From an optimization exercise on the open Yosys and OpenROAD flow, aimed at small area and few clock cycles; shortcuts taken in it are not production practice. The RTL was checked by simulation tests, not by an equivalence proof against the original design. The series may have gaps, and a smaller design here may also do less where the tests do not look.

run_1/layer_met2.png
Scale bar: 200 µm.
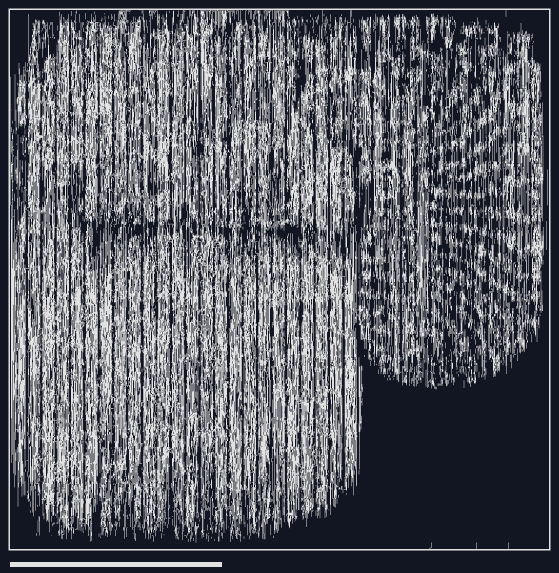
run_1/clk_routes.png
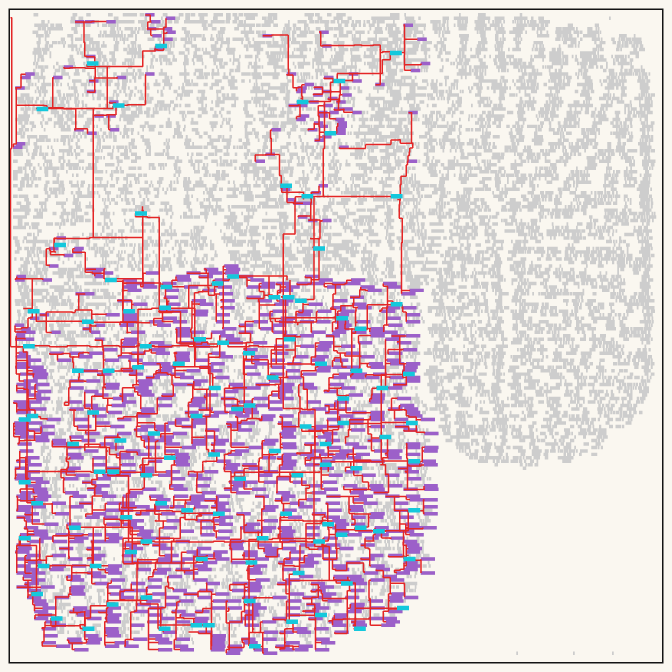
run_1/wires.png
Scale bar: 200 µm. Two of the layers only.
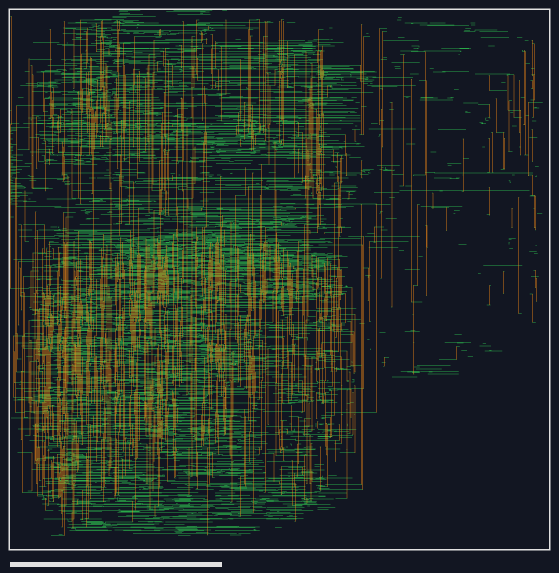
run_1/congestion.png
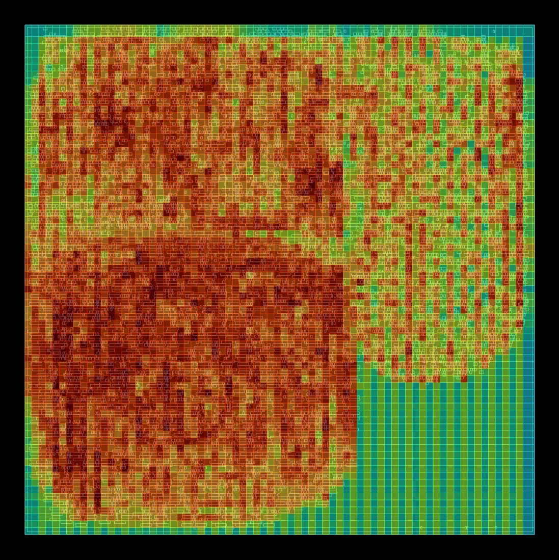
### design/flow/config.mk
export PLATFORM = sky130hd
export DESIGN_NAME = DatapathSingleCycle
export DESIGN_NICKNAME = DatapathSingleCycle
export VERILOG_FILES = /design/flow/design.v
export SDC_FILE = /design/flow/constraint.sdc
export NUM_CORES = 4
export LEC_CHECK = 0
export ABC_AREA = 1
export CAP_MARGIN = 20
export CORE_MARGIN = 2
export CORE_UTILIZATION = 40
export PLACE_DENSITY = 0.55
export SLEW_MARGIN = 20
### design/flow/constraint.sdc
create_clock -name core_clock -period 200.0 [get_ports {clk}]
set_input_delay 40.0000 -clock core_clock [delete_from_list [all_inputs] [get_ports {clk}]]
set_output_delay 40.0000 -clock core_clock [all_outputs]
set_load 0.01 [all_outputs]
### design/flow/design.v
`timescale 1ns / 1ps
module gp1(input wire a, b,
           output wire g, p);
   assign g = a & b;
   assign p = a | b;
endmodule
module gp4(input wire [3:0] gin, pin,
           input wire cin,
           output wire gout, pout,
           output wire [2:0] cout);
   assign gout = (| gin);
   assign pout = (& pin);
   assign cout[0] = (gin[0] | (pin[0] & cin));
   assign cout[1] = (gin[1] | pin[1] & ((gin[0] | (pin[0] & cin))));
   assign cout[2] = (gin[2] | pin[2] & ((gin[1] | pin[1] & ((gin[0] | (pin[0] & cin))))));
endmodule
module gp8(input wire [7:0] gin, pin,
           input wire cin,
           output wire gout, pout,
           output wire [6:0] cout);
   assign gout = (| gin);
   assign pout = (& pin);
   assign cout[0] = (gin[0] | (pin[0] & cin));
   assign cout[1] = (gin[1] | pin[1] & (gin[0] | (pin[0] & cin)));
   assign cout[2] = (gin[2] | pin[2] & (gin[1] | pin[1] & ((gin[0] | (pin[0] & cin)))));
   assign cout[3] = (gin[3] | pin[3] & (gin[2] | pin[2] & ((gin[1] | pin[1] & ((gin[0] | (pin[0] & cin)))))));
   assign cout[4] = (gin[4] | pin[4] & (gin[3] | pin[3] & (gin[2] | pin[2] & ((gin[1] | pin[1] & ((gin[0] | (pin[0] & cin))))))));
   assign cout[5] = (gin[5] | pin[5] & (gin[4] | pin[4] & (gin[3] | pin[3] & (gin[2] | pin[2] & ((gin[1] | pin[1] & ((gin[0] | (pin[0] & cin)))))))));
   assign cout[6] = (gin[6] | pin[6] & (gin[5] | pin[5] & (gin[4] | pin[4] & (gin[3] | pin[3] & (gin[2] | pin[2] & ((gin[1] | pin[1] & ((gin[0] | (pin[0] & cin))))))))));
endmodule
module cla
  (input wire [31:0]  a, b,
   input wire         cin,
   output wire [31:0] sum);
   wire [31:0] g ;
   wire [31:0] p;
   wire [30:0] cout;
   wire [4:0] gout;
   wire [4:0] pout;
   reg [31:0] result;
   genvar i; 
   generate
      for(i = 0; i < 32; i = i +1) begin
         gp1 adder1(.a(a[i]),
               .b(b[i]), 
               .g(g[i]),
               .p(p[i]));
      end 
   endgenerate 
   gp8 inst_1 (.gin(g[7:0]),
            .pin(p[7:0]),
            .cin(cin),
            .gout(gout[0]),
            .pout(pout[0]),
            .cout(cout[6:0]));
   gp8 inst_2 (.gin(g[14:7]),
            .pin(p[14:7]),
            .cin(cout[6]),
            .gout(gout[1]),
            .pout(pout[1]),
            .cout(cout[13:7]));
   gp8 inst_3 (.gin(g[21:14]),
            .pin(p[21:14]),
            .cin(cout[13]),
            .gout(gout[2]),
            .pout(pout[2]),
            .cout(cout[20:14]));
   gp8 inst_4 (.gin(g[28:21]),
            .pin(p[28:21]),
            .cin(cout[20]),
            .gout(gout[3]),
            .pout(pout[3]),
            .cout(cout[27:21]));
   gp4 instgp4_1 (.gin(g[31:28]),
            .pin(p[31:28]),
            .cin(cout[27]),
            .gout(gout[4]),
            .pout(pout[4]),
            .cout(cout[30:28]));
   always_comb begin
      for(integer x = 0; x < 32; x = x + 1) begin
         if(x == 0) begin 
            result[x] = a[x] ^ b[x] ^ cin;
         end 
         else begin 
            result[x] = a[x] ^ b[x] ^ cout[x-1];
         end
      end 
   end   
   assign sum = result;
endmodule
`timescale 1ns / 1ns
module divider_unsigned (
    input  wire [31:0] i_dividend,
    input  wire [31:0] i_divisor,
    output wire [31:0] o_remainder,
    output wire [31:0] o_quotient
);
    wire [32:0] hz;
    assign hz[32] = 1'b1;
    genvar w;
    for (w = 31; w >= 0; w = w - 1) begin : hzc
        assign hz[w] = hz[w+1] & ~i_divisor[w];
    end
    wire [31:0] rem [33];
    assign rem[0] = 32'd0;
    genvar k;
    for (k = 0; k < 32; k = k + 1) begin : step
        localparam int W = k + 1;
        wire [W-1:0] t;
        if (k == 0) begin : t0
            assign t = i_dividend[31];
        end else begin : tk
            assign t = {rem[k][W-2:0], i_dividend[31-k]};
        end
        wire [W:0] diff = {1'b0, t} - {1'b0, i_divisor[W-1:0]};
        wire q = hz[W] & ~diff[W];
        assign o_quotient[31-k] = q;
        if (W < 32) begin : pad
            assign rem[k+1] = {{(32-W){1'b0}}, q ? diff[W-1:0] : t};
        end else begin : full
            assign rem[k+1] = q ? diff[W-1:0] : t;
        end
    end
    assign o_remainder = rem[32];
endmodule
`timescale 1ns / 1ns
module RegFile (
    input logic [4:0] rd,
    input logic [31:0] rd_data,
    input logic [4:0] rs1,
    output logic [31:0] rs1_data,
    input logic [4:0] rs2,
    output logic [31:0] rs2_data,
    input logic clk,
    input logic we,
    input logic rst
);
  logic [32*32-1:32] regs;
  logic [31:1] valid;
  always_ff @(posedge clk) begin
    for (int i = 1; i < 32; i++) begin
      if (we && rd == 5'(i)) regs[i*32+:32] <= rd_data;
    end
  end
  always_ff @(posedge clk) begin
    if (rst) begin
      valid <= '0;
    end else begin
      for (int i = 1; i < 32; i++) begin
        if (we && rd == 5'(i)) valid[i] <= 1'b1;
      end
    end
  end
  always_comb begin
    rs1_data = 32'd0;
    rs2_data = 32'd0;
    for (int i = 1; i < 32; i++) begin
      rs1_data = rs1_data | (regs[i*32+:32] & {32{valid[i] && rs1 == 5'(i)}});
      rs2_data = rs2_data | (regs[i*32+:32] & {32{valid[i] && rs2 == 5'(i)}});
    end
  end
endmodule
module DatapathSingleCycle (
    input wire clk,
    input wire rst,
    output logic halt,
    output logic [31:0] pc_to_imem,
    input wire [31:0] insn_from_imem,
    output logic [31:0] addr_to_dmem,
    input logic [31:0] load_data_from_dmem,
    output logic [31:0] store_data_to_dmem,
    output logic [3:0] store_we_to_dmem
);
  wire [31:0] insn = insn_from_imem;
  wire [4:0] opc = insn[6:2];
  wire [2:0] f3 = insn[14:12];
  wire [4:0] insn_rd = insn[11:7];
  wire [4:0] insn_rs1 = insn[19:15];
  wire [4:0] insn_rs2 = insn[24:20];
  wire is_load = opc == 5'b00000;
  wire is_store = opc == 5'b01000;
  wire is_branch = opc == 5'b11000;
  wire is_jalr = opc == 5'b11001;
  wire is_jal = opc == 5'b11011;
  wire is_opimm = opc == 5'b00100;
  wire is_op = opc == 5'b01100;
  wire is_system = opc == 5'b11100;
  wire is_auipc = opc == 5'b00101;
  wire is_lui = opc == 5'b01101;
  wire is_m = is_op & insn[25];
  wire is_mul = is_m & ~f3[2];
  wire is_div = is_m & f3[2];
  wire [31:0] imm_i = {{20{insn[31]}}, insn[31:20]};
  wire [31:0] imm_s = {{20{insn[31]}}, insn[31:25], insn[11:7]};
  wire [31:0] imm_b = {{19{insn[31]}}, insn[31], insn[7], insn[30:25], insn[11:8], 1'b0};
  wire [31:0] imm_j = {{11{insn[31]}}, insn[31], insn[19:12], insn[20], insn[30:21], 1'b0};
  wire [31:0] imm_u = {insn[31:12], 12'd0};
  logic [31:0] rs1_data, rs2_data, rd_data;
  logic we;
  RegFile rf (
      .clk(clk), .rst(rst), .we(we), .rd(insn_rd), .rd_data(rd_data),
      .rs1(insn_rs1), .rs2(insn_rs2), .rs1_data(rs1_data), .rs2_data(rs2_data));
  logic [31:2] pc;
  assign pc_to_imem = {pc, 2'b00};
  wire [31:2] pc_plus4 = pc + 30'd1;
  wire use_rs2 = is_op | is_branch;
  wire [31:0] opb = use_rs2 ? rs2_data : (is_store ? imm_s : imm_i);
  wire do_sub = is_branch | ((is_op | is_opimm) & (f3 == 3'b010 || f3 == 3'b011))
              | (is_op & f3 == 3'b000 & insn[30]);
  wire [32:0] sum33 = {1'b0, rs1_data} + {1'b0, opb ^ {32{do_sub}}} + {32'd0, do_sub};
  wire [31:0] sum = sum33[31:0];
  wire lt_u = ~sum33[32];
  wire lt_s = (rs1_data[31] ^ opb[31]) ? rs1_data[31] : sum[31];
  wire eq = sum == 32'd0;
  wire cond = f3[2] ? (f3[1] ? lt_u : lt_s) : eq;
  wire taken = is_branch & (cond ^ f3[0]);
  wire [31:0] pc_imm = is_branch ? imm_b : (is_jal ? imm_j : imm_u);
  wire [31:2] pc_sum = pc + pc_imm[31:2];
  wire [4:0] shamt = is_op ? rs2_data[4:0] : insn[24:20];
  wire sh_left = ~f3[2];
  logic [31:0] rs1_rev, sh_res_rev;
  always_comb for (int i = 0; i < 32; i++) rs1_rev[i] = rs1_data[31-i];
  wire [31:0] sh_in = sh_left ? rs1_rev : rs1_data;
  wire sh_fill = insn[30] & rs1_data[31] & ~sh_left;
  wire [32:0] sh_wide = $signed({sh_fill, sh_in}) >>> shamt;
  wire [31:0] sh_out = sh_wide[31:0];
  always_comb for (int i = 0; i < 32; i++) sh_res_rev[i] = sh_out[31-i];
  wire [31:0] sh_res = sh_left ? sh_res_rev : sh_out;
  logic [31:0] alu_res;
  always_comb begin
    case (f3)
      3'b000: alu_res = sum;
      3'b001: alu_res = sh_res;
      3'b010: alu_res = {31'd0, lt_s};
      3'b011: alu_res = {31'd0, lt_u};
      3'b100: alu_res = rs1_data ^ opb;
      3'b101: alu_res = sh_res;
      3'b110: alu_res = rs1_data | opb;
      default: alu_res = rs1_data & opb;
    endcase
  end
  wire [1:0] off = sum[1:0];
  wire [31:0] ld = load_data_from_dmem;
  wire [7:0] lbyte = off[1] ? (off[0] ? ld[31:24] : ld[23:16]) : (off[0] ? ld[15:8] : ld[7:0]);
  wire [7:0] lhi = off[1] ? ld[31:24] : ld[15:8];
  logic [31:0] load_res;
  always_comb begin
    case (f3[1:0])
      2'b00: load_res = {{24{~f3[2] & lbyte[7]}}, lbyte};
      2'b01: load_res = {{16{~f3[2] & lhi[7]}}, lhi, lbyte};
      default: load_res = ld;
    endcase
  end
  assign addr_to_dmem = {sum[31:2], 2'b00};
  always_comb begin
    case (f3[1:0])
      2'b00: store_data_to_dmem = {4{rs2_data[7:0]}};
      2'b01: store_data_to_dmem = {2{rs2_data[15:0]}};
      default: store_data_to_dmem = rs2_data;
    endcase
  end
  always_comb begin
    store_we_to_dmem = 4'b0000;
    if (is_store) begin
      case (f3[1:0])
        2'b00: store_we_to_dmem = 4'b0001 << off;
        2'b01: store_we_to_dmem = off[1] ? 4'b1100 : 4'b0011;
        default: store_we_to_dmem = 4'b1111;
      endcase
    end
  end
  logic [1:0] mcnt;
  logic [32:0] macc;    
  logic [23:0] mlo;     
  wire a_signed = f3[0] ^ f3[1];   
  wire b_signed = f3[1:0] == 2'b01;   
  wire [32:0] ma = {a_signed & rs1_data[31], rs1_data};
  logic [7:0] mbyte;
  always_comb begin
    case (mcnt)
      2'd0: mbyte = rs2_data[7:0];
      2'd1: mbyte = rs2_data[15:8];
      2'd2: mbyte = rs2_data[23:16];
      default: mbyte = rs2_data[31:24];
    endcase
  end
  wire [8:0] mb = {(mcnt == 2'd3) & b_signed & rs2_data[31], mbyte};
  wire [32:0] macc_in = (mcnt == 2'd0) ? 33'd0 : macc;
  wire [41:0] mterm = $signed(ma) * $signed(mb);
  wire [41:0] msum = $signed(mterm) + $signed(macc_in);
  wire mul_last = mcnt == 2'd3;
  always_ff @(posedge clk) begin
    if (rst || !is_mul) mcnt <= 2'd0;
    else mcnt <= mcnt + 2'd1;
    macc <= msum[40:8];
    mlo <= {msum[7:0], mlo[23:8]};
  end
  wire [31:0] mul_res = (f3[1:0] == 2'b00) ? {msum[7:0], mlo} : msum[39:8];
  wire d_signed = ~f3[0];   
  wire a_neg = d_signed & rs1_data[31];
  wire b_neg = d_signed & rs2_data[31];
  wire [31:0] dividend = a_neg ? -rs1_data : rs1_data;
  wire [31:0] divisor = b_neg ? -rs2_data : rs2_data;
  wire [31:0] quotient, remainder;
  divider_unsigned divu (
      .i_dividend(dividend), .i_divisor(divisor),
      .o_remainder(remainder), .o_quotient(quotient));
  wire b_zero = rs2_data == 32'd0;
  wire d_neg = f3[1] ? a_neg : ((a_neg ^ b_neg) & ~b_zero);
  wire [31:0] d_mag = f3[1] ? remainder : quotient;
  wire [31:0] div_res = d_neg ? -d_mag : d_mag;
  always_comb begin
    we = 1'b0;
    rd_data = alu_res;
    if (is_load) begin
      we = 1'b1;
      rd_data = load_res;
    end else if (is_opimm) begin
      we = 1'b1;
      rd_data = alu_res;
    end else if (is_op) begin
      we = ~is_mul | mul_last;
      rd_data = is_m ? (f3[2] ? div_res : mul_res) : alu_res;
    end else if (is_lui) begin
      we = 1'b1;
      rd_data = imm_u;
    end else if (is_auipc) begin
      we = 1'b1;
      rd_data = {pc_sum, 2'b00};
    end else if (is_jal | is_jalr) begin
      we = 1'b1;
      rd_data = {pc_plus4, 2'b00};
    end
  end
  assign halt = is_system;
  wire stall = is_mul & ~mul_last;
  always_ff @(posedge clk) begin
    if (rst) pc <= 30'd0;
    else if (!stall) begin
      if (is_jalr) pc <= sum[31:2];
      else if (is_jal | taken) pc <= pc_sum;
      else pc <= pc_plus4;
    end
  end
endmodule
### design/flow/run.sh
#!/bin/bash
# synth_recipe.tcl (not shown) runs the flow's synth.tcl, then flattens the netlist and writes it again
# the make line also repeats each setting of config.mk as NAME=value (left out here)
make -C /OpenROAD-flow-scripts/flow DESIGN_CONFIG=/design/flow/config.mk WORK_HOME=/design/flow/orfs CLKGATE_MAP_FILE= SYNTH_SCRIPT=/design/flow/synth_recipe.tcl finish
==> flow_summary.toml, run 1 <==
[status]
status = "timing/DRC/antenna clean"

[detailed_routing]
wl_met3_um = 72140
drt_pass_1_iters = 7
routed_wl_um = 515900
route.detailed.vias_per_inst = 6.159
iteration_0_drc_markers = 15490

[critical_path]
r2r-start = "rf.valid[3]"
worst_path_largest_cell_delay_ps = 830
crit_path_max_fanout = 50
timing.critical_path.arrival_ps = 156040
endpoint = "rf.regs[221]"
reg2reg_setup_slack_ps = 84800
slowest_stage_cell_cp = "sky130_fd_sc_hd__clkdlybuf4s50_1"
crit_required_ps = 200470
ff2ff_path_depth = 664

[global_routing]
maximum_number_of_pins_on_one_net_before_global_route_repair = 65
antenna_found_initial = 42
globalRoute.totalOverflow = 0
global_route.usage.met1_pct = 47.64

[final_layout]
layout.cell_area.non_filler_um2 = 112500
final_layout_size_suffix_gt1_share_pct = 6.838
num-fill-cells = 25480
fin_nets = 14640
fin_cells = 16990

[timing]
final_setup_violation_count = 0
finalCriticalPeriod_ps = 155570
final.setup_skew_ps = 96.80
worst_pin_slew_ps = 1255
timing.fmax_mhz = 6.428
hold_viol = 0
hold_slack_ps = 349.8
timing.slew.headroom_pct = 15.29
grt_setup_unrepaired = "no"

[yosys]
synthFlopType = "sky130_fd_sc_hd__edfxtp_1"
synth_seq_cells = 1112
synth-seq-area-share_pct = 31.65
post-synth-top-area-fraction_pct = 29.29
netlist_top_cells_area = "sky130_fd_sc_hd__edfxtp_1, sky130_fd_sc_hd__nand2_1, sky130_fd_sc_hd__ha_1, sky130_fd_sc_hd__fa_1, sky130_fd_sc_hd__inv_1"
synth_edf_count = 992

[worst_hold_path]
hp-class = "flip-flop to flip-flop"
hp-start = "mlo[12]"
min_delay_path_depth = 0
worst_hold_path.endpoint = "mlo[4]"

[place]
port_buffers = 160
detailedPlacementHpwl_um = 344000

[run]
cap_violations = 0

[clocking]
worst_setup_hold_path_clk_slew_ps = 70
clock_buffers_created_by_tritoncts = 109
holdBufCountCts = 0
h-tree-depth = 3
cts_repair_resize_count = 0
cts_sinks = 1112

[floorplan]
core_um2 = 253500
floorplan.die_area_um2 = 258300
floorplan.initialDensity_pct = 40.12
die-height_um = 508.2

[power]
Testbench counts for the RTL of run 1, summed over its fixed seeds: cycles 46,915.
Back to the opening pictures, layer_met2.png:
11623 nets have wire on it. The wires run mostly vertical. The layer carries 212 mm of wire. The longest straight run is 303 µm. The layer holds 41% of the routed length.

Back to the opening pictures, clk_routes.png:
Red stands for clock wires, length 15400 µm. Purple stands for flip-flops, count 1112. Cyan stands for clock drivers, count 109.
There are 110 routed clock nets.

Back to the opening pictures, wires.png:
Green stands for metal 3, wire length 72.1 mm. Orange stands for metal 4, wire length 43.5 mm.

Back to the opening pictures, congestion.png:
Global Route met3 Usage: 12.87%
Wirelength per Cell: 30.36 µm
global routing usage summed across all routing layers: 38.68%
layer carrying the most global-route usage: met2

-- run 1: sequential cells by signal, summed over array words and instances, names as in the netlist --
name	flops
mlo	24
rf.valid	31
mcnt	2
macc	33
pc	30
rf.regs	992
-- run 1: cell usage in the layout (no fill, tap or decap), drive strengths merged, types with 102 or more instances in the layout --
master         instances
a22o                 105
edfxtp               992
xnor2                159
nor2                1120
o21bai               119
fa                   304
clkinv               102
inv                 1489
nand2               3450
clkdlybuf4s50        157
xor2                 435
buf                  368
dfxtp                120
a21oi                815
ha                   757
nand4                234
clkbuf               133
o21ai                864
nand3               1083
-- run 1: area by class of cell --
type / instances / area, µm² / area share, %
clock buffer: 133 / 2879 / 2.560
tap: 3366 / 4212 / 3.745
clock inverter: 67 / 743.2 / 0.6609
inverter: 1540 / 5788 / 5.147
antenna: 26 / 65.06 / 0.05786
timing repair buffer: 525 / 4367 / 3.883
sequential: 1112 / 32190 / 28.63
multi-input combinational: 10220 / 62210 / 55.32
-- run 1: cells by family after synthesis --
family | count (synthesis)
simple gates | 6190
buf+inv | 2077
xor+xnor | 594
other cells | 1
fa+ha+maj | 1061
compound gates | 2361
flops | 1112
mux | 13
run_1/routing.png
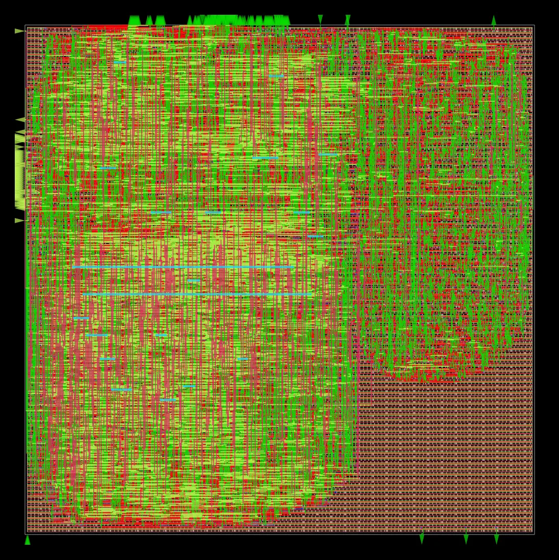

--- run 2 (changed files replaced; the others as in run 1) ---
removed: design/flow/run.sh
==> design/flow/design.v <==
`timescale 1ns / 1ns
module rca #(parameter int W = 32) (
    input  wire [W-1:0] a,
    input  wire [W-1:0] b,
    input  wire         cin,
    output wire [W-1:0] sum,
    output wire         cout
);
  assign {cout, sum} = {1'b0, a} + {1'b0, b} + {{W{1'b0}}, cin};
endmodule
module rinc #(parameter int W = 32) (
    input  wire [W-1:0] a,
    input  wire         cin,
    output wire [W-1:0] sum
);
  assign sum = a + {{(W-1){1'b0}}, cin};
endmodule
module cneg #(parameter int W = 32) (
    input  wire [W-1:0] a,
    input  wire         neg,
    output wire [W-1:0] y
);
  rinc #(W) inc (.a(a ^ {W{neg}}), .cin(neg), .sum(y));
endmodule
`timescale 1ns / 1ns
module div_stage (
    input  wire [31:0] rem,
    input  wire        nbit,
    input  wire [31:0] dx,
    input  wire        dcin,
    output wire [31:0] rem_o,
    output wire        q
);
  wire [32:0] t = {rem, nbit};
  wire [32:0] diff;
  rca #(33) sub (.a(t), .b({1'b1, dx}), .cin(dcin), .sum(diff), .cout(q));
  assign rem_o = q ? diff[31:0] : t[31:0];
endmodule
module mul_row (
    input  wire [32:0] acc,
    input  wire [32:0] a,
    input  wire        bj,
    input  wire        negj,
    output wire [32:0] acc_o,
    output wire        obit
);
  wire [32:0] pp = (a ^ {33{negj}}) & {33{bj}};
  wire [33:0] s;
  wire co;
  rca #(34) add (.a({acc[32], acc}), .b({pp[32], pp}), .cin(bj & negj), .sum(s), .cout(co));
  assign obit = s[0];
  assign acc_o = s[33:1];
endmodule
module mdu_step (
    input  wire [32:0] ma,        
    input  wire [7:0]  mb,        
    input  wire        mneg7,     
    input  wire [32:0] acc_i,
    output wire [32:0] acc_o,
    output wire [7:0]  obyte,
    input  wire [31:0] dn,        
    input  wire [1:0]  cyc,       
    input  wire [31:0] dx,        
    input  wire        dcin,
    input  wire [31:0] rem_i,
    output wire [31:0] rem_o,
    output wire [7:0]  qbyte
);
  wire [32:0] acc [9];
  assign acc[0] = acc_i;
  genvar j;
  for (j = 0; j < 8; j = j + 1) begin : mrow
    mul_row r (.acc(acc[j]), .a(ma), .bj(mb[j]), .negj(j == 7 ? mneg7 : 1'b0),
               .acc_o(acc[j+1]), .obit(obyte[j]));
  end
  assign acc_o = acc[8];
  logic [7:0] nbyte;
  always_comb begin
    case (cyc)
      2'd0: nbyte = dn[31:24];
      2'd1: nbyte = dn[23:16];
      2'd2: nbyte = dn[15:8];
      default: nbyte = dn[7:0];
    endcase
  end
  wire [31:0] rem [9];
  assign rem[0] = rem_i;
  for (j = 0; j < 8; j = j + 1) begin : dstage
    div_stage s (.rem(rem[j]), .nbit(nbyte[7-j]), .dx(dx), .dcin(dcin), .rem_o(rem[j+1]), .q(qbyte[7-j]));
  end
  assign rem_o = rem[8];
endmodule
`timescale 1ns / 1ns
module RegFile (
    input logic [4:0] rd,
    input logic [31:0] rd_data,
    input logic [4:0] rs1,
    output logic [31:0] rs1_data,
    input logic [4:0] rs2,
    output logic [31:0] rs2_data,
    input logic clk,
    input logic we,
    input logic rst
);
  logic [32*32-1:32] regs;
  logic [31:1] valid;
  always_ff @(posedge clk) begin
    for (int i = 1; i < 32; i++) begin
      if (we && rd == 5'(i)) regs[i*32+:32] <= rd_data;
    end
  end
  always_ff @(posedge clk) begin
    if (rst) begin
      valid <= '0;
    end else begin
      for (int i = 1; i < 32; i++) begin
        if (we && rd == 5'(i)) valid[i] <= 1'b1;
      end
    end
  end
  always_comb begin
    rs1_data = 32'd0;
    rs2_data = 32'd0;
    for (int i = 1; i < 32; i++) begin
      rs1_data = rs1_data | (regs[i*32+:32] & {32{valid[i] && rs1 == 5'(i)}});
      rs2_data = rs2_data | (regs[i*32+:32] & {32{valid[i] && rs2 == 5'(i)}});
    end
  end
endmodule
module DatapathSingleCycle (
    input wire clk,
    input wire rst,
    output logic halt,
    output logic [31:0] pc_to_imem,
    input wire [31:0] insn_from_imem,
    output logic [31:0] addr_to_dmem,
    input logic [31:0] load_data_from_dmem,
    output logic [31:0] store_data_to_dmem,
    output logic [3:0] store_we_to_dmem
);
  wire [31:0] insn = insn_from_imem;
  wire [4:0] opc = insn[6:2];
  wire [2:0] f3 = insn[14:12];
  wire [4:0] insn_rd = insn[11:7];
  wire [4:0] insn_rs1 = insn[19:15];
  wire [4:0] insn_rs2 = insn[24:20];
  wire is_load = opc == 5'b00000;
  wire is_store = opc == 5'b01000;
  wire is_branch = opc == 5'b11000;
  wire is_jalr = opc == 5'b11001;
  wire is_jal = opc == 5'b11011;
  wire is_opimm = opc == 5'b00100;
  wire is_op = opc == 5'b01100;
  wire is_system = opc == 5'b11100;
  wire is_auipc = opc == 5'b00101;
  wire is_lui = opc == 5'b01101;
  wire is_m = is_op & insn[25];
  wire [31:0] imm_i = {{20{insn[31]}}, insn[31:20]};
  wire [31:0] imm_s = {{20{insn[31]}}, insn[31:25], insn[11:7]};
  wire [31:0] imm_b = {{19{insn[31]}}, insn[31], insn[7], insn[30:25], insn[11:8], 1'b0};
  wire [31:0] imm_j = {{11{insn[31]}}, insn[31], insn[19:12], insn[20], insn[30:21], 1'b0};
  wire [31:0] imm_u = {insn[31:12], 12'd0};
  logic [31:0] rs1_data, rs2_data, rd_data;
  logic we;
  logic [4:0] wr_rd;
  RegFile rf (
      .clk(clk), .rst(rst), .we(we), .rd(wr_rd), .rd_data(rd_data),
      .rs1(insn_rs1), .rs2(insn_rs2), .rs1_data(rs1_data), .rs2_data(rs2_data));
  logic [31:2] pc;
  assign pc_to_imem = {pc, 2'b00};
  wire [31:2] pc_plus4;
  rinc #(30) pcinc (.a(pc), .cin(1'b1), .sum(pc_plus4));
  wire use_rs2 = is_op | is_branch;
  wire [31:0] opb = use_rs2 ? rs2_data : (is_store ? imm_s : imm_i);
  wire do_sub = is_branch | ((is_op | is_opimm) & (f3 == 3'b010 || f3 == 3'b011))
              | (is_op & f3 == 3'b000 & insn[30]);
  wire [31:0] sum;
  wire carry;
  rca #(32) alu_add (.a(rs1_data), .b(opb ^ {32{do_sub}}), .cin(do_sub), .sum(sum), .cout(carry));
  wire lt_u = ~carry;
  wire lt_s = (rs1_data[31] ^ opb[31]) ? rs1_data[31] : sum[31];
  wire eq = sum == 32'd0;
  wire cond = f3[2] ? (f3[1] ? lt_u : lt_s) : eq;
  wire taken = is_branch & (cond ^ f3[0]);
  wire [31:0] pc_imm = is_branch ? imm_b : (is_jal ? imm_j : imm_u);
  wire [31:2] pc_sum;
  wire pc_co;
  rca #(30) pcadd (.a(pc), .b(pc_imm[31:2]), .cin(1'b0), .sum(pc_sum), .cout(pc_co));
  wire [4:0] shamt = is_op ? rs2_data[4:0] : insn[24:20];
  wire sh_left = ~f3[2];
  logic [31:0] rs1_rev, sh_res_rev;
  always_comb for (int i = 0; i < 32; i++) rs1_rev[i] = rs1_data[31-i];
  wire [31:0] sh_in = sh_left ? rs1_rev : rs1_data;
  wire sh_fill = insn[30] & rs1_data[31] & ~sh_left;
  wire [32:0] sh_wide = $signed({sh_fill, sh_in}) >>> shamt;
  wire [31:0] sh_out = sh_wide[31:0];
  always_comb for (int i = 0; i < 32; i++) sh_res_rev[i] = sh_out[31-i];
  wire [31:0] sh_res = sh_left ? sh_res_rev : sh_out;
  logic [31:0] alu_res;
  always_comb begin
    case (f3)
      3'b000: alu_res = sum;
      3'b001: alu_res = sh_res;
      3'b010: alu_res = {31'd0, lt_s};
      3'b011: alu_res = {31'd0, lt_u};
      3'b100: alu_res = rs1_data ^ opb;
      3'b101: alu_res = sh_res;
      3'b110: alu_res = rs1_data | opb;
      default: alu_res = rs1_data & opb;
    endcase
  end
  wire [1:0] off = sum[1:0];
  wire [31:0] ld = load_data_from_dmem;
  wire [7:0] lbyte = off[1] ? (off[0] ? ld[31:24] : ld[23:16]) : (off[0] ? ld[15:8] : ld[7:0]);
  wire [7:0] lhi = off[1] ? ld[31:24] : ld[15:8];
  logic [31:0] load_res;
  always_comb begin
    case (f3[1:0])
      2'b00: load_res = {{24{~f3[2] & lbyte[7]}}, lbyte};
      2'b01: load_res = {{16{~f3[2] & lhi[7]}}, lhi, lbyte};
      default: load_res = ld;
    endcase
  end
  assign addr_to_dmem = {sum[31:2], 2'b00};
  always_comb begin
    case (f3[1:0])
      2'b00: store_data_to_dmem = {4{rs2_data[7:0]}};
      2'b01: store_data_to_dmem = {2{rs2_data[15:0]}};
      default: store_data_to_dmem = rs2_data;
    endcase
  end
  always_comb begin
    store_we_to_dmem = 4'b0000;
    if (is_store && !stall) begin
      case (f3[1:0])
        2'b00: store_we_to_dmem = 4'b0001 << off;
        2'b01: store_we_to_dmem = off[1] ? 4'b1100 : 4'b0011;
        default: store_we_to_dmem = 4'b1111;
      endcase
    end
  end
  logic m_pend;           
  logic m_done;           
  logic [1:0] m_step;
  logic [31:0] m_a, m_b;  
  logic [2:0] m_f3;
  logic [4:0] m_rd;
  logic [32:0] m_hi;      
  logic [31:0] m_lo;      
  wire m_is_div = m_f3[2];
  wire a_signed = m_f3[0] ^ m_f3[1];   
  wire b_signed = m_f3[1:0] == 2'b01;   
  wire [32:0] ma = {a_signed & m_a[31], m_a};
  logic [7:0] mbyte;
  always_comb begin
    case (m_step)
      2'd0: mbyte = m_b[7:0];
      2'd1: mbyte = m_b[15:8];
      2'd2: mbyte = m_b[23:16];
      default: mbyte = m_b[31:24];
    endcase
  end
  wire mneg7 = (m_step == 2'd3) & b_signed;
  wire d_signed = ~m_f3[0];   
  wire a_neg = d_signed & m_a[31];
  wire b_neg = d_signed & m_b[31];
  wire [31:0] dn;
  cneg #(32) negn (.a(m_a), .neg(a_neg), .y(dn));
  wire [31:0] dx = m_b ^ {32{~b_neg}};
  wire m_first = m_step == 2'd0;
  wire [32:0] acc_o;
  wire [31:0] rem_o;
  wire [7:0] obyte, qbyte;
  mdu_step mstep (
      .ma(ma), .mb(mbyte), .mneg7(mneg7), .acc_i(m_first ? 33'd0 : m_hi),
      .acc_o(acc_o), .obyte(obyte),
      .dn(dn), .cyc(m_step), .dx(dx), .dcin(~b_neg), .rem_i(m_first ? 32'd0 : m_hi[31:0]),
      .rem_o(rem_o), .qbyte(qbyte));
  wire b_zero = m_b == 32'd0;
  wire d_neg = m_f3[1] ? a_neg : ((a_neg ^ b_neg) & ~b_zero);
  wire [31:0] quot = {m_lo[7:0], m_lo[15:8], m_lo[23:16], m_lo[31:24]};
  wire [31:0] d_mag = m_f3[1] ? m_hi[31:0] : quot;
  wire [31:0] div_res;
  cneg #(32) negr (.a(d_mag), .neg(d_neg), .y(div_res));
  wire [31:0] mul_res = (m_f3[1:0] == 2'b00) ? m_lo : m_hi[31:0];
  wire [31:0] m_res = m_is_div ? div_res : mul_res;
  wire uses_rs1 = is_load | is_store | is_branch | is_jalr | is_opimm | is_op;
  wire uses_rs2 = is_store | is_branch | is_op;
  logic we_main;
  wire m_rd_nz = m_rd != 5'd0;
  wire stall = m_pend & (is_m
      | (m_rd_nz & ((uses_rs1 & insn_rs1 == m_rd) | (uses_rs2 & insn_rs2 == m_rd)
                    | (we_main & insn_rd == m_rd))));
  wire m_issue = is_m & ~stall;
  wire main_write = we_main & ~stall;
  wire m_write = m_pend & m_done & ~main_write;
  always_ff @(posedge clk) begin
    if (rst) begin
      m_pend <= 1'b0;
    end else if (m_issue) begin
      m_pend <= 1'b1;
    end else if (m_write) begin
      m_pend <= 1'b0;
    end
    if (m_issue) begin
      m_a <= rs1_data;
      m_b <= rs2_data;
      m_f3 <= f3;
      m_rd <= insn_rd;
      m_step <= 2'd0;
      m_done <= 1'b0;
    end else if (!m_done) begin
      m_step <= m_step + 2'd1;
      m_done <= m_step == 2'd3;
      m_hi <= m_is_div ? {1'b0, rem_o} : acc_o;
      m_lo <= {m_is_div ? qbyte : obyte, m_lo[31:8]};
    end
  end
  logic [31:0] main_data;
  always_comb begin
    we_main = 1'b0;
    main_data = alu_res;
    if (is_load) begin
      we_main = 1'b1;
      main_data = load_res;
    end else if (is_opimm) begin
      we_main = 1'b1;
      main_data = alu_res;
    end else if (is_op) begin
      we_main = ~is_m;
      main_data = alu_res;
    end else if (is_lui) begin
      we_main = 1'b1;
      main_data = imm_u;
    end else if (is_auipc) begin
      we_main = 1'b1;
      main_data = {pc_sum, 2'b00};
    end else if (is_jal | is_jalr) begin
      we_main = 1'b1;
      main_data = {pc_plus4, 2'b00};
    end
  end
  assign we = main_write | m_write;
  assign rd_data = m_write ? m_res : main_data;
  assign wr_rd = m_write ? m_rd : insn_rd;
  assign halt = is_system;
  always_ff @(posedge clk) begin
    if (rst) pc <= 30'd0;
    else if (!stall) begin
      if (is_jalr) pc <= sum[31:2];
      else if (is_jal | taken) pc <= pc_sum;
      else pc <= pc_plus4;
    end
  end
endmodule
==> design/flow/flow/run.sh <==
#!/bin/bash
# Layout flow: the standard flow (standard.sh), except that synthesis's
# final ABC technology mapping uses an area-oriented script
# (flow/abc_area_map.script) through flow/synth_area.tcl. Registers are
# mapped before ABC runs, so they are the standard synthesis's.
set -euo pipefail
here=$(pwd)
sed "s#SYNTH_SCRIPT=[^ ]*#SYNTH_SCRIPT=$here/flow/synth_area.tcl#" standard.sh > standard_area.sh
grep -q "SYNTH_SCRIPT=$here/flow/synth_area.tcl" standard_area.sh
bash standard_area.sh synth > synth.log 2>&1
bash standard.sh > layout.log 2>&1
==> design/flow/flow/abc_area_map.script <==
strash
dch
map -a
topo
stime -c
==> design/flow/flow/alu_ripple.v <==
// Ripple-carry $alu for the layout flow: each bit's sum and carry are the
// xor and majority of its two operand bits and the incoming carry, which the
// adder step then maps to one full-adder cell per bit. (ORFS's default builds
// a Kogge-Stone carry tree, which the 200 ns clock does not need.)
(* techmap_celltype = "$alu" *)
module _80_alu_ripple (A, B, CI, BI, X, Y, CO);
	parameter A_SIGNED = 0;
	parameter B_SIGNED = 0;
	parameter A_WIDTH = 1;
	parameter B_WIDTH = 1;
	parameter Y_WIDTH = 1;

	(* force_downto *)
	input [A_WIDTH-1:0] A;
	(* force_downto *)
	input [B_WIDTH-1:0] B;
	(* force_downto *)
	output [Y_WIDTH-1:0] X, Y;

	input CI, BI;
	(* force_downto *)
	output [Y_WIDTH-1:0] CO;

	(* force_downto *)
	wire [Y_WIDTH-1:0] A_buf, B_buf;
	\$pos #(.A_SIGNED(A_SIGNED), .A_WIDTH(A_WIDTH), .Y_WIDTH(Y_WIDTH)) A_conv (.A(A), .Y(A_buf));
	\$pos #(.A_SIGNED(B_SIGNED), .A_WIDTH(B_WIDTH), .Y_WIDTH(Y_WIDTH)) B_conv (.A(B), .Y(B_buf));

	(* force_downto *)
	wire [Y_WIDTH-1:0] AA = A_buf;
	(* force_downto *)
	wire [Y_WIDTH-1:0] BB = BI ? ~B_buf : B_buf;

	(* force_downto *)
	wire [Y_WIDTH:0] C;
	assign C[0] = CI;
	genvar i;
	generate
		for (i = 0; i < Y_WIDTH; i = i + 1) begin : bitn
			assign Y[i] = AA[i] ^ BB[i] ^ C[i];
			assign C[i+1] = (AA[i] & BB[i]) | (AA[i] & C[i]) | (BB[i] & C[i]);
		end
	endgenerate

	assign CO = C[Y_WIDTH:1];
	assign X = AA ^ BB;
endmodule
==> design/flow/flow/synth_area.tcl <==
# The standard flow's synthesis script (synth_recipe.tcl) with two changes to how the
# logic is mapped (registers are mapped before either step and stay as the
# standard synthesis makes them):
#  - $alu cells become ripple-carry adders (flow/alu_ripple.v) instead of
#    ORFS's Kogge-Stone carry trees;
#  - the final ABC mapping uses an area-oriented script
#    (flow/abc_area_map.script) instead of ORFS's delay-oriented one.
set ::flow_dir [file normalize [file dirname [info script]]]
proc synth {args} {
  set out {}
  foreach a $args {
    if {[string match "*lcu_kogge_stone.v" $a]} { set a [file join $::flow_dir alu_ripple.v] }
    lappend out $a
  }
  yosys synth -nofsm -noshare {*}$out
}
proc abc {args} {
  set i [lsearch -exact $args -script]
  if {$i >= 0} { lset args [expr {$i + 1}] [file join $::flow_dir abc_area_map.script] }
  yosys abc {*}$args
}
source $::env(SCRIPTS_DIR)/synth.tcl
# left out here: clear keep_hierarchy, flatten, clean up, hide names made inside functions, write 1_2_yosys.v
==> design/flow/standard.sh <==
#!/bin/bash
# synth_recipe.tcl (not shown) runs the flow's synth.tcl, then flattens the netlist and writes it again
# the make line also repeats each setting of config.mk as NAME=value (left out here)
make -C /OpenROAD-flow-scripts/flow DESIGN_CONFIG=/design/flow/config.mk WORK_HOME=/design/flow/orfs CLKGATE_MAP_FILE= SYNTH_SCRIPT=/design/flow/synth_recipe.tcl "${@:-finish}"
run_2/routing.png
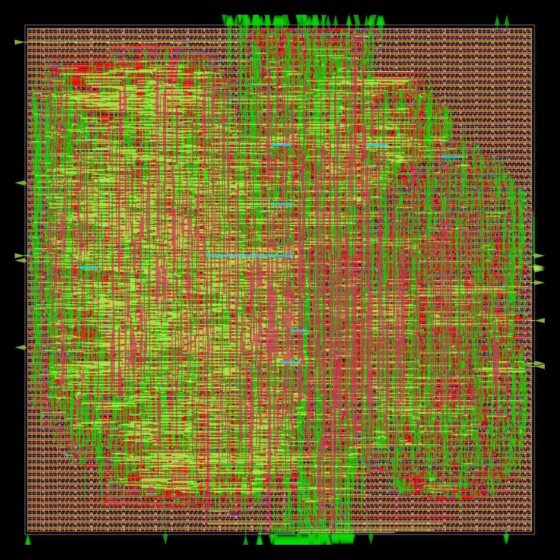
number of vias in the routed layout: 68080
met2 wirelength from detailed routing: 159600 µm

run_2/layer_met2.png
Scale bar: 100 µm.
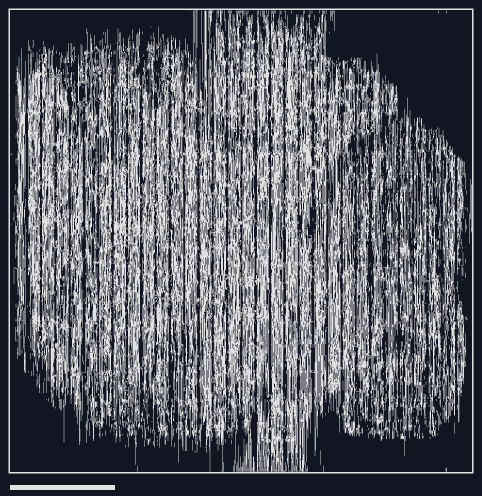
7108 nets have wire on it. The layer holds 42% of the routed length.
Routed WL: 375900 µm
GR Layer Usage met2: 56.86%

run_2/wires.png
Scale bar: 100 µm. Two of the layers only.
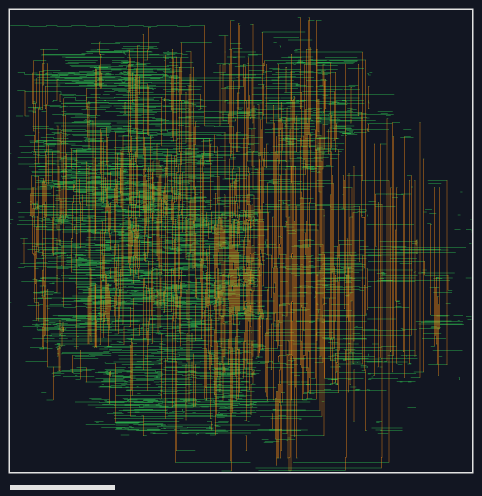
Orange stands for metal 4, wire length 40.8 mm. Green stands for metal 3, wire length 49.2 mm.

==> run 2 against run 1 <==
Still clean. Non-clock buffer count decreased by 25. Maximum frequency up 19%. Die area fell by 26%. Critical endpoint is now m_hi[31]. Highest routed layer unchanged.
==> flow_summary.toml, run 2 <==
[final_layout]
layout_top_registers = "rf.regs (992), m_hi (33)"
layout.cell_area.non_filler_um2 = 88050
finished_core_util_pct = 46.99
registers.top_by_ff_count = "rf.regs"
final_cell_mix = "sky130_fd_sc_hd__nand2_1, sky130_fd_sc_hd__edfxtp_1, sky130_fd_sc_hd__clkinv_1"
final_common_cell = "sky130_fd_sc_hd__nand2_1"
largest_register_ff_count = 992
fin_cells = 10420
final_layout_size_suffix_gt1_share_pct = 9.403

[run]
cap_violations = 0

[critical_path]
timing.critical_path.arrival_ps = 131040
ff2ff_path_depth = 336
critical_path_end_type = "flip-flop"
slowest_stage_cell_cp = "sky130_fd_sc_hd__clkinv_1"
endpoint = "m_hi[31]"
crit_required_ps = 200520
r2r-start = "m_f3[0]"
worst_path_largest_cell_delay_ps = 880
reg2reg_setup_slack_ps = 69480

[timing]
timing.slew.headroom_pct = 4.399
finalWorstSetupSlack_ps = 69480
hold_viol = 0
hold_slack_ps = 478.0
finalCriticalPeriod_ps = 130520
final.setup_skew_ps = 65.11
final_setup_violation_count = 0

[worst_hold_path]
hp-start = "m_lo[8]"
hp-class = "flip-flop to flip-flop"

[detailed_routing]
route.detailed.vias_per_inst = 6.533
iteration_0_drc_markers = 10890
drt_pass_1_iters = 12

[global_routing]
maximum_number_of_pins_on_one_net_before_global_route_repair = 81
antenna_found_initial = 24
groute.usage.overall_pct = 38.76
globalRoute.totalOverflow = 0

[yosys]
synth_edf_count = 1129
synth_seq_cells = 1194
synth-seq-area-share_pct = 46.71
post-synth-top-area-fraction_pct = 44.99
synthFlopType = "sky130_fd_sc_hd__edfxtp_1"
synth_simple_gate_area_share_pct = 12.54
syn-instance-count = 7178

[floorplan]
core_um2 = 187400
die-width_um = 438.1
floorplan.initialDensity_pct = 40.21
floorplan.die_area_um2 = 191900
die-height_um = 438.1

[place]
port_buffers = 160

[clocking]
cts_sinks = 1194
cts_repair_resize_count = 0
worst_setup_hold_path_clk_slew_ps = 60
h-tree-depth = 4
holdBufCountCts = 0

[status]
status = "timing/DRC/antenna clean"
Testbench counts for the RTL of run 2, summed over its fixed seeds: cycles 47,264.
## run 2: cell count changes in the layout (fill, tap and decap cells not counted), sizes merged, moves of 151 or more
cell	previous run	this run
clkinv	102	775
a22oi	17	443
nand2	3450	1283
fa	304	562
inv	1489	10
nand3	1083	151
xor2	435	132
ha	757	168
o21ai	864	557
xnor2	159	8
nor2	1120	676
a21oi	815	317
## run 2: cell type report
class / count / area [µm²]
clock inverter: 72 / 757.0
antenna: 15 / 37.54
multi-input combinational: 5244 / 38330
inverter: 731 / 2744
tap: 2495 / 3122
fill: 17680 / 99350
clock buffer: 171 / 3597
timing repair buffer: 500 / 4257
sequential: 1194 / 35200
## run 2: per-layer routing
layer / vias to the layer above / routed length, µm / track usage (%)
met4: 16 / 40840 / 34.02
met1: 33630 / 126100 / 45.08
met5: - / 169 / 0.8933
met2: 5290 / 159600 / 56.86
met3: 1509 / 49210 / 13.31
li1: 27640 / - / -
run_2/congestion.png
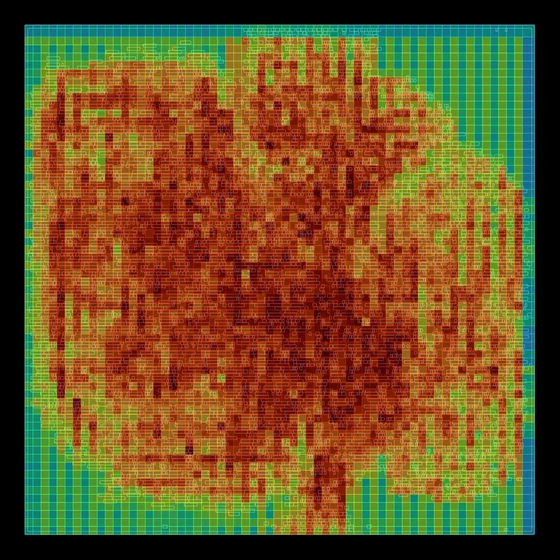

==> run 3: changes to the inputs <==
--- a/design/flow/design.v
+++ b/design/flow/design.v
@@ -91,6 +91,26 @@
   assign rem_o = rem[8];
 endmodule
 `timescale 1ns / 1ns
+module rf_aoi222 (
+    input logic a0, b0, a1, b1, a2, b2,
+    output logic y
+);
+  assign y = ~((a0 & b0) | (a1 & b1) | (a2 & b2));
+endmodule
+module rf_read_bit (
+    input logic [31:1] d,
+    input logic [31:1] s,
+    output logic y
+);
+  logic [10:0] g;
+  genvar k;
+  for (k = 0; k < 10; k++) begin : grp
+    rf_aoi222 u (.a0(d[3*k+1]), .b0(s[3*k+1]), .a1(d[3*k+2]), .b1(s[3*k+2]),
+                 .a2(d[3*k+3]), .b2(s[3*k+3]), .y(g[k]));
+  end
+  assign g[10] = ~(d[31] & s[31]);
+  assign y = ~&g;
+endmodule
 module RegFile (
     input logic [4:0] rd,
     input logic [31:0] rd_data,
@@ -118,13 +138,21 @@
       end
     end
   end
+  logic [31:1] sel1, sel2;
   always_comb begin
-    rs1_data = 32'd0;
-    rs2_data = 32'd0;
     for (int i = 1; i < 32; i++) begin
-      rs1_data = rs1_data | (regs[i*32+:32] & {32{valid[i] && rs1 == 5'(i)}});
-      rs2_data = rs2_data | (regs[i*32+:32] & {32{valid[i] && rs2 == 5'(i)}});
+      sel1[i] = valid[i] && rs1 == 5'(i);
+      sel2[i] = valid[i] && rs2 == 5'(i);
+    end
+  end
+  genvar b;
+  for (b = 0; b < 32; b++) begin : rdbit
+    logic [31:1] col;
+    for (genvar i = 1; i < 32; i++) begin : c
+      assign col[i] = regs[i*32+b];
     end
+    rf_read_bit p1 (.d(col), .s(sel1), .y(rs1_data[b]));
+    rf_read_bit p2 (.d(col), .s(sel2), .y(rs2_data[b]));
   end
 endmodule
 module DatapathSingleCycle (
==> design/flow/flow/run.sh (replaced) <==
#!/bin/bash
# Layout flow: the standard flow (standard.sh), with synthesis run through
# flow/synth_area.tcl instead of synth_recipe.tcl. That script is
# synth_recipe.tcl with ripple-carry adders (flow/alu_ripple.v), the register
# file's read-port gate groups kept whole through mapping, and an
# area-oriented ABC script (flow/abc_area_map.script). Registers are mapped
# before any of this and stay as the standard synthesis makes them.
# Logs: synth.log (synthesis), layout.log (the rest of the flow).
set -euo pipefail
here=$(pwd)
sed "s#SYNTH_SCRIPT=[^ ]*#SYNTH_SCRIPT=$here/flow/synth_area.tcl#" standard.sh > standard_area.sh
grep -q "SYNTH_SCRIPT=$here/flow/synth_area.tcl" standard_area.sh
bash standard_area.sh synth > synth.log 2>&1
bash standard.sh > layout.log 2>&1
==> design/flow/flow/abc_area_map.script (replaced) <==
strash
dch
amap
strash
dch
amap
topo
stime -c
--- a/design/flow/flow/synth_area.tcl
+++ b/design/flow/flow/synth_area.tcl
@@ -3,10 +3,15 @@
 # standard synthesis makes them):
 #  - $alu cells become ripple-carry adders (flow/alu_ripple.v) instead of
 #    ORFS's Kogge-Stone carry trees;
+#  - the register file's read-port AND-OR-invert groups (module rf_aoi222)
+#    are kept as modules through mapping, so that each maps to one
+#    a222oi cell, and flattened afterwards like the rest;
 #  - the final ABC mapping uses an area-oriented script
-#    (flow/abc_area_map.script) instead of ORFS's delay-oriented one.
+#    (flow/abc_area_map.script, ABC's amap) instead of ORFS's delay-oriented
+#    one.
 set ::flow_dir [file normalize [file dirname [info script]]]
 proc synth {args} {
+  yosys setattr -mod -set keep_hierarchy 1 rf_aoi222
   set out {}
   foreach a $args {
     if {[string match "*lcu_kogge_stone.v" $a]} { set a [file join $::flow_dir alu_ripple.v] }
run_3/congestion.png
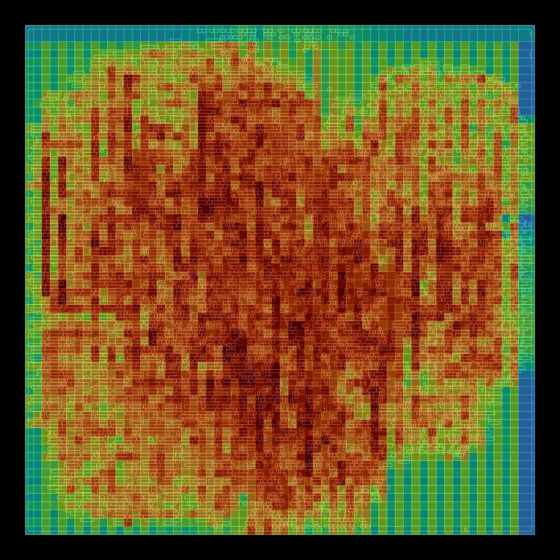
met1 usage in global routing: 42.46%
GR Layer Usage met2: 55.87%
Wirelength per Cell: 38.87 µm

run_3/routing.png
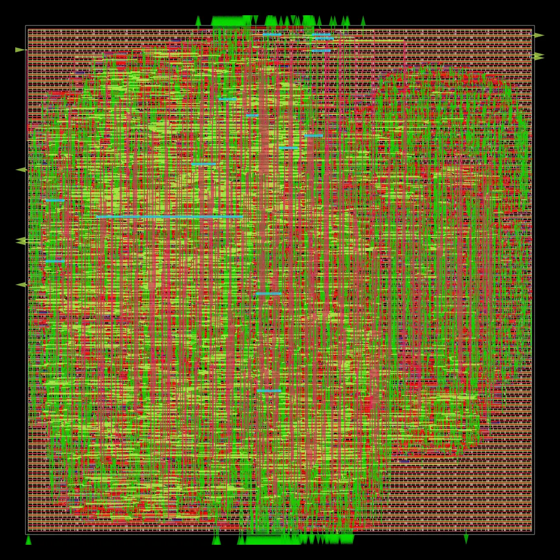
Routed WL: 343300 µm
Top Metal Used: met5
global routing usage summed across all routing layers: 37.07%
number of vias in the routed layout: 62110
met2 wirelength from detailed routing: 151300 µm

run_3/clk_routes.png
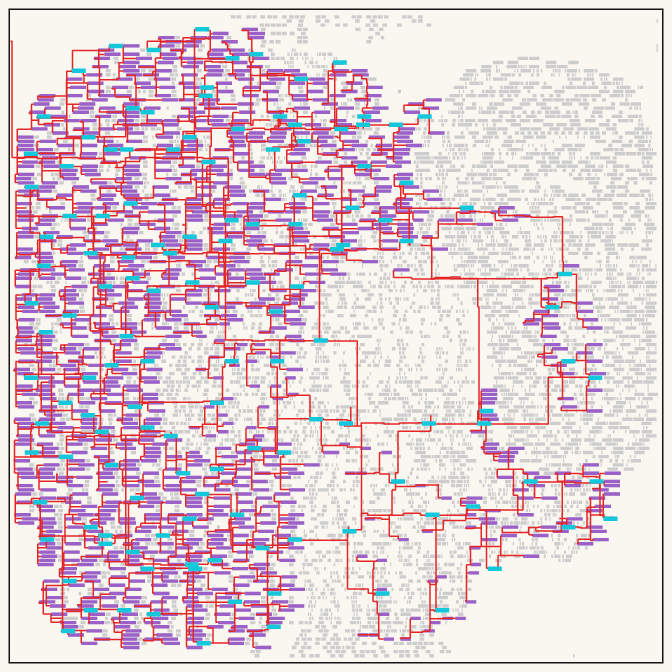
Red stands for clock wires, length 15500 µm. Purple stands for flip-flops, count 1194. Cyan stands for clock drivers, count 135.
There are 136 routed clock nets.

==> run 3 against run 2 <==
Clock-buffer cell count fell by 7. Maximum frequency rose by 5.5%. Clock skew fell by 20 ps. Via count fell by 8.8%. Die area fell by 4.8%. Core utilization rose by 0.26 points. Final cell count fell by 15%. Non-clock buffer count rose by 25. Highest routed layer unchanged.
==> flow_summary.toml, run 3 <==
[status]
status = "timing/DRC/antenna clean"

[yosys]
synthFlopType = "sky130_fd_sc_hd__edfxtp_1"
syn-instance-count = 5713
post-synth-top-area-fraction_pct = 47.27
netlist_top_cells_area = "sky130_fd_sc_hd__edfxtp_1, sky130_fd_sc_hd__fa_1, sky130_fd_sc_hd__a222oi_1, sky130_fd_sc_hd__o22ai_1, sky130_fd_sc_hd__nor2_1"
synth-seq-area-share_pct = 49.08

[final_layout]
final_common_cell = "sky130_fd_sc_hd__edfxtp_1"
design.seq.count = 1194
layout.clock.cell_area_share_pct = 4.915
n_all_buffers = 525
fin_nets = 7163
largest_register_ff_count = 992
antenna_cells_inserted = 18
num-multi-input-gates = 3974
num-fill-cells = 16160
layout.cell_area.non_filler_um2 = 84210
top_area_cell_class = "multi-input gates"
register_share_of_the_cell_area_pct = 41.81
clkbuf_count = 164
multiInputGateArea_um2 = 35520
nNonClkInverters = 536
fin_cells = 8831

[critical_path]
crit_required_ps = 200560
crit_path_max_fanout = 35
critical_path_end_type = "flip-flop"
reg2reg_setup_slack_ps = 76250
r2r-start = "m_a[31]"

[detailed_routing]
route.detailed.vias_per_inst = 7.033
iteration_0_drc_markers = 11470
m1WireLength_um = 112800

[timing]
final.setup_skew_ps = 45.02
worst_pin_slew_ps = 1405
finalWorstSetupSlack_ps = 76250
finalCriticalPeriod_ps = 123750
timing.slew.headroom_pct = 5.587

[worst_hold_path]
hp-class = "flip-flop to flip-flop"
min_delay_path_depth = 2

[clocking]
cts_sinks = 1194
worst_setup_hold_path_clk_slew_ps = 60
clock_buffers_created_by_tritoncts = 135
holdBufCountCts = 0

[global_routing]
globalRoute.totalOverflow = 0
maximum_number_of_pins_on_one_net_before_global_route_repair = 72
antenna_found_initial = 39
grt_busiest_layer = "met2"
use_met3_pct = 9.442

[floorplan]
die-height_um = 427.5
floorplan.die_area_um2 = 182700
tap_cells = 2355

[place]
detailedPlacementHpwl_um = 236600

[run]
cap_violations = 0
Testbench counts for the RTL of run 3, summed over its fixed seeds: cycles 47,264.
==> run 3: cell count changes in the layout (fill, tap and decap cells not counted), moves of 72 or more <==
cell,before,now
sky130_fd_sc_hd__a222oi_1,0,642
sky130_fd_sc_hd__a21oi_1,316,154
sky130_fd_sc_hd__nand4_1,111,183
sky130_fd_sc_hd__clkinv_1,758,560
sky130_fd_sc_hd__a22o_1,0,96
sky130_fd_sc_hd__nand2_1,1281,226
sky130_fd_sc_hd__xor2_1,132,1
sky130_fd_sc_hd__a221oi_1,192,33
sky130_fd_sc_hd__a22oi_1,441,89
sky130_fd_sc_hd__nand3_1,151,6
sky130_fd_sc_hd__o21ai_0,519,208
sky130_fd_sc_hd__o22ai_1,178,391
==> run 3: metrics by stage <==
step / hold WS [ps] / utilization [%]
after floorplan: 448.5 / -
after global placement: 457.8 / 44.86
after detailed placement: 465.3 / 44.87
after CTS: 478.3 / 47.19
after global routing: 488.8 / 47.22
final: 475.4 / 47.25
==> run 3: cell families after synthesis <==
group                    after synthesis
AND/OR/NAND/NOR                     1274
XOR/XNOR                               1
other                                  1
buffers and inverters                548
adder cells (fa/ha/maj)              731
AO/OA/AOI/OAI                       1964
flip-flops                          1194
run_3/wires.png
Scale bar: 100 µm. Two of the layers only.
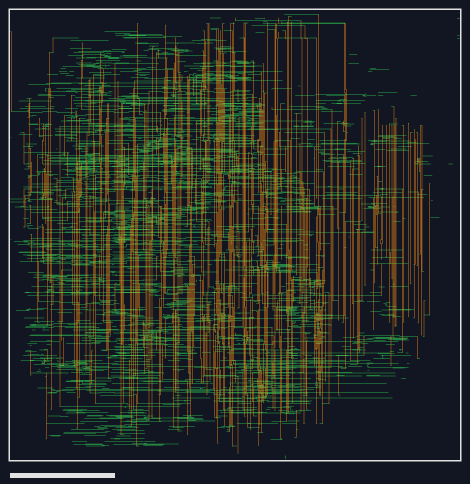

==> run 4: changes to the inputs <==
--- a/design/flow/config.mk
+++ b/design/flow/config.mk
@@ -8,6 +8,8 @@
 export ABC_AREA = 1
 export CAP_MARGIN = 20
 export CORE_MARGIN = 2
-export CORE_UTILIZATION = 40
-export PLACE_DENSITY = 0.55
+export CORE_UTILIZATION = 55
+export CTS_CLUSTER_DIAMETER = 100
+export CTS_CLUSTER_SIZE = 30
+export PLACE_DENSITY = 0.65
 export SLEW_MARGIN = 20
run_4/wires.png
Scale bar: 100 µm. Two of the layers only.
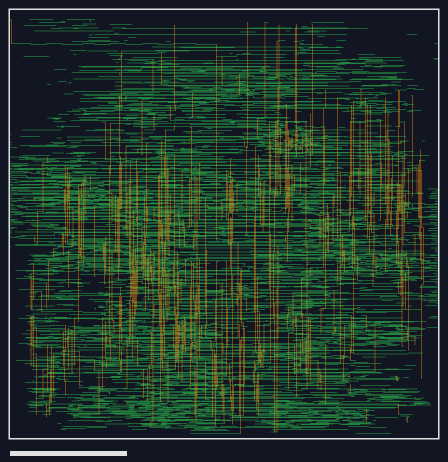
Orange stands for metal 4, wire length 17200 µm. Green stands for metal 3, wire length 66.2 mm.

run_4/routing.png
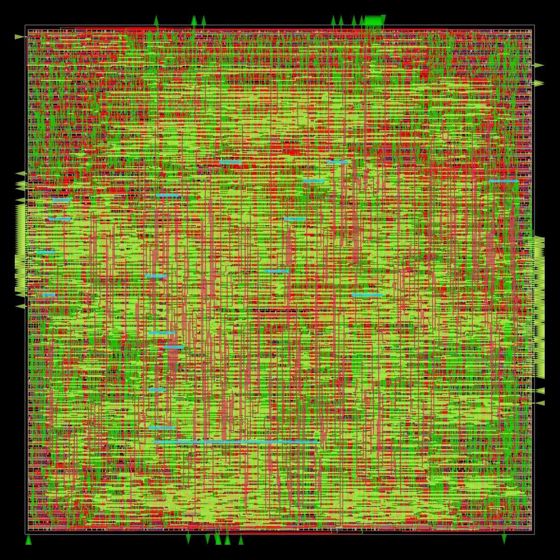
Wirelength per Cell: 40.06 µm
Routed met3 length: 66250 µm

==> run 4 against run 3 <==
First-iteration DRC count up 42%. Global-route usage up 10 points. Sequential share of layout area up 1.7 points. Sequential cell count unchanged. Synthesized area unchanged. Core utilization up 15 points.
==> flow_summary.toml, run 4 <==
[timing]
finalWorstSetupSlack_ps = 75560

[final_layout]
layout.buffer.nonclock.area_share_pct = 5.343
nNonClkInverters = 536
registers.top_by_ff_count = "rf.regs"
final_common_cell = "sky130_fd_sc_hd__edfxtp_1"
n_all_buffers = 524
design.seq.count = 1194
multiInputGateArea_um2 = 35500

[yosys]
synth_simple_gate_area_share_pct = 7.928
post-synth-top-area-fraction_pct = 47.27
synth_seq_cells = 1194
synth_edf_count = 1129
synth-seq-area-share_pct = 49.08
synthFlopType = "sky130_fd_sc_hd__edfxtp_1"
syn-instance-count = 5713

[worst_hold_path]
worst_hold_path.endpoint = "rf.valid[15]"
hp-class = "flip-flop to flip-flop"
hp-start = "rf.valid[15]"
min_delay_path_depth = 2

[critical_path]
worst_path_largest_cell_delay_ps = 860
crit_path_max_fanout = 59
critical_path_end_type = "flip-flop"
ff2ff_path_depth = 326
crit_required_ps = 200420
slowest_stage_cell_cp = "sky130_fd_sc_hd__nor3_1"
endpoint = "m_hi[0]"

[place]
port_buffers = 160

[floorplan]
tap_cells = 1742
core_um2 = 129500
floorplan.die_area_um2 = 133300

[global_routing]
globalRoute.totalOverflow = 0
maximum_number_of_pins_on_one_net_before_global_route_repair = 70
antenna_found_initial = 33

[clocking]
h-tree-depth = 2

[detailed_routing]
drt_pass_1_iters = 22
route.detailed.vias_per_inst = 7.858

[status]
status = "timing/DRC/antenna clean"
run_4/layer_met2.png
Scale bar: 100 µm.
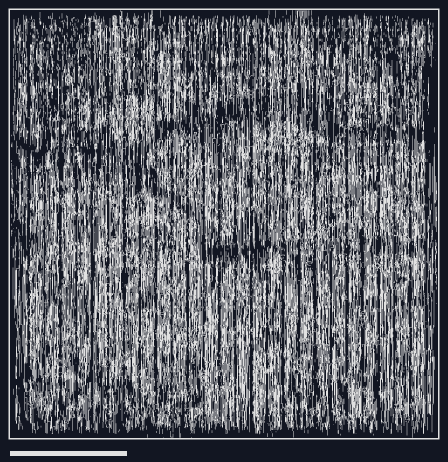
6234 nets have wire on it. The layer carries 123 mm of wire. The wires run mostly vertical. The layer holds 38% of the routed length. The longest straight run is 132 µm.
GR Layer Usage met2: 61.67%
number of vias in the routed layout: 63320

[run 4: cell counts after synthesis]
Identical to the previous run, type by type.
[run 4: metal layers]
| layer | up-vias | GRT usage, % | share of wire, % |
|---|---|---|---|
| met5 | - | 0.6173 | 0.11 |
| met4 | 36 | 20.27 | 5.3 |
| met3 | 980 | 26.44 | 21 |
| met2 | 6018 | 61.67 | 38 |
| met1 | 31430 | 64.74 | 36 |
| li1 | 24860 | - | - |
[run 4: per-module statistics from Yosys (local to each module, per instance)]
module               copies in the design  flops+latches  cells
DatapathSingleCycle                     1           1194   5073
rf_aoi222                             640              0      1
run_4/congestion.png
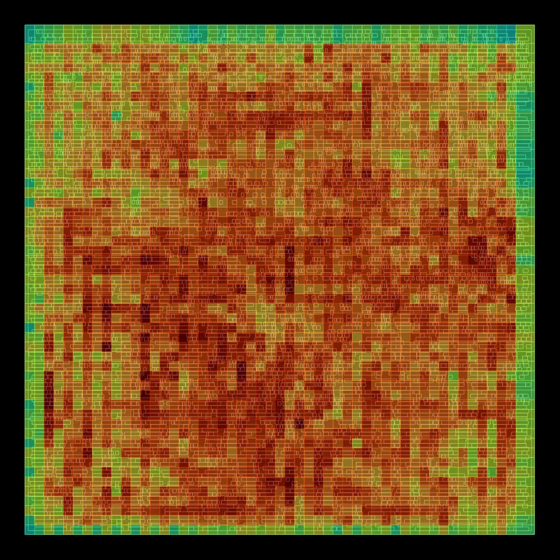

==> run 5: changes to the inputs <==
--- a/design/flow/design.v
+++ b/design/flow/design.v
@@ -304,24 +304,29 @@
       .acc_o(acc_o), .obyte(obyte),
       .dn(dn), .cyc(m_step), .dx(dx), .dcin(~b_neg), .rem_i(m_first ? 32'd0 : m_hi[31:0]),
       .rem_o(rem_o), .qbyte(qbyte));
+  wire [32:0] hi_n = m_is_div ? {1'b0, rem_o} : acc_o;
+  wire [31:0] lo_n = {m_is_div ? qbyte : obyte, m_lo[31:8]};
+  wire [32:0] r_hi = m_done ? m_hi : hi_n;
+  wire [31:0] r_lo = m_done ? m_lo : lo_n;
   wire b_zero = m_b == 32'd0;
   wire d_neg = m_f3[1] ? a_neg : ((a_neg ^ b_neg) & ~b_zero);
-  wire [31:0] quot = {m_lo[7:0], m_lo[15:8], m_lo[23:16], m_lo[31:24]};
-  wire [31:0] d_mag = m_f3[1] ? m_hi[31:0] : quot;
+  wire [31:0] quot = {r_lo[7:0], r_lo[15:8], r_lo[23:16], r_lo[31:24]};
+  wire [31:0] d_mag = m_f3[1] ? r_hi[31:0] : quot;
   wire [31:0] div_res;
   cneg #(32) negr (.a(d_mag), .neg(d_neg), .y(div_res));
-  wire [31:0] mul_res = (m_f3[1:0] == 2'b00) ? m_lo : m_hi[31:0];
+  wire [31:0] mul_res = (m_f3[1:0] == 2'b00) ? r_lo : r_hi[31:0];
   wire [31:0] m_res = m_is_div ? div_res : mul_res;
+  wire m_ready = m_pend & (m_done | m_step == 2'd3);
   wire uses_rs1 = is_load | is_store | is_branch | is_jalr | is_opimm | is_op;
   wire uses_rs2 = is_store | is_branch | is_op;
   logic we_main;
   wire m_rd_nz = m_rd != 5'd0;
-  wire stall = m_pend & (is_m
-      | (m_rd_nz & ((uses_rs1 & insn_rs1 == m_rd) | (uses_rs2 & insn_rs2 == m_rd)
-                    | (we_main & insn_rd == m_rd))));
+  wire m_raw = m_rd_nz & ((uses_rs1 & insn_rs1 == m_rd) | (uses_rs2 & insn_rs2 == m_rd));
+  wire m_waw = m_rd_nz & we_main & insn_rd == m_rd;
+  wire stall = m_pend & (is_m ? (~m_ready | m_raw) : (m_raw | m_waw));
   wire m_issue = is_m & ~stall;
   wire main_write = we_main & ~stall;
-  wire m_write = m_pend & m_done & ~main_write;
+  wire m_write = m_ready & ~main_write;
   always_ff @(posedge clk) begin
     if (rst) begin
       m_pend <= 1'b0;
@@ -340,8 +345,8 @@
     end else if (!m_done) begin
       m_step <= m_step + 2'd1;
       m_done <= m_step == 2'd3;
-      m_hi <= m_is_div ? {1'b0, rem_o} : acc_o;
-      m_lo <= {m_is_div ? qbyte : obyte, m_lo[31:8]};
+      m_hi <= hi_n;
+      m_lo <= lo_n;
     end
   end
   logic [31:0] main_data;
run_5/congestion.png
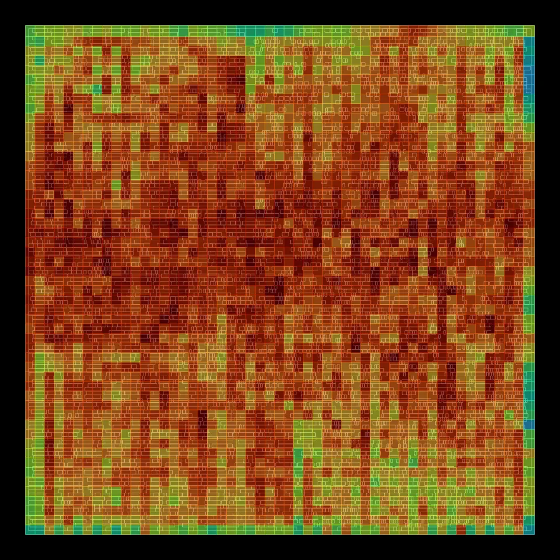
GR Layer Usage met2: 70.07%
global routing usage summed across all routing layers: 49.14%
Finished Core Util: 62.54%
met1 usage in global routing: 59.43%
Wirelength per Cell: 41.12 µm

run_5/wires.png
Scale bar: 100 µm. Two of the layers only.
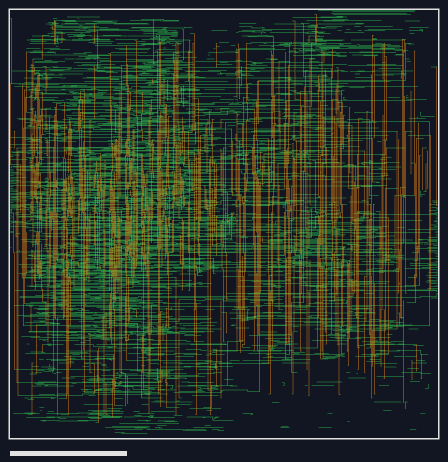
Orange stands for metal 4, wire length 33.8 mm. Green stands for metal 3, wire length 53.1 mm.
Routed WL: 337000 µm
number of vias in the routed layout: 64340

run_5/clk_routes.png
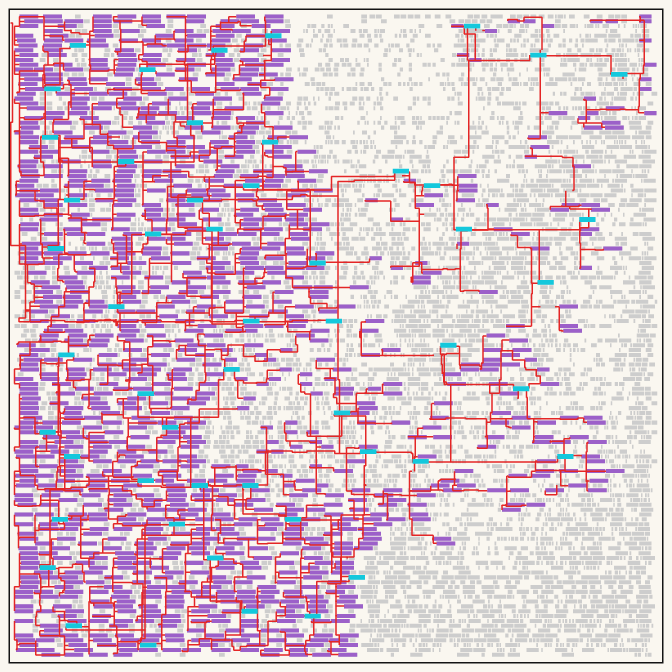
Cyan stands for clock drivers, count 52. Red stands for clock wires, length 12800 µm. Purple stands for flip-flops, count 1194.
There are 53 routed clock nets.

==> run 5 against run 4 <==
Critical path depth rose by 41. Final cell count rose by 1.7%. Critical endpoint is now rf.regs[383]. Clock skew fell by 11 ps. Worst hold slack improved by 2.7 ps. Maximum frequency fell by 5.5%. Non-clock buffer count rose by 5. Sequential share of layout area fell by 0.56 points. Setup slack got worse by 7300 ps.
==> flow_summary.toml, run 5 <==
[critical_path]
endpoint = "rf.regs[383]"
crit_required_ps = 200500
ff2ff_path_depth = 367
worst_path_largest_cell_delay_ps = 550
r2r-start = "m_a[31]"

[floorplan]
floorplan.initialDensity_pct = 55.25
die-height_um = 366.7
die-width_um = 366.7
core_um2 = 131000

[final_layout]
final_layout_size_suffix_gt1_share_pct = 9.530
final_common_cell = "sky130_fd_sc_hd__edfxtp_1"
fin_nets = 7166
registers.top_by_ff_count = "rf.regs"
layout_top_registers = "rf.regs (992), m_hi (33)"

[timing]
finalCriticalPeriod_ps = 131710
grt_setup_unrepaired = "no"
worst_pin_slew_ps = 1292
final_setup_violation_count = 0
final.setup_skew_ps = 54.23
finalWorstSetupSlack_ps = 68290

[worst_hold_path]
hp-start = "rf.valid[3]"
min_delay_path_depth = 2
hp-class = "flip-flop to flip-flop"

[yosys]
post-synth-top-area-fraction_pct = 46.85
synth-seq-area-share_pct = 48.65
netlist_top_cells_area = "sky130_fd_sc_hd__edfxtp_1, sky130_fd_sc_hd__fa_1, sky130_fd_sc_hd__a222oi_1, sky130_fd_sc_hd__o22ai_1, sky130_fd_sc_hd__nor2_1"
syn-instance-count = 5795
synth_seq_cells = 1194
synth_simple_gate_area_share_pct = 7.994
synthFlopType = "sky130_fd_sc_hd__edfxtp_1"

[detailed_routing]
met2_wirelength_from_detailed_routing_um = 141000
wl_met3_um = 53050
highest-signal-layer = "met5"
route.detailed.vias_per_inst = 7.851
drt_pass_1_iters = 14
m1WireLength_um = 108900

[global_routing]
grt_busiest_layer = "met2"
use_met3_pct = 19.10
globalRoute.totalOverflow = 0

[clocking]
clock_buffers_created_by_tritoncts = 52
holdBufCountCts = 0
worst_setup_hold_path_clk_slew_ps = 120
cts_sinks = 1194

[status]
status = "timing/DRC/antenna clean"

[place]
detailedPlacementHpwl_um = 232400
Testbench counts for the RTL of run 5, summed over its fixed seeds: cycles 45,563.
==> run 5: cell count changes after synthesis, moves of 25 or more <==
cell	before	now
sky130_fd_sc_hd__a21oi_1	154	124
sky130_fd_sc_hd__a22o_1	96	69
sky130_fd_sc_hd__nand2_1	227	271
sky130_fd_sc_hd__nor3_1	139	106
sky130_fd_sc_hd__o221a_1	20	48
sky130_fd_sc_hd__o221ai_1	69	44
sky130_fd_sc_hd__o22ai_1	407	381
sky130_fd_sc_hd__o32ai_1	20	52
==> run 5: through the flow <==
step | hold slack [ps] | instance area [µm²] | util (%) | std cells
3_5_place_dp | 466.4 | 79990 | 61.08 | 8065
6_report | 493.6 | 81900 | 62.54 | 8196
2_1_floorplan | 448.5 | 72370 | - | 5798
4_1_cts | 493.6 | 81720 | 62.40 | 8161
5_1_grt | 510.4 | 81840 | 62.49 | 8171
3_3_place_gp | 457.6 | 79990 | 61.07 | 8065
==> run 5: cell type report <==
class / instances / area, µm²
fillers: 10490 / 49070
multi-input cells: 4040 / 36220
flip-flops and latches: 1194 / 35210
repair buffers: 529 / 4395
well taps: 1755 / 2196
inverters: 552 / 2072
clock buffers: 78 / 1399
clock inverters: 18 / 332.8
diodes: 30 / 75.07
run_5/layer_met2.png
Scale bar: 100 µm.
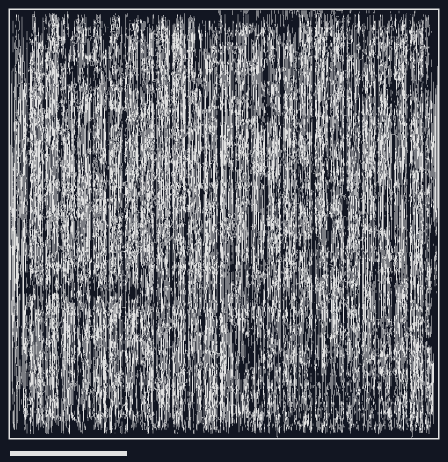

==> run 6: changes to the inputs <==
--- a/design/flow/config.mk
+++ b/design/flow/config.mk
@@ -9,7 +9,7 @@
 export CAP_MARGIN = 20
 export CORE_MARGIN = 2
 export CORE_UTILIZATION = 55
-export CTS_CLUSTER_DIAMETER = 100
-export CTS_CLUSTER_SIZE = 30
+export CTS_CLUSTER_DIAMETER = 70
+export CTS_CLUSTER_SIZE = 20
 export PLACE_DENSITY = 0.65
 export SLEW_MARGIN = 20
run_6/layer_met2.png
Scale bar: 100 µm.
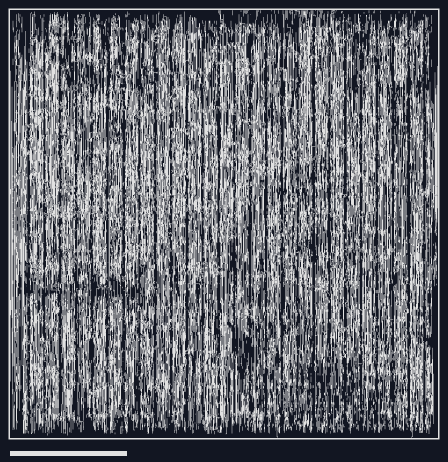
6339 nets have wire on it. The layer holds 41% of the routed length.

run_6/clk_routes.png
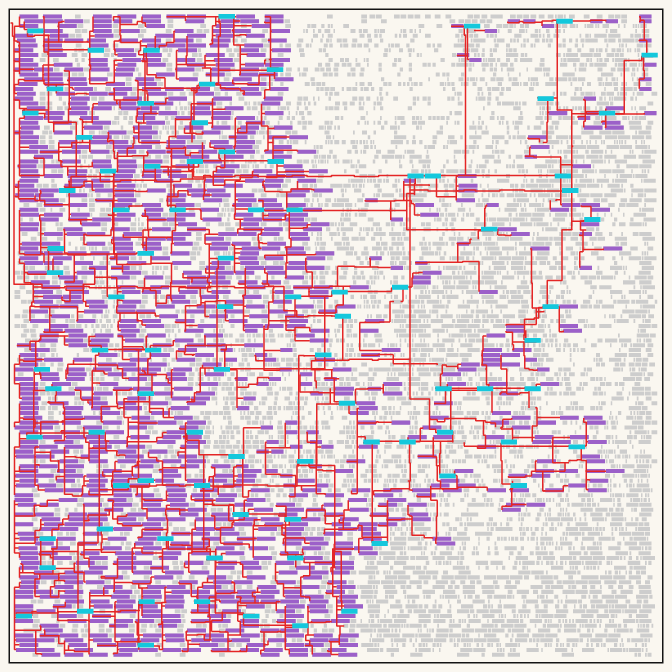
Red stands for clock wires, length 13500 µm. Purple stands for flip-flops, count 1194. Cyan stands for clock drivers, count 87.
There are 88 routed clock nets.
clock latency on the worst-skew pair: 780 ps
final setup skew: 91.38 ps

==> run 6 against run 5 <==
Register-to-register slack is essentially flat. Sequential cell count unchanged. Sequential share of layout area decreased by 0.55 points. Clock skew up 37 ps. Clock-buffer cell count is 16 higher. Global-route usage rose by 0.36 points. First-iteration DRC count down 0.33%. Final area grew 1.3%. Synthesized area stayed put. Critical path type unchanged.
==> flow_summary.toml, run 6 <==
[status]
status = "timing/DRC/antenna clean"

[yosys]
synth_seq_cells = 1194
synth_simple_gate_area_share_pct = 7.994
netlist_top_cells_area = "sky130_fd_sc_hd__edfxtp_1, sky130_fd_sc_hd__fa_1, sky130_fd_sc_hd__a222oi_1, sky130_fd_sc_hd__o22ai_1, sky130_fd_sc_hd__nor2_1"
post-synth-top-area-fraction_pct = 46.85
synthFlopType = "sky130_fd_sc_hd__edfxtp_1"

[place]
port_buffers = 160
detailedPlacementHpwl_um = 232400

[final_layout]
final_cell_mix = "sky130_fd_sc_hd__edfxtp_1, sky130_fd_sc_hd__a222oi_1, sky130_fd_sc_hd__nor2_1"
registers.top_by_ff_count = "rf.regs"
areaGrowthSynthToFinish_pct = 14.66
final_common_cell = "sky130_fd_sc_hd__edfxtp_1"
largest_register_ff_count = 992
fin_nets = 7199

[timing]
timing.slew.headroom_pct = 11.51
worst_pin_slew_ps = 1318
timing.fmax_mhz = 7.592
final_setup_violation_count = 0
hold_slack_ps = 483.9
finalCriticalPeriod_ps = 131710

[detailed_routing]
iteration_0_drc_markers = 14500
drt_pass_1_iters = 17
wl_met3_um = 53990
m1WireLength_um = 108600
route.detailed.vias_per_inst = 7.834
routed_wl_um = 337900

[clocking]
cts_sinks = 1194
clock_tree.root_cell = "sky130_fd_sc_hd__clkbuf_16"
clock_buffers_created_by_tritoncts = 87
h-tree-depth = 3
cts_repair_resize_count = 0

[floorplan]
die-width_um = 366.7
core_um2 = 131000
floorplan.die_area_um2 = 134500
die-height_um = 366.7

[critical_path]
crit_required_ps = 200520
timing.critical_path.arrival_ps = 132230
slowest_stage_cell_cp = "sky130_fd_sc_hd__fa_1"
r2r-start = "m_a[31]"
critical_path_end_type = "flip-flop"
ff2ff_path_depth = 367
reg2reg_setup_slack_ps = 68290
setup.worst_path.start_class = "flip-flop"
endpoint = "rf.regs[319]"

[global_routing]
antenna_found_initial = 40
grt_busiest_layer = "met2"
groute.usage.overall_pct = 49.50
use_met3_pct = 19.40
globalRoute.totalOverflow = 0
maximum_number_of_pins_on_one_net_before_global_route_repair = 78

[worst_hold_path]
worst_hold_path.endpoint = "rf.valid[3]"
hp-class = "flip-flop to flip-flop"
hp-start = "rf.valid[3]"
min_delay_path_depth = 2

[run]
cap_violations = 0
run_6/congestion.png
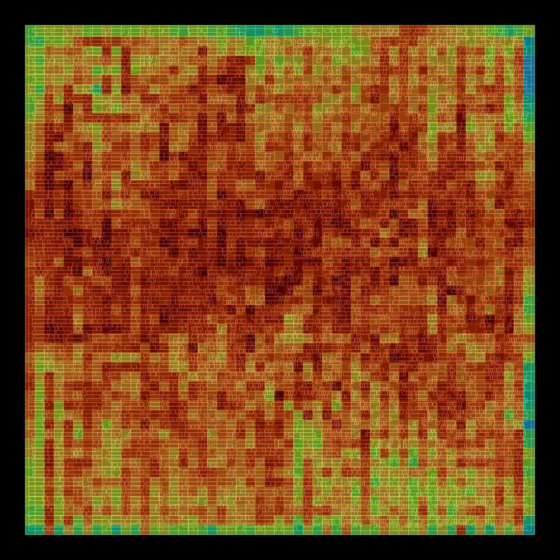
Wirelength per Cell: 41.01 µm
Finished Core Util: 63.35%
met1 usage in global routing: 59.93%
GR Layer Usage met2: 69.94%

-- run 6: cell counts after synthesis --
Identical to the previous run, type by type.
-- run 6: worst register-to-register path, delay by kind of cell, from the launching register on --
kind	cells	cell delay [ps]
compound gates	27	4310
fa+ha+maj	307	121020
buf+inv	18	3340
flops	1	520
simple gates	15	2360
-- run 6: final cells by class --
type | instances | area, µm²
Antenna cell | 35 | 87.58
Clock buffer | 94 | 2223
Clock inverter | 42 | 620.6
Fill cell | 10360 | 48000
Inverter | 552 | 2072
Multi-Input combinational cell | 4040 | 36200
Sequential cell | 1194 | 35210
Tap cell | 1755 | 2196
Timing Repair Buffer | 527 | 4363
-- run 6: metrics by stage --
step                      std cells  setup slack, ps  area [µm²]
after floorplan                5798            71320       72370
after global placement         8065            69920       79990
after detailed placement       8065            68390       79990
after CTS                      8201            68120       82840
after global routing           8215            63110       82910
final                          8239            68290       82970
run_6/routing.png
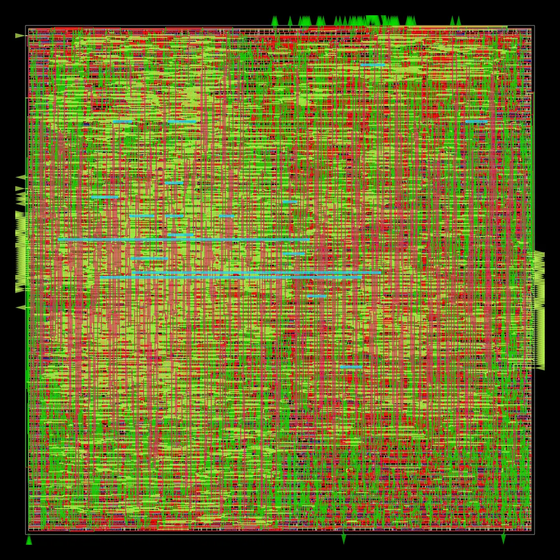

==> run 7: changes to the inputs <==
==> design/flow/config.mk (replaced) <==
export PLATFORM = sky130hd
export DESIGN_NAME = DatapathSingleCycle
export DESIGN_NICKNAME = DatapathSingleCycle
export VERILOG_FILES = /design/flow/design.v
export SDC_FILE = /design/flow/constraint.sdc
export NUM_CORES = 4
export LEC_CHECK = 0
export ABC_AREA = 1
export CAP_MARGIN = 10
export CORE_MARGIN = 2
export CORE_UTILIZATION = 50
export CTS_CLUSTER_DIAMETER = 80
export CTS_CLUSTER_SIZE = 24
export PLACE_DENSITY = 0.6
export SLEW_MARGIN = 10
run_7/routing.png
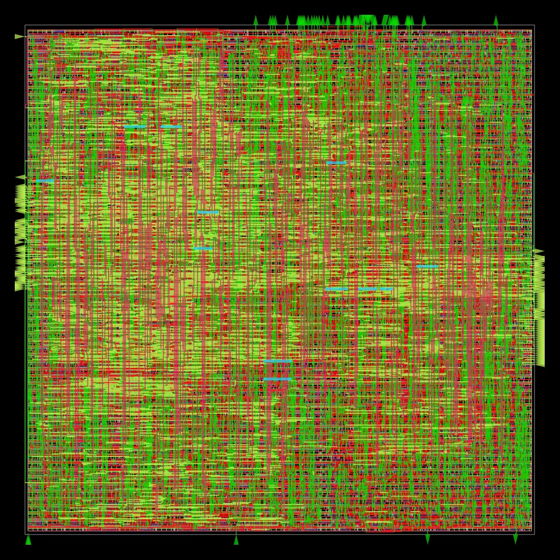
detailed-routing wirelength on met1: 112800 µm
global routing usage summed across all routing layers: 45.08%
met2 wirelength from detailed routing: 146700 µm
Routed WL: 337800 µm

run_7/congestion.png
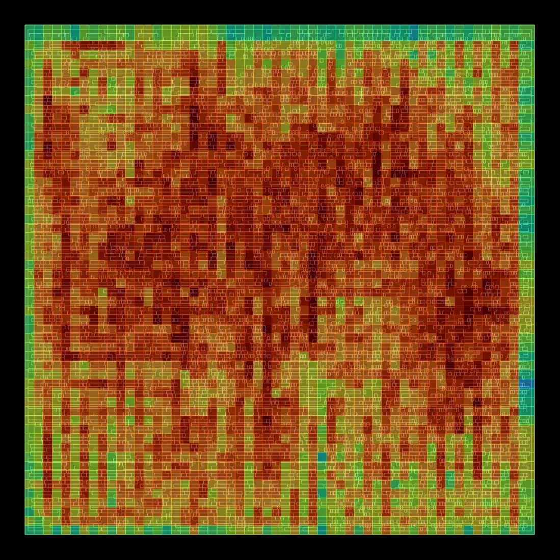
Finished Core Util: 57.53%
GR Layer Usage met2: 67.33%
Wirelength per Cell: 40.40 µm

run_7/sizes.png
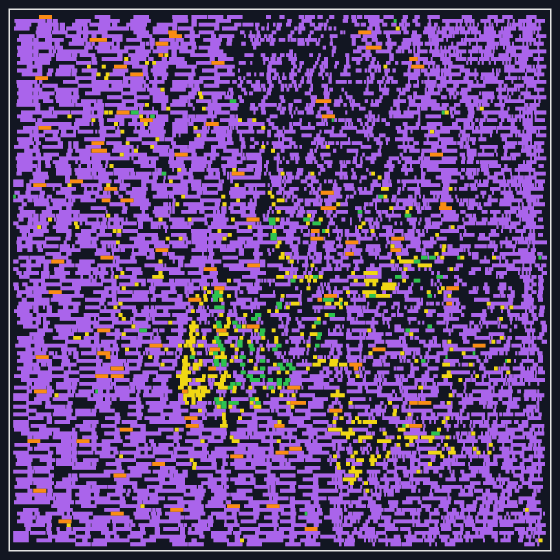
Orange stands for _6 and larger, cells 96, share 1.5%. Yellow stands for _3 and _4 cells, cells 444, share 6.9%. Green stands for _2 cells, cells 111, share 1.7%. Purple stands for _0 and _1 cells, cells 5793, share 90%.
number of ordinary and repair buffers in the finished layout: 546
post-route standard cell area excluding fillers: 82650 µm²

==> run 7 against run 6 <==
Still clean. Via count is 2.5% lower. Sequential share of layout area increased by 0.16 points. Clock skew down 50 ps. Highest routed layer unchanged.
==> flow_summary.toml, run 7 <==
[status]
status = "timing/DRC/antenna clean"

[clocking]
clk_latency_ps = 730
cts_tree = "yes"
h-tree-depth = 3
holdBufCountCts = 0
clock_buffers_created_by_tritoncts = 69
cts_sinks = 1194
cts_repair_resize_count = 0
worst_setup_hold_path_clk_slew_ps = 90
clock_tree.root_cell = "sky130_fd_sc_hd__clkbuf_16"

[detailed_routing]
wl_met3_um = 45890
route.detailed.vias_per_inst = 7.529
iteration_0_drc_markers = 13070
highest-signal-layer = "met5"
drt_pass_1_iters = 29
via_count = 62950

[global_routing]
grt_pass1_wl_um = 463000
grt_busiest_layer = "met2"
use_met3_pct = 13.79
first_global_vias = 59840
global_route.usage.met1_pct = 54.47
antenna_found_initial = 27
maximum_number_of_pins_on_one_net_before_global_route_repair = 67
globalRoute.totalOverflow = 0

[worst_hold_path]
worst_hold_path.endpoint = "rf.valid[2]"
min_delay_path_depth = 2
hp-start = "rf.valid[2]"
hp-class = "flip-flop to flip-flop"

[timing]
hold_viol = 0
worst_pin_slew_ps = 1225
final.setup_skew_ps = 41.41
timing.slew.headroom_pct = 17.45
timing.fmax_mhz = 7.594
finalWorstSetupSlack_ps = 68310
grt_setup_unrepaired = "no"
hold_slack_ps = 487.8
finalCriticalPeriod_ps = 131690
final_setup_violation_count = 0

[floorplan]
floorplan.die_area_um2 = 147800
die-height_um = 384.4
core.rowCount = 139
floorplan.initialDensity_pct = 50.37
core_um2 = 143700
die-width_um = 384.4

[yosys]
synthFlopType = "sky130_fd_sc_hd__edfxtp_1"
synth_simple_gate_area_share_pct = 7.994
synth_adder_area_share_pct = 18.50
synth_seq_cells = 1194
post-synth-top-count-cell = "sky130_fd_sc_hd__edfxtp_1"
synth-seq-area-share_pct = 48.65
netlist_top_cells_area = "sky130_fd_sc_hd__edfxtp_1, sky130_fd_sc_hd__fa_1, sky130_fd_sc_hd__a222oi_1, sky130_fd_sc_hd__o22ai_1, sky130_fd_sc_hd__nor2_1"
synth_top_cells_by_count = "sky130_fd_sc_hd__edfxtp_1, sky130_fd_sc_hd__a222oi_1, sky130_fd_sc_hd__nor2_1, sky130_fd_sc_hd__fa_1, sky130_fd_sc_hd__clkinv_1"
syn-instance-count = 5795
post-synth-top-area-fraction_pct = 46.85
syn_area_um2 = 72360
synth_edf_count = 1129

[final_layout]
areaGrowthSynthToFinish_pct = 14.21
multiInputGateArea_um2 = 36200
num-fill-cells = 12060
fin_nets = 7200
fin_cells = 8361
final_cell_mix = "sky130_fd_sc_hd__edfxtp_1, sky130_fd_sc_hd__a222oi_1, sky130_fd_sc_hd__nor2_1"
largest_register_ff_count = 992
layout_top_registers = "rf.regs (992), m_hi (33)"
registers.top_by_ff_count = "rf.regs"
register_area_um2 = 35210
final_common_cell = "sky130_fd_sc_hd__edfxtp_1"
final_layout_size_suffix_gt1_share_pct = 10.10

[critical_path]
endpoint_of_the_lowest_slack_register_to_register_path = "rf.regs[318]"
gate_family_responsible_for_the_most_delay_along_the_worst_path = "adder cells"
setup.worst_path.start_class = "flip-flop"
crit_path_max_fanout = 60
slowest_stage_cell_cp = "sky130_fd_sc_hd__fa_1"
timing.critical_path.arrival_ps = 132090
worst_path_largest_cell_delay_ps = 520
critical_path_end_type = "flip-flop"
reg2reg_setup_slack_ps = 68310
ff2ff_path_depth = 370
cp.depth = 370
combined_buffer_and_inverter_count_along_the_critical_path = 24
crit_required_ps = 200400
r2r-start = "m_a[31]"
endpoint = "rf.regs[318]"

[place]
detailedPlacementHpwl_um = 238400
postPlaceCellArea_um2 = 80360
setup_slack_placement_ps = 68200
port_buffers = 160
placedCellCount = 8234

[run]
cap_violations = 0
==> run 7: changes by cell type in the layout (fill, tap and decap cells not counted), moves of 3 or more <==
cell	previous run	this run
sky130_fd_sc_hd__inv_12	8	3
sky130_fd_sc_hd__clkinv_4	5	1
sky130_fd_sc_hd__o21ai_0	209	215
sky130_fd_sc_hd__diode_2	35	14
sky130_fd_sc_hd__o21ai_1	25	22
sky130_fd_sc_hd__clkinv_1	555	549
sky130_fd_sc_hd__clkbuf_1	5	14
sky130_fd_sc_hd__clkbuf_16	87	71
sky130_fd_sc_hd__buf_4	364	382
sky130_fd_sc_hd__clkinv_16	6	3
sky130_fd_sc_hd__buf_12	0	3
==> run 7: layout make-up <==
type	count	share of cell area, %
sequential	1194	42.60
multi-input combinational	4040	43.80
tap	1903	2.881
clock inverter	27	0.4844
timing repair buffer	546	5.480
antenna	14	0.04239
clock buffer	85	2.213
inverter	552	2.507
run_7/layer_met2.png
Scale bar: 100 µm.
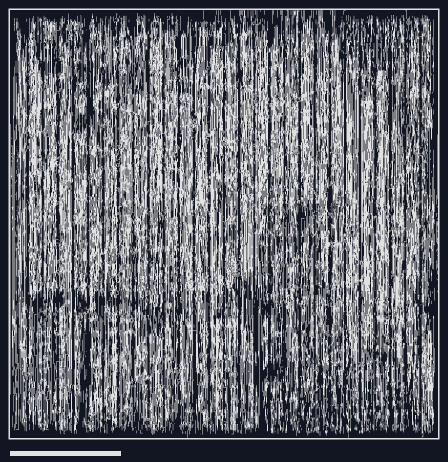

==> run 8: changes to the inputs <==
--- a/design/flow/design.v
+++ b/design/flow/design.v
@@ -23,57 +23,41 @@
   rinc #(W) inc (.a(a ^ {W{neg}}), .cin(neg), .sum(y));
 endmodule
 `timescale 1ns / 1ns
-module div_stage (
-    input  wire [31:0] rem,
-    input  wire        nbit,
-    input  wire [31:0] dx,
-    input  wire        dcin,
-    output wire [31:0] rem_o,
-    output wire        q
-);
-  wire [32:0] t = {rem, nbit};
-  wire [32:0] diff;
-  rca #(33) sub (.a(t), .b({1'b1, dx}), .cin(dcin), .sum(diff), .cout(q));
-  assign rem_o = q ? diff[31:0] : t[31:0];
-endmodule
-module mul_row (
-    input  wire [32:0] acc,
+module md_row (
+    input  wire        div,
+    input  wire [33:0] x,
     input  wire [32:0] a,
     input  wire        bj,
     input  wire        negj,
-    output wire [32:0] acc_o,
-    output wire        obit
+    input  wire [31:0] dx,
+    input  wire        dcin,
+    input  wire        nbit_n,
+    output wire [33:0] xo,
+    output wire        bit_o
 );
   wire [32:0] pp = (a ^ {33{negj}}) & {33{bj}};
+  wire [33:0] y = div ? {2'b01, dx} : {pp[32], pp};
   wire [33:0] s;
   wire co;
-  rca #(34) add (.a({acc[32], acc}), .b({pp[32], pp}), .cin(bj & negj), .sum(s), .cout(co));
-  assign obit = s[0];
-  assign acc_o = s[33:1];
+  rca #(34) add (.a(x), .b(y), .cin(div ? dcin : (bj & negj)), .sum(s), .cout(co));
+  wire q = s[33];
+  assign bit_o = div ? q : s[0];
+  assign xo = div ? {1'b0, q ? s[31:0] : x[31:0], nbit_n} : {s[33], s[33:1]};
 endmodule
 module mdu_step (
+    input  wire        div,
     input  wire [32:0] ma,        
     input  wire [7:0]  mb,        
     input  wire        mneg7,     
-    input  wire [32:0] acc_i,
-    output wire [32:0] acc_o,
+    input  wire [33:0] x_i,
+    output wire [33:0] x_o,
     output wire [7:0]  obyte,
     input  wire [31:0] dn,        
     input  wire [1:0]  cyc,       
     input  wire [31:0] dx,        
     input  wire        dcin,
-    input  wire [31:0] rem_i,
-    output wire [31:0] rem_o,
     output wire [7:0]  qbyte
 );
-  wire [32:0] acc [9];
-  assign acc[0] = acc_i;
-  genvar j;
-  for (j = 0; j < 8; j = j + 1) begin : mrow
-    mul_row r (.acc(acc[j]), .a(ma), .bj(mb[j]), .negj(j == 7 ? mneg7 : 1'b0),
-               .acc_o(acc[j+1]), .obit(obyte[j]));
-  end
-  assign acc_o = acc[8];
   logic [7:0] nbyte;
   always_comb begin
     case (cyc)
@@ -83,12 +67,20 @@
       default: nbyte = dn[7:0];
     endcase
   end
-  wire [31:0] rem [9];
-  assign rem[0] = rem_i;
-  for (j = 0; j < 8; j = j + 1) begin : dstage
-    div_stage s (.rem(rem[j]), .nbit(nbyte[7-j]), .dx(dx), .dcin(dcin), .rem_o(rem[j+1]), .q(qbyte[7-j]));
+  wire [8:0] nb = {nbyte, 1'b0};   
+  wire [33:0] x [9];
+  wire [7:0] bits;
+  assign x[0] = {x_i[33:1], div ? nb[8] : x_i[0]};
+  genvar j;
+  for (j = 0; j < 8; j = j + 1) begin : row
+    md_row r (.div(div), .x(x[j]), .a(ma), .bj(mb[j]), .negj(j == 7 ? mneg7 : 1'b0),
+              .dx(dx), .dcin(dcin), .nbit_n(nb[7-j]), .xo(x[j+1]), .bit_o(bits[j]));
+  end
+  assign x_o = x[8];
+  assign obyte = bits;
+  for (j = 0; j < 8; j = j + 1) begin : qb
+    assign qbyte[7-j] = bits[j];
   end
-  assign rem_o = rem[8];
 endmodule
 `timescale 1ns / 1ns
 module rf_aoi222 (
@@ -268,12 +260,11 @@
     end
   end
   logic m_pend;           
-  logic m_done;           
   logic [1:0] m_step;
   logic [31:0] m_a, m_b;  
   logic [2:0] m_f3;
   logic [4:0] m_rd;
-  logic [32:0] m_hi;      
+  logic [33:0] m_x;       
   logic [31:0] m_lo;      
   wire m_is_div = m_f3[2];
   wire a_signed = m_f3[0] ^ m_f3[1];   
@@ -296,27 +287,23 @@
   cneg #(32) negn (.a(m_a), .neg(a_neg), .y(dn));
   wire [31:0] dx = m_b ^ {32{~b_neg}};
   wire m_first = m_step == 2'd0;
-  wire [32:0] acc_o;
-  wire [31:0] rem_o;
+  wire [33:0] x_o;
   wire [7:0] obyte, qbyte;
   mdu_step mstep (
-      .ma(ma), .mb(mbyte), .mneg7(mneg7), .acc_i(m_first ? 33'd0 : m_hi),
-      .acc_o(acc_o), .obyte(obyte),
-      .dn(dn), .cyc(m_step), .dx(dx), .dcin(~b_neg), .rem_i(m_first ? 32'd0 : m_hi[31:0]),
-      .rem_o(rem_o), .qbyte(qbyte));
-  wire [32:0] hi_n = m_is_div ? {1'b0, rem_o} : acc_o;
+      .div(m_is_div), .ma(ma), .mb(mbyte), .mneg7(mneg7), .x_i(m_first ? 34'd0 : m_x),
+      .x_o(x_o), .obyte(obyte),
+      .dn(dn), .cyc(m_step), .dx(dx), .dcin(~b_neg), .qbyte(qbyte));
   wire [31:0] lo_n = {m_is_div ? qbyte : obyte, m_lo[31:8]};
-  wire [32:0] r_hi = m_done ? m_hi : hi_n;
-  wire [31:0] r_lo = m_done ? m_lo : lo_n;
+  wire [31:0] r_lo = lo_n;
   wire b_zero = m_b == 32'd0;
   wire d_neg = m_f3[1] ? a_neg : ((a_neg ^ b_neg) & ~b_zero);
   wire [31:0] quot = {r_lo[7:0], r_lo[15:8], r_lo[23:16], r_lo[31:24]};
-  wire [31:0] d_mag = m_f3[1] ? r_hi[31:0] : quot;
+  wire [31:0] d_mag = m_f3[1] ? x_o[32:1] : quot;   
   wire [31:0] div_res;
   cneg #(32) negr (.a(d_mag), .neg(d_neg), .y(div_res));
-  wire [31:0] mul_res = (m_f3[1:0] == 2'b00) ? r_lo : r_hi[31:0];
+  wire [31:0] mul_res = (m_f3[1:0] == 2'b00) ? r_lo : x_o[31:0];   
   wire [31:0] m_res = m_is_div ? div_res : mul_res;
-  wire m_ready = m_pend & (m_done | m_step == 2'd3);
+  wire m_ready = m_pend & (m_step == 2'd3);
   wire uses_rs1 = is_load | is_store | is_branch | is_jalr | is_opimm | is_op;
   wire uses_rs2 = is_store | is_branch | is_op;
   logic we_main;
@@ -335,17 +322,16 @@
     end else if (m_write) begin
       m_pend <= 1'b0;
     end
+    if (rst) m_step <= 2'd3;
+    else if (m_issue) m_step <= 2'd0;
+    else if (m_step != 2'd3) m_step <= m_step + 2'd1;
     if (m_issue) begin
       m_a <= rs1_data;
       m_b <= rs2_data;
       m_f3 <= f3;
       m_rd <= insn_rd;
-      m_step <= 2'd0;
-      m_done <= 1'b0;
-    end else if (!m_done) begin
-      m_step <= m_step + 2'd1;
-      m_done <= m_step == 2'd3;
-      m_hi <= hi_n;
+    end else if (m_step != 2'd3) begin
+      m_x <= x_o;
       m_lo <= lo_n;
     end
   end
run_8/layer_met2.png
Scale bar: 100 µm.
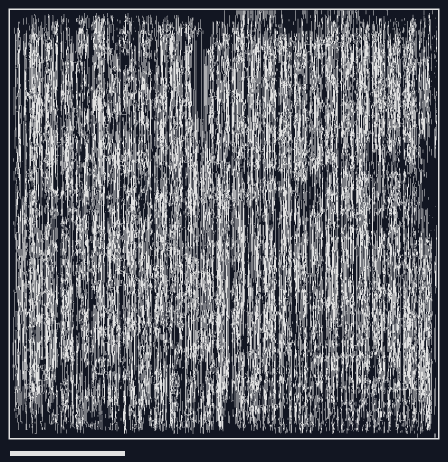
The longest straight run is 189 µm. The layer carries 136 mm of wire. The wires run mostly vertical. 5961 nets have wire on it.
GR Layer Usage met2: 66.22%
number of vias in the routed layout: 62730
Routed WL: 316500 µm

run_8/wires.png
Scale bar: 100 µm. Two of the layers only.
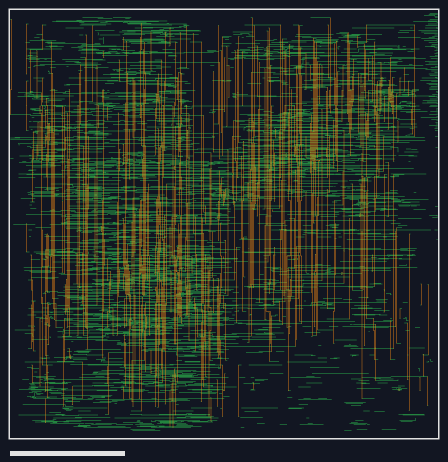
Orange stands for metal 4, wire length 28.8 mm. Green stands for metal 3, wire length 41.9 mm.

==> run 8 against run 7 <==
Routed wire length shrank 6.3%. Global-route usage shrank 0.70 points. Clock-buffer cell count shrank 10. Die area shrank 5.8%. Register-to-register slack lost 12000 ps. Synthesized area shrank 5.9%. Core utilization grew 0.18 points. Sequential share of layout area grew 2.2 points. Critical endpoint is now rf.regs[223]. Non-clock buffer count is the same. First-iteration DRC count shrank 0.63%.
==> flow_summary.toml, run 8 <==
[status]
status = "timing/DRC/antenna clean"

[final_layout]
registers.top_by_ff_count = "rf.regs"
areaGrowthSynthToFinish_pct = 14.67
finished_core_util_pct = 57.71
register_area_um2 = 34970
multiInputGateArea_um2 = 32740
num-fill-cells = 11380
final_layout_size_suffix_gt1_share_pct = 10.17
fin_nets = 6868
final_common_cell = "sky130_fd_sc_hd__edfxtp_1"
layout_top_registers = "rf.regs (992), m_x (34)"
fin_cells = 8141
layout.cell_area.non_filler_um2 = 78080
largest_register_ff_count = 992
final_cell_mix = "sky130_fd_sc_hd__edfxtp_1, sky130_fd_sc_hd__a222oi_1, sky130_fd_sc_hd__nor2_1"

[timing]
timing.fmax_mhz = 6.945
finalCriticalPeriod_ps = 143980
hold_slack_ps = 465.2
grt_setup_unrepaired = "no"
timing.slew.headroom_pct = 14.90
final_setup_violation_count = 0
worst_pin_slew_ps = 1259
final.setup_skew_ps = 87.60
finalWorstSetupSlack_ps = 56020
hold_viol = 0

[yosys]
synth_seq_cells = 1186
netlist_top_cells_area = "sky130_fd_sc_hd__edfxtp_1, sky130_fd_sc_hd__a222oi_1, sky130_fd_sc_hd__fa_1, sky130_fd_sc_hd__o22ai_1, sky130_fd_sc_hd__nor2_1"
synth_adder_area_share_pct = 12.45
synth-seq-area-share_pct = 51.36
synthFlopType = "sky130_fd_sc_hd__edfxtp_1"
syn_area_um2 = 68090
post-synth-top-area-fraction_pct = 49.48
syn-instance-count = 5708
synth_simple_gate_area_share_pct = 7.911
synth_edf_count = 1122
synth_top_cells_by_count = "sky130_fd_sc_hd__edfxtp_1, sky130_fd_sc_hd__a222oi_1, sky130_fd_sc_hd__nor2_1, sky130_fd_sc_hd__o22ai_1, sky130_fd_sc_hd__o21ai_0"

[worst_hold_path]
min_delay_path_depth = 0
hp-start = "m_lo[22]"
hp-class = "flip-flop to flip-flop"
worst_hold_path.endpoint = "m_lo[14]"

[clocking]
clk_latency_ps = 750
holdBufCountCts = 0
worst_setup_hold_path_clk_slew_ps = 100
cts_repair_resize_count = 0
cts_tree = "yes"
clock_buffers_created_by_tritoncts = 71
clock_tree.root_cell = "sky130_fd_sc_hd__clkbuf_16"
h-tree-depth = 3

[place]
placedCellCount = 8025
detailedPlacementHpwl_um = 218600
postPlaceCellArea_um2 = 75770
setup_slack_placement_ps = 56010

[floorplan]
floorplan.die_area_um2 = 139100
floorplan.initialDensity_pct = 50.33
die-height_um = 373.0
core_um2 = 135300
core.rowCount = 135
die-width_um = 373.0

[critical_path]
endpoint = "rf.regs[223]"
setup.worst_path.start_class = "flip-flop"
cp.depth = 386
slowest_stage_cell_cp = "sky130_fd_sc_hd__clkinv_1"
combined_buffer_and_inverter_count_along_the_critical_path = 26
worst_path_largest_cell_delay_ps = 870
crit_required_ps = 200360
endpoint_of_the_lowest_slack_register_to_register_path = "rf.regs[223]"
critical_path_end_type = "flip-flop"
r2r-start = "m_a[31]"
gate_family_responsible_for_the_most_delay_along_the_worst_path = "adder cells"
timing.critical_path.arrival_ps = 144340
crit_path_max_fanout = 36
reg2reg_setup_slack_ps = 56020
ff2ff_path_depth = 386

[run]
cap_violations = 0

[global_routing]
grt_busiest_layer = "met2"
grt_pass1_wl_um = 441500
first_global_vias = 59330
use_met3_pct = 11.73
global_route.usage.met1_pct = 55.67
antenna_found_initial = 20
globalRoute.totalOverflow = 0

[detailed_routing]
met2_wirelength_from_detailed_routing_um = 136400
iteration_0_drc_markers = 12990
m1WireLength_um = 109200
highest-signal-layer = "met5"
drt_pass_1_iters = 14
Testbench counts for the RTL of run 8, summed over its fixed seeds: cycles 45,563.
run_8/congestion.png
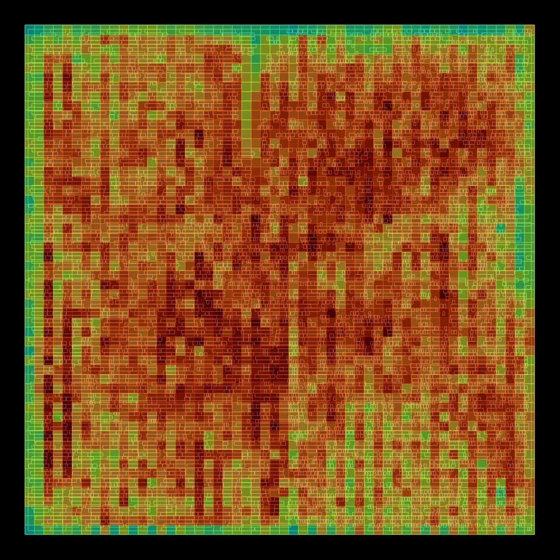
Wirelength per Cell: 38.87 µm
global routing usage summed across all routing layers: 44.38%

[run 8: cell types whose count changed after synthesis, moves of 26 or more]
| cell | before | now |
|---|---|---|
| sky130_fd_sc_hd__o21ai_0 | 254 | 392 |
| sky130_fd_sc_hd__a21oi_1 | 124 | 353 |
| sky130_fd_sc_hd__o22ai_1 | 381 | 490 |
| sky130_fd_sc_hd__nor2_1 | 616 | 588 |
| sky130_fd_sc_hd__fa_1 | 565 | 323 |
| sky130_fd_sc_hd__o21a_1 | 16 | 57 |
| sky130_fd_sc_hd__or2_0 | 48 | 9 |
| sky130_fd_sc_hd__o32ai_1 | 52 | 26 |
| sky130_fd_sc_hd__o221a_1 | 48 | 6 |
| sky130_fd_sc_hd__clkinv_1 | 552 | 359 |
| sky130_fd_sc_hd__a22o_1 | 69 | 10 |
[run 8: layout make-up]
cell class                 instances  area share, %
tap                             1781          2.854
sequential                      1186          44.79
timing repair buffer             546          5.753
multi-input combinational       4154          41.93
clock inverter                    30         0.5753
antenna                           10        0.03205
inverter                         359          1.729
clock buffer                      75          2.335
run_8/clk_routes.png
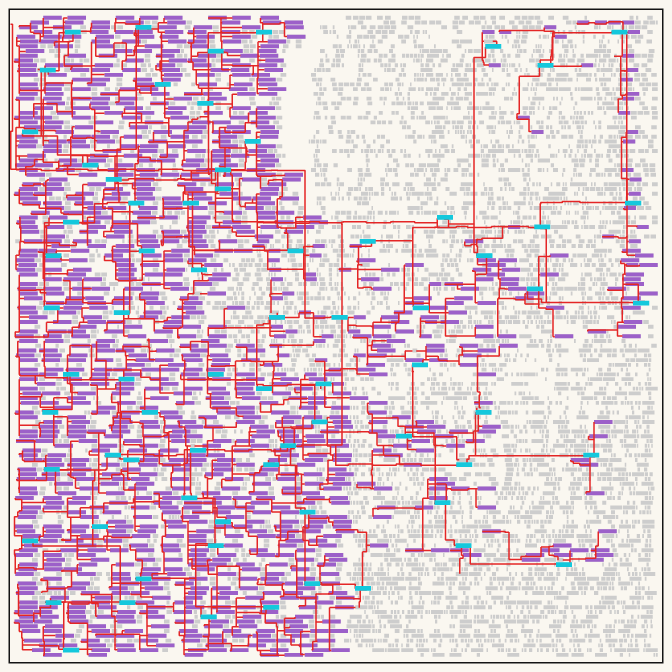

==> run 9: changes to the inputs <==
--- a/design/flow/config.mk
+++ b/design/flow/config.mk
@@ -6,10 +6,10 @@
 export NUM_CORES = 4
 export LEC_CHECK = 0
 export ABC_AREA = 1
-export CAP_MARGIN = 10
+export CAP_MARGIN = 20
 export CORE_MARGIN = 2
 export CORE_UTILIZATION = 50
 export CTS_CLUSTER_DIAMETER = 80
 export CTS_CLUSTER_SIZE = 24
 export PLACE_DENSITY = 0.6
-export SLEW_MARGIN = 10
+export SLEW_MARGIN = 20
run_9/clk_routes.png
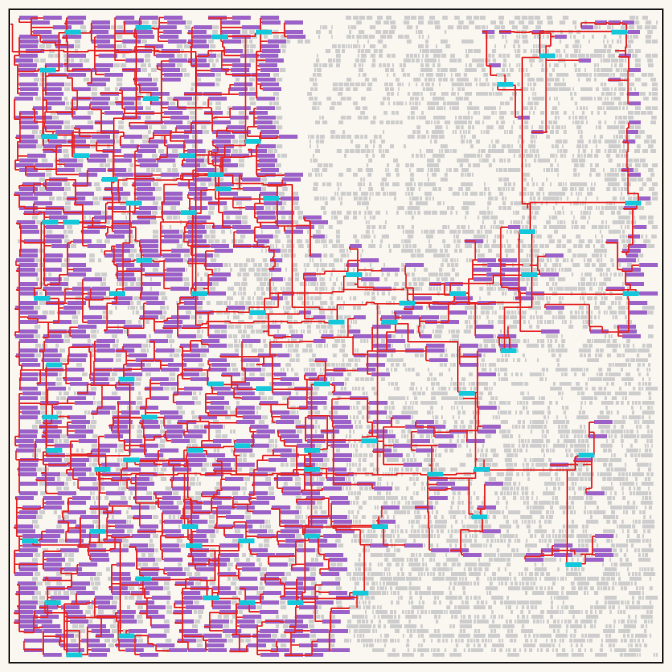
Red stands for clock wires, length 13400 µm. Purple stands for flip-flops, count 1186. Cyan stands for clock drivers, count 72.
There are 73 routed clock nets.
final setup skew: 78.28 ps

run_9/sizes.png
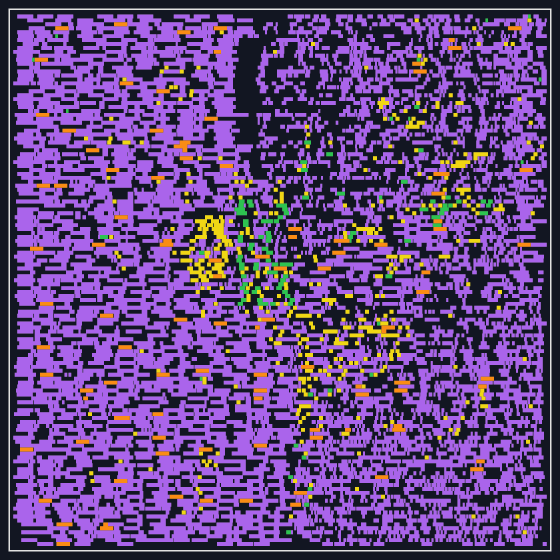
number of ordinary and repair buffers in the finished layout: 548
post-route standard cell area excluding fillers: 78230 µm²
Setup WS post-layout: 56520 ps
layout overhead on the synthesized area: 14.88%

run_9/routing.png
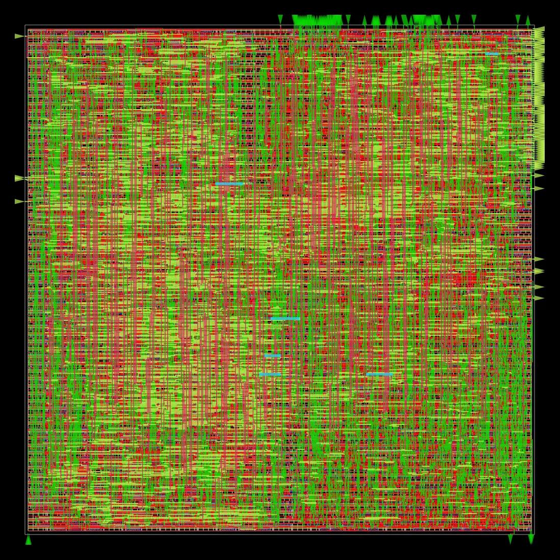
detailed-routing wirelength on met1: 108600 µm
met2 wirelength from detailed routing: 135500 µm

==> run 9 against run 8 <==
Synthesized area unchanged. Sequential share of layout area decreased by 0.083 points. Highest routed layer unchanged. Worst hold slack improved by 2.9 ps. Core utilization increased by 0.11 points. Still clean on timing, DRC and antenna. Critical endpoint is now rf.regs[191].
==> flow_summary.toml, run 9 <==
[status]
status = "timing/DRC/antenna clean"

[yosys]
synth_seq_cells = 1186
post-synth-top-count-cell = "sky130_fd_sc_hd__edfxtp_1"
synth-seq-area-share_pct = 51.36
post-synth-top-area-fraction_pct = 49.48
synth_edf_count = 1122
syn-instance-count = 5708
synth_top_cells_by_count = "sky130_fd_sc_hd__edfxtp_1, sky130_fd_sc_hd__a222oi_1, sky130_fd_sc_hd__nor2_1, sky130_fd_sc_hd__o22ai_1, sky130_fd_sc_hd__o21ai_0"
netlist_top_cells_area = "sky130_fd_sc_hd__edfxtp_1, sky130_fd_sc_hd__a222oi_1, sky130_fd_sc_hd__fa_1, sky130_fd_sc_hd__o22ai_1, sky130_fd_sc_hd__nor2_1"

[detailed_routing]
wl_met3_um = 42680
route.detailed.vias_per_inst = 7.711
drt_pass_1_iters = 12
via_count = 62810
wirelength_per_cell_um = 38.92
iteration_0_drc_markers = 13300
highest-signal-layer = "met5"
routed_wl_um = 317000

[final_layout]
num-fill-cells = 11290
final_layout_size_suffix_gt1_share_pct = 10.30
registers.top_by_ff_count = "rf.regs"
final_cell_mix = "sky130_fd_sc_hd__edfxtp_1, sky130_fd_sc_hd__a222oi_1, sky130_fd_sc_hd__nor2_1"
fin_cells = 8146
fin_nets = 6871
finished_core_util_pct = 57.82
largest_register_ff_count = 992
layout_top_registers = "rf.regs (992), m_x (34)"

[critical_path]
slowest_stage_cell_cp = "sky130_fd_sc_hd__fa_1"
reg2reg_setup_slack_ps = 56520
worst_path_largest_cell_delay_ps = 580
endpoint_of_the_lowest_slack_register_to_register_path = "rf.regs[191]"
critical_path_end_type = "flip-flop"
crit_required_ps = 200410
endpoint = "rf.regs[191]"
crit_path_max_fanout = 36

[run]
cap_violations = 0

[timing]
final_setup_violation_count = 0
hold_viol = 0
grt_setup_unrepaired = "no"
finalCriticalPeriod_ps = 143480
worst_pin_slew_ps = 1251
hold_slack_ps = 468.1
fin_crit_sh_pct = 71.74
timing.slew.headroom_pct = 15.97
timing.fmax_mhz = 6.969

[global_routing]
met2_usage_pct = 65.25
grt_busiest_layer = "met2"
globalRoute.totalOverflow = 0
first_global_vias = 59360
grt_pass1_wl_um = 442400
global_route.usage.met1_pct = 55.63
antenna_found_initial = 17
use_met3_pct = 12.09
groute.usage.overall_pct = 44.45

[floorplan]
floorplan.die_area_um2 = 139100
die-height_um = 373.0
floorplan.initialDensity_pct = 50.33
core.rowCount = 135
die-width_um = 373.0
core_um2 = 135300

[worst_hold_path]
hp-start = "m_lo[22]"
hp-class = "flip-flop to flip-flop"

[place]
detailedPlacementHpwl_um = 218800
port_buffers = 160

[clocking]
cts_tree = "yes"
clk_latency_ps = 760
cts_repair_resize_count = 0
holdBufCountCts = 0
clock_tree.root_cell = "sky130_fd_sc_hd__clkbuf_16"
clock_buffers_created_by_tritoncts = 72
h-tree-depth = 3
run 9: cell counts after synthesis:
Identical to the previous run, type by type.
run 9: area by class of cell:
cell class,count,area [µm²],area share [%]
timing repair buffer,548,4541,5.805
sequential,1186,34970,44.71
multi-input combinational,4154,32750,41.87
inverter,359,1350,1.726
antenna,5,12.51,0.01599
tap,1781,2228,2.849
clock buffer,78,1856,2.372
clock inverter,35,510.5,0.6526
run 9: critical path: cells and delay by family, from the launching register on:
kind | cells | cell delay [ps]
AOI/OAI and AO/OA | 33 | 5790
adders and majority gates | 318 | 129950
buffers and inverters | 27 | 5280
DFF | 1 | 500
and+or+nand+nor | 9 | 1360
run 9: cell families after synthesis:
logic type / share of synthesized area (%)
AOI/OAI and AO/OA: 26.15
adders and majority gates: 12.45
buffers and inverters: 2.111
DFF: 51.36
other: 0.005507
and+or+nand+nor: 7.911
run 9: stage by stage:
stage / area [µm²] / setup WS, ps
floorplan: 68100 / 38700
global placement: 75770 / 56740
detailed placement: 75780 / 55980
CTS: 78140 / 55770
global route: 78220 / 51220
finish: 78230 / 56520

## Gallery

Wiring by layer.
Scale bar: 100 µm. Two of the layers only.
(a)
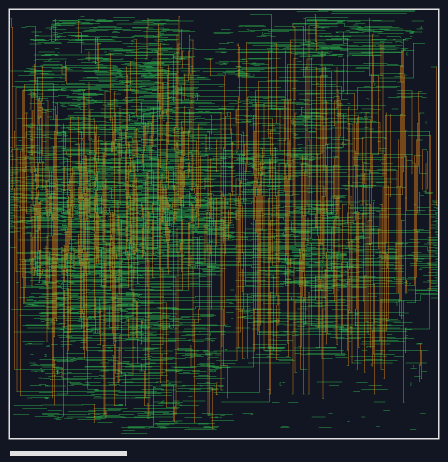
(b)
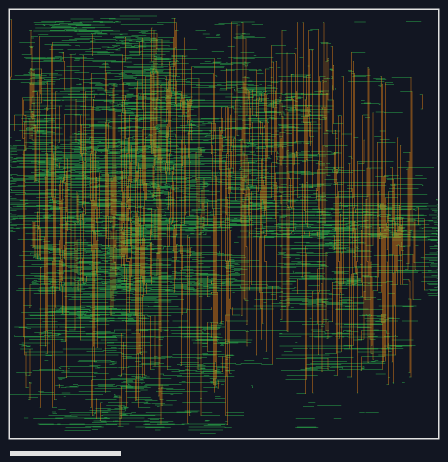
(c)
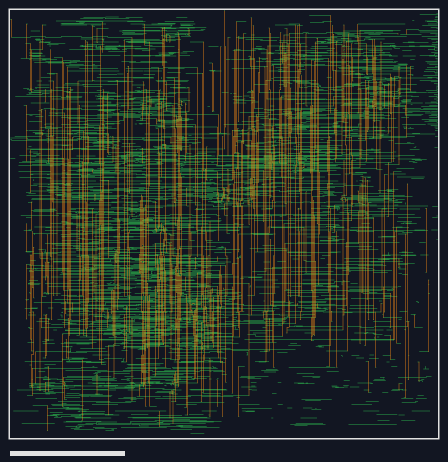
run 7: (b)
run 6: (a)
run 9: (c)

Key to (a):
Orange stands for metal 4, wire length 34.4 mm. Green stands for metal 3, wire length 54.0 mm.


==> layout pictures side by side <==
Clock network drawn from the DEF.
shot_01.png
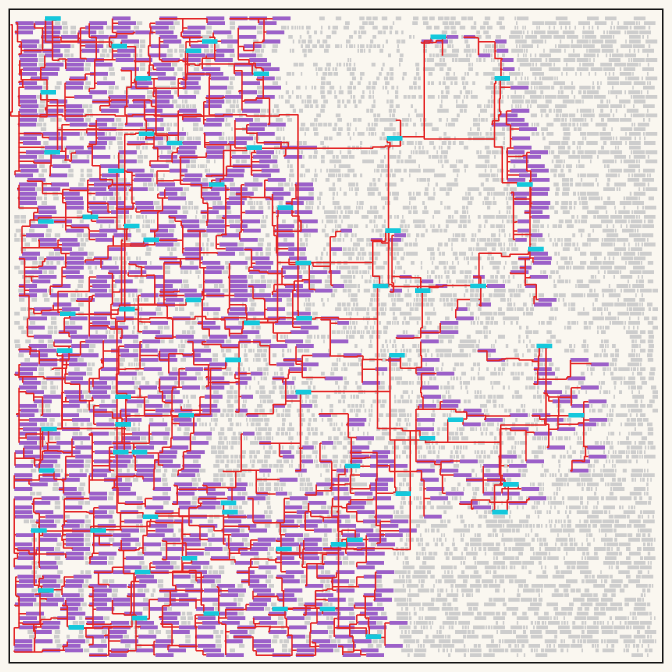
shot_02.png
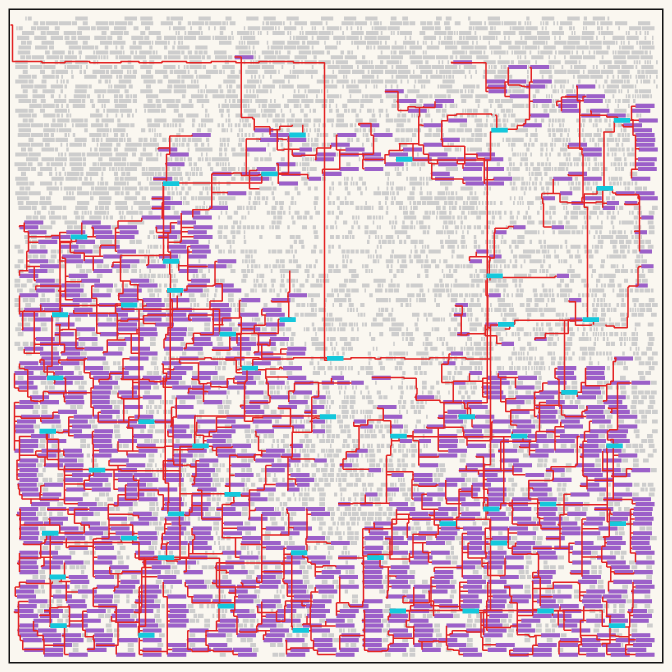
shot_03.png
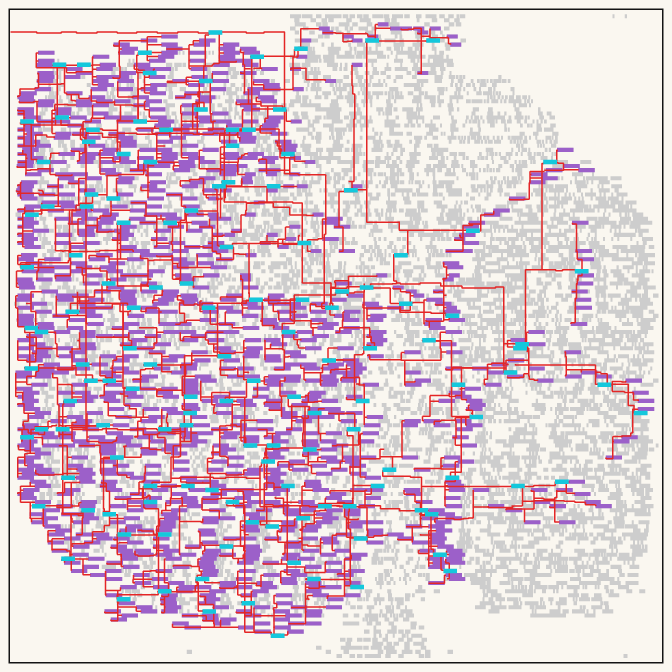
| from | picture |
|---|---|
| run 7 | shot_01.png |
| run 2 | shot_03.png |
| run 4 | shot_02.png |

Key to shot_02.png:
Red stands for clock wires, length 12400 µm. Cyan stands for clock drivers, count 51. Purple stands for flip-flops, count 1194.
Position of the flops: all over the die. There are 52 routed clock nets.

-- re-timing with driven ports --
The flow's constraints put no driver on any port. The routed layouts listed below were extracted and timed again, unchanged, in two steps.
Step 1 sets driving cells, clkbuf_16 on the clock port and buf_2 on the other inputs (assumed; they add their load-dependent delay and slew).
Step 2 moves the port delays by t, midway between the first and last clock arrival at a register: inputs arrive t later, outputs are due t later. That takes back most of the time a late clock gives input paths.
a / b / c = ideal ports / drivers / drivers and shift; a / b = the first two.
run	t, ns	setup WS [ns]	pins driven straight from the clock port
run 1	0.869	44.432 / 44.499 / 43.630	1
run 2	0.866	69.481 / 69.481 / 69.481	1
run 3	0.883	76.252 / 76.252 / 76.252	1
run 4	0.794	75.560 / 75.560 / 75.560	1
run 5	0.808	68.285 / 68.285 / 68.285	1
run 6	0.827	68.289 / 68.289 / 68.289	1
run 7	0.797	68.310 / 68.310 / 68.310	1
run 8	0.794	56.022 / 56.022 / 56.022	1
run 9	0.811	56.515 / 56.515 / 56.515	1
After both steps every run listed still meets setup and hold. For run 1, which loses most, drivers alone change the setup slack by +0.067 ns; drivers and shift together by -0.802 ns.
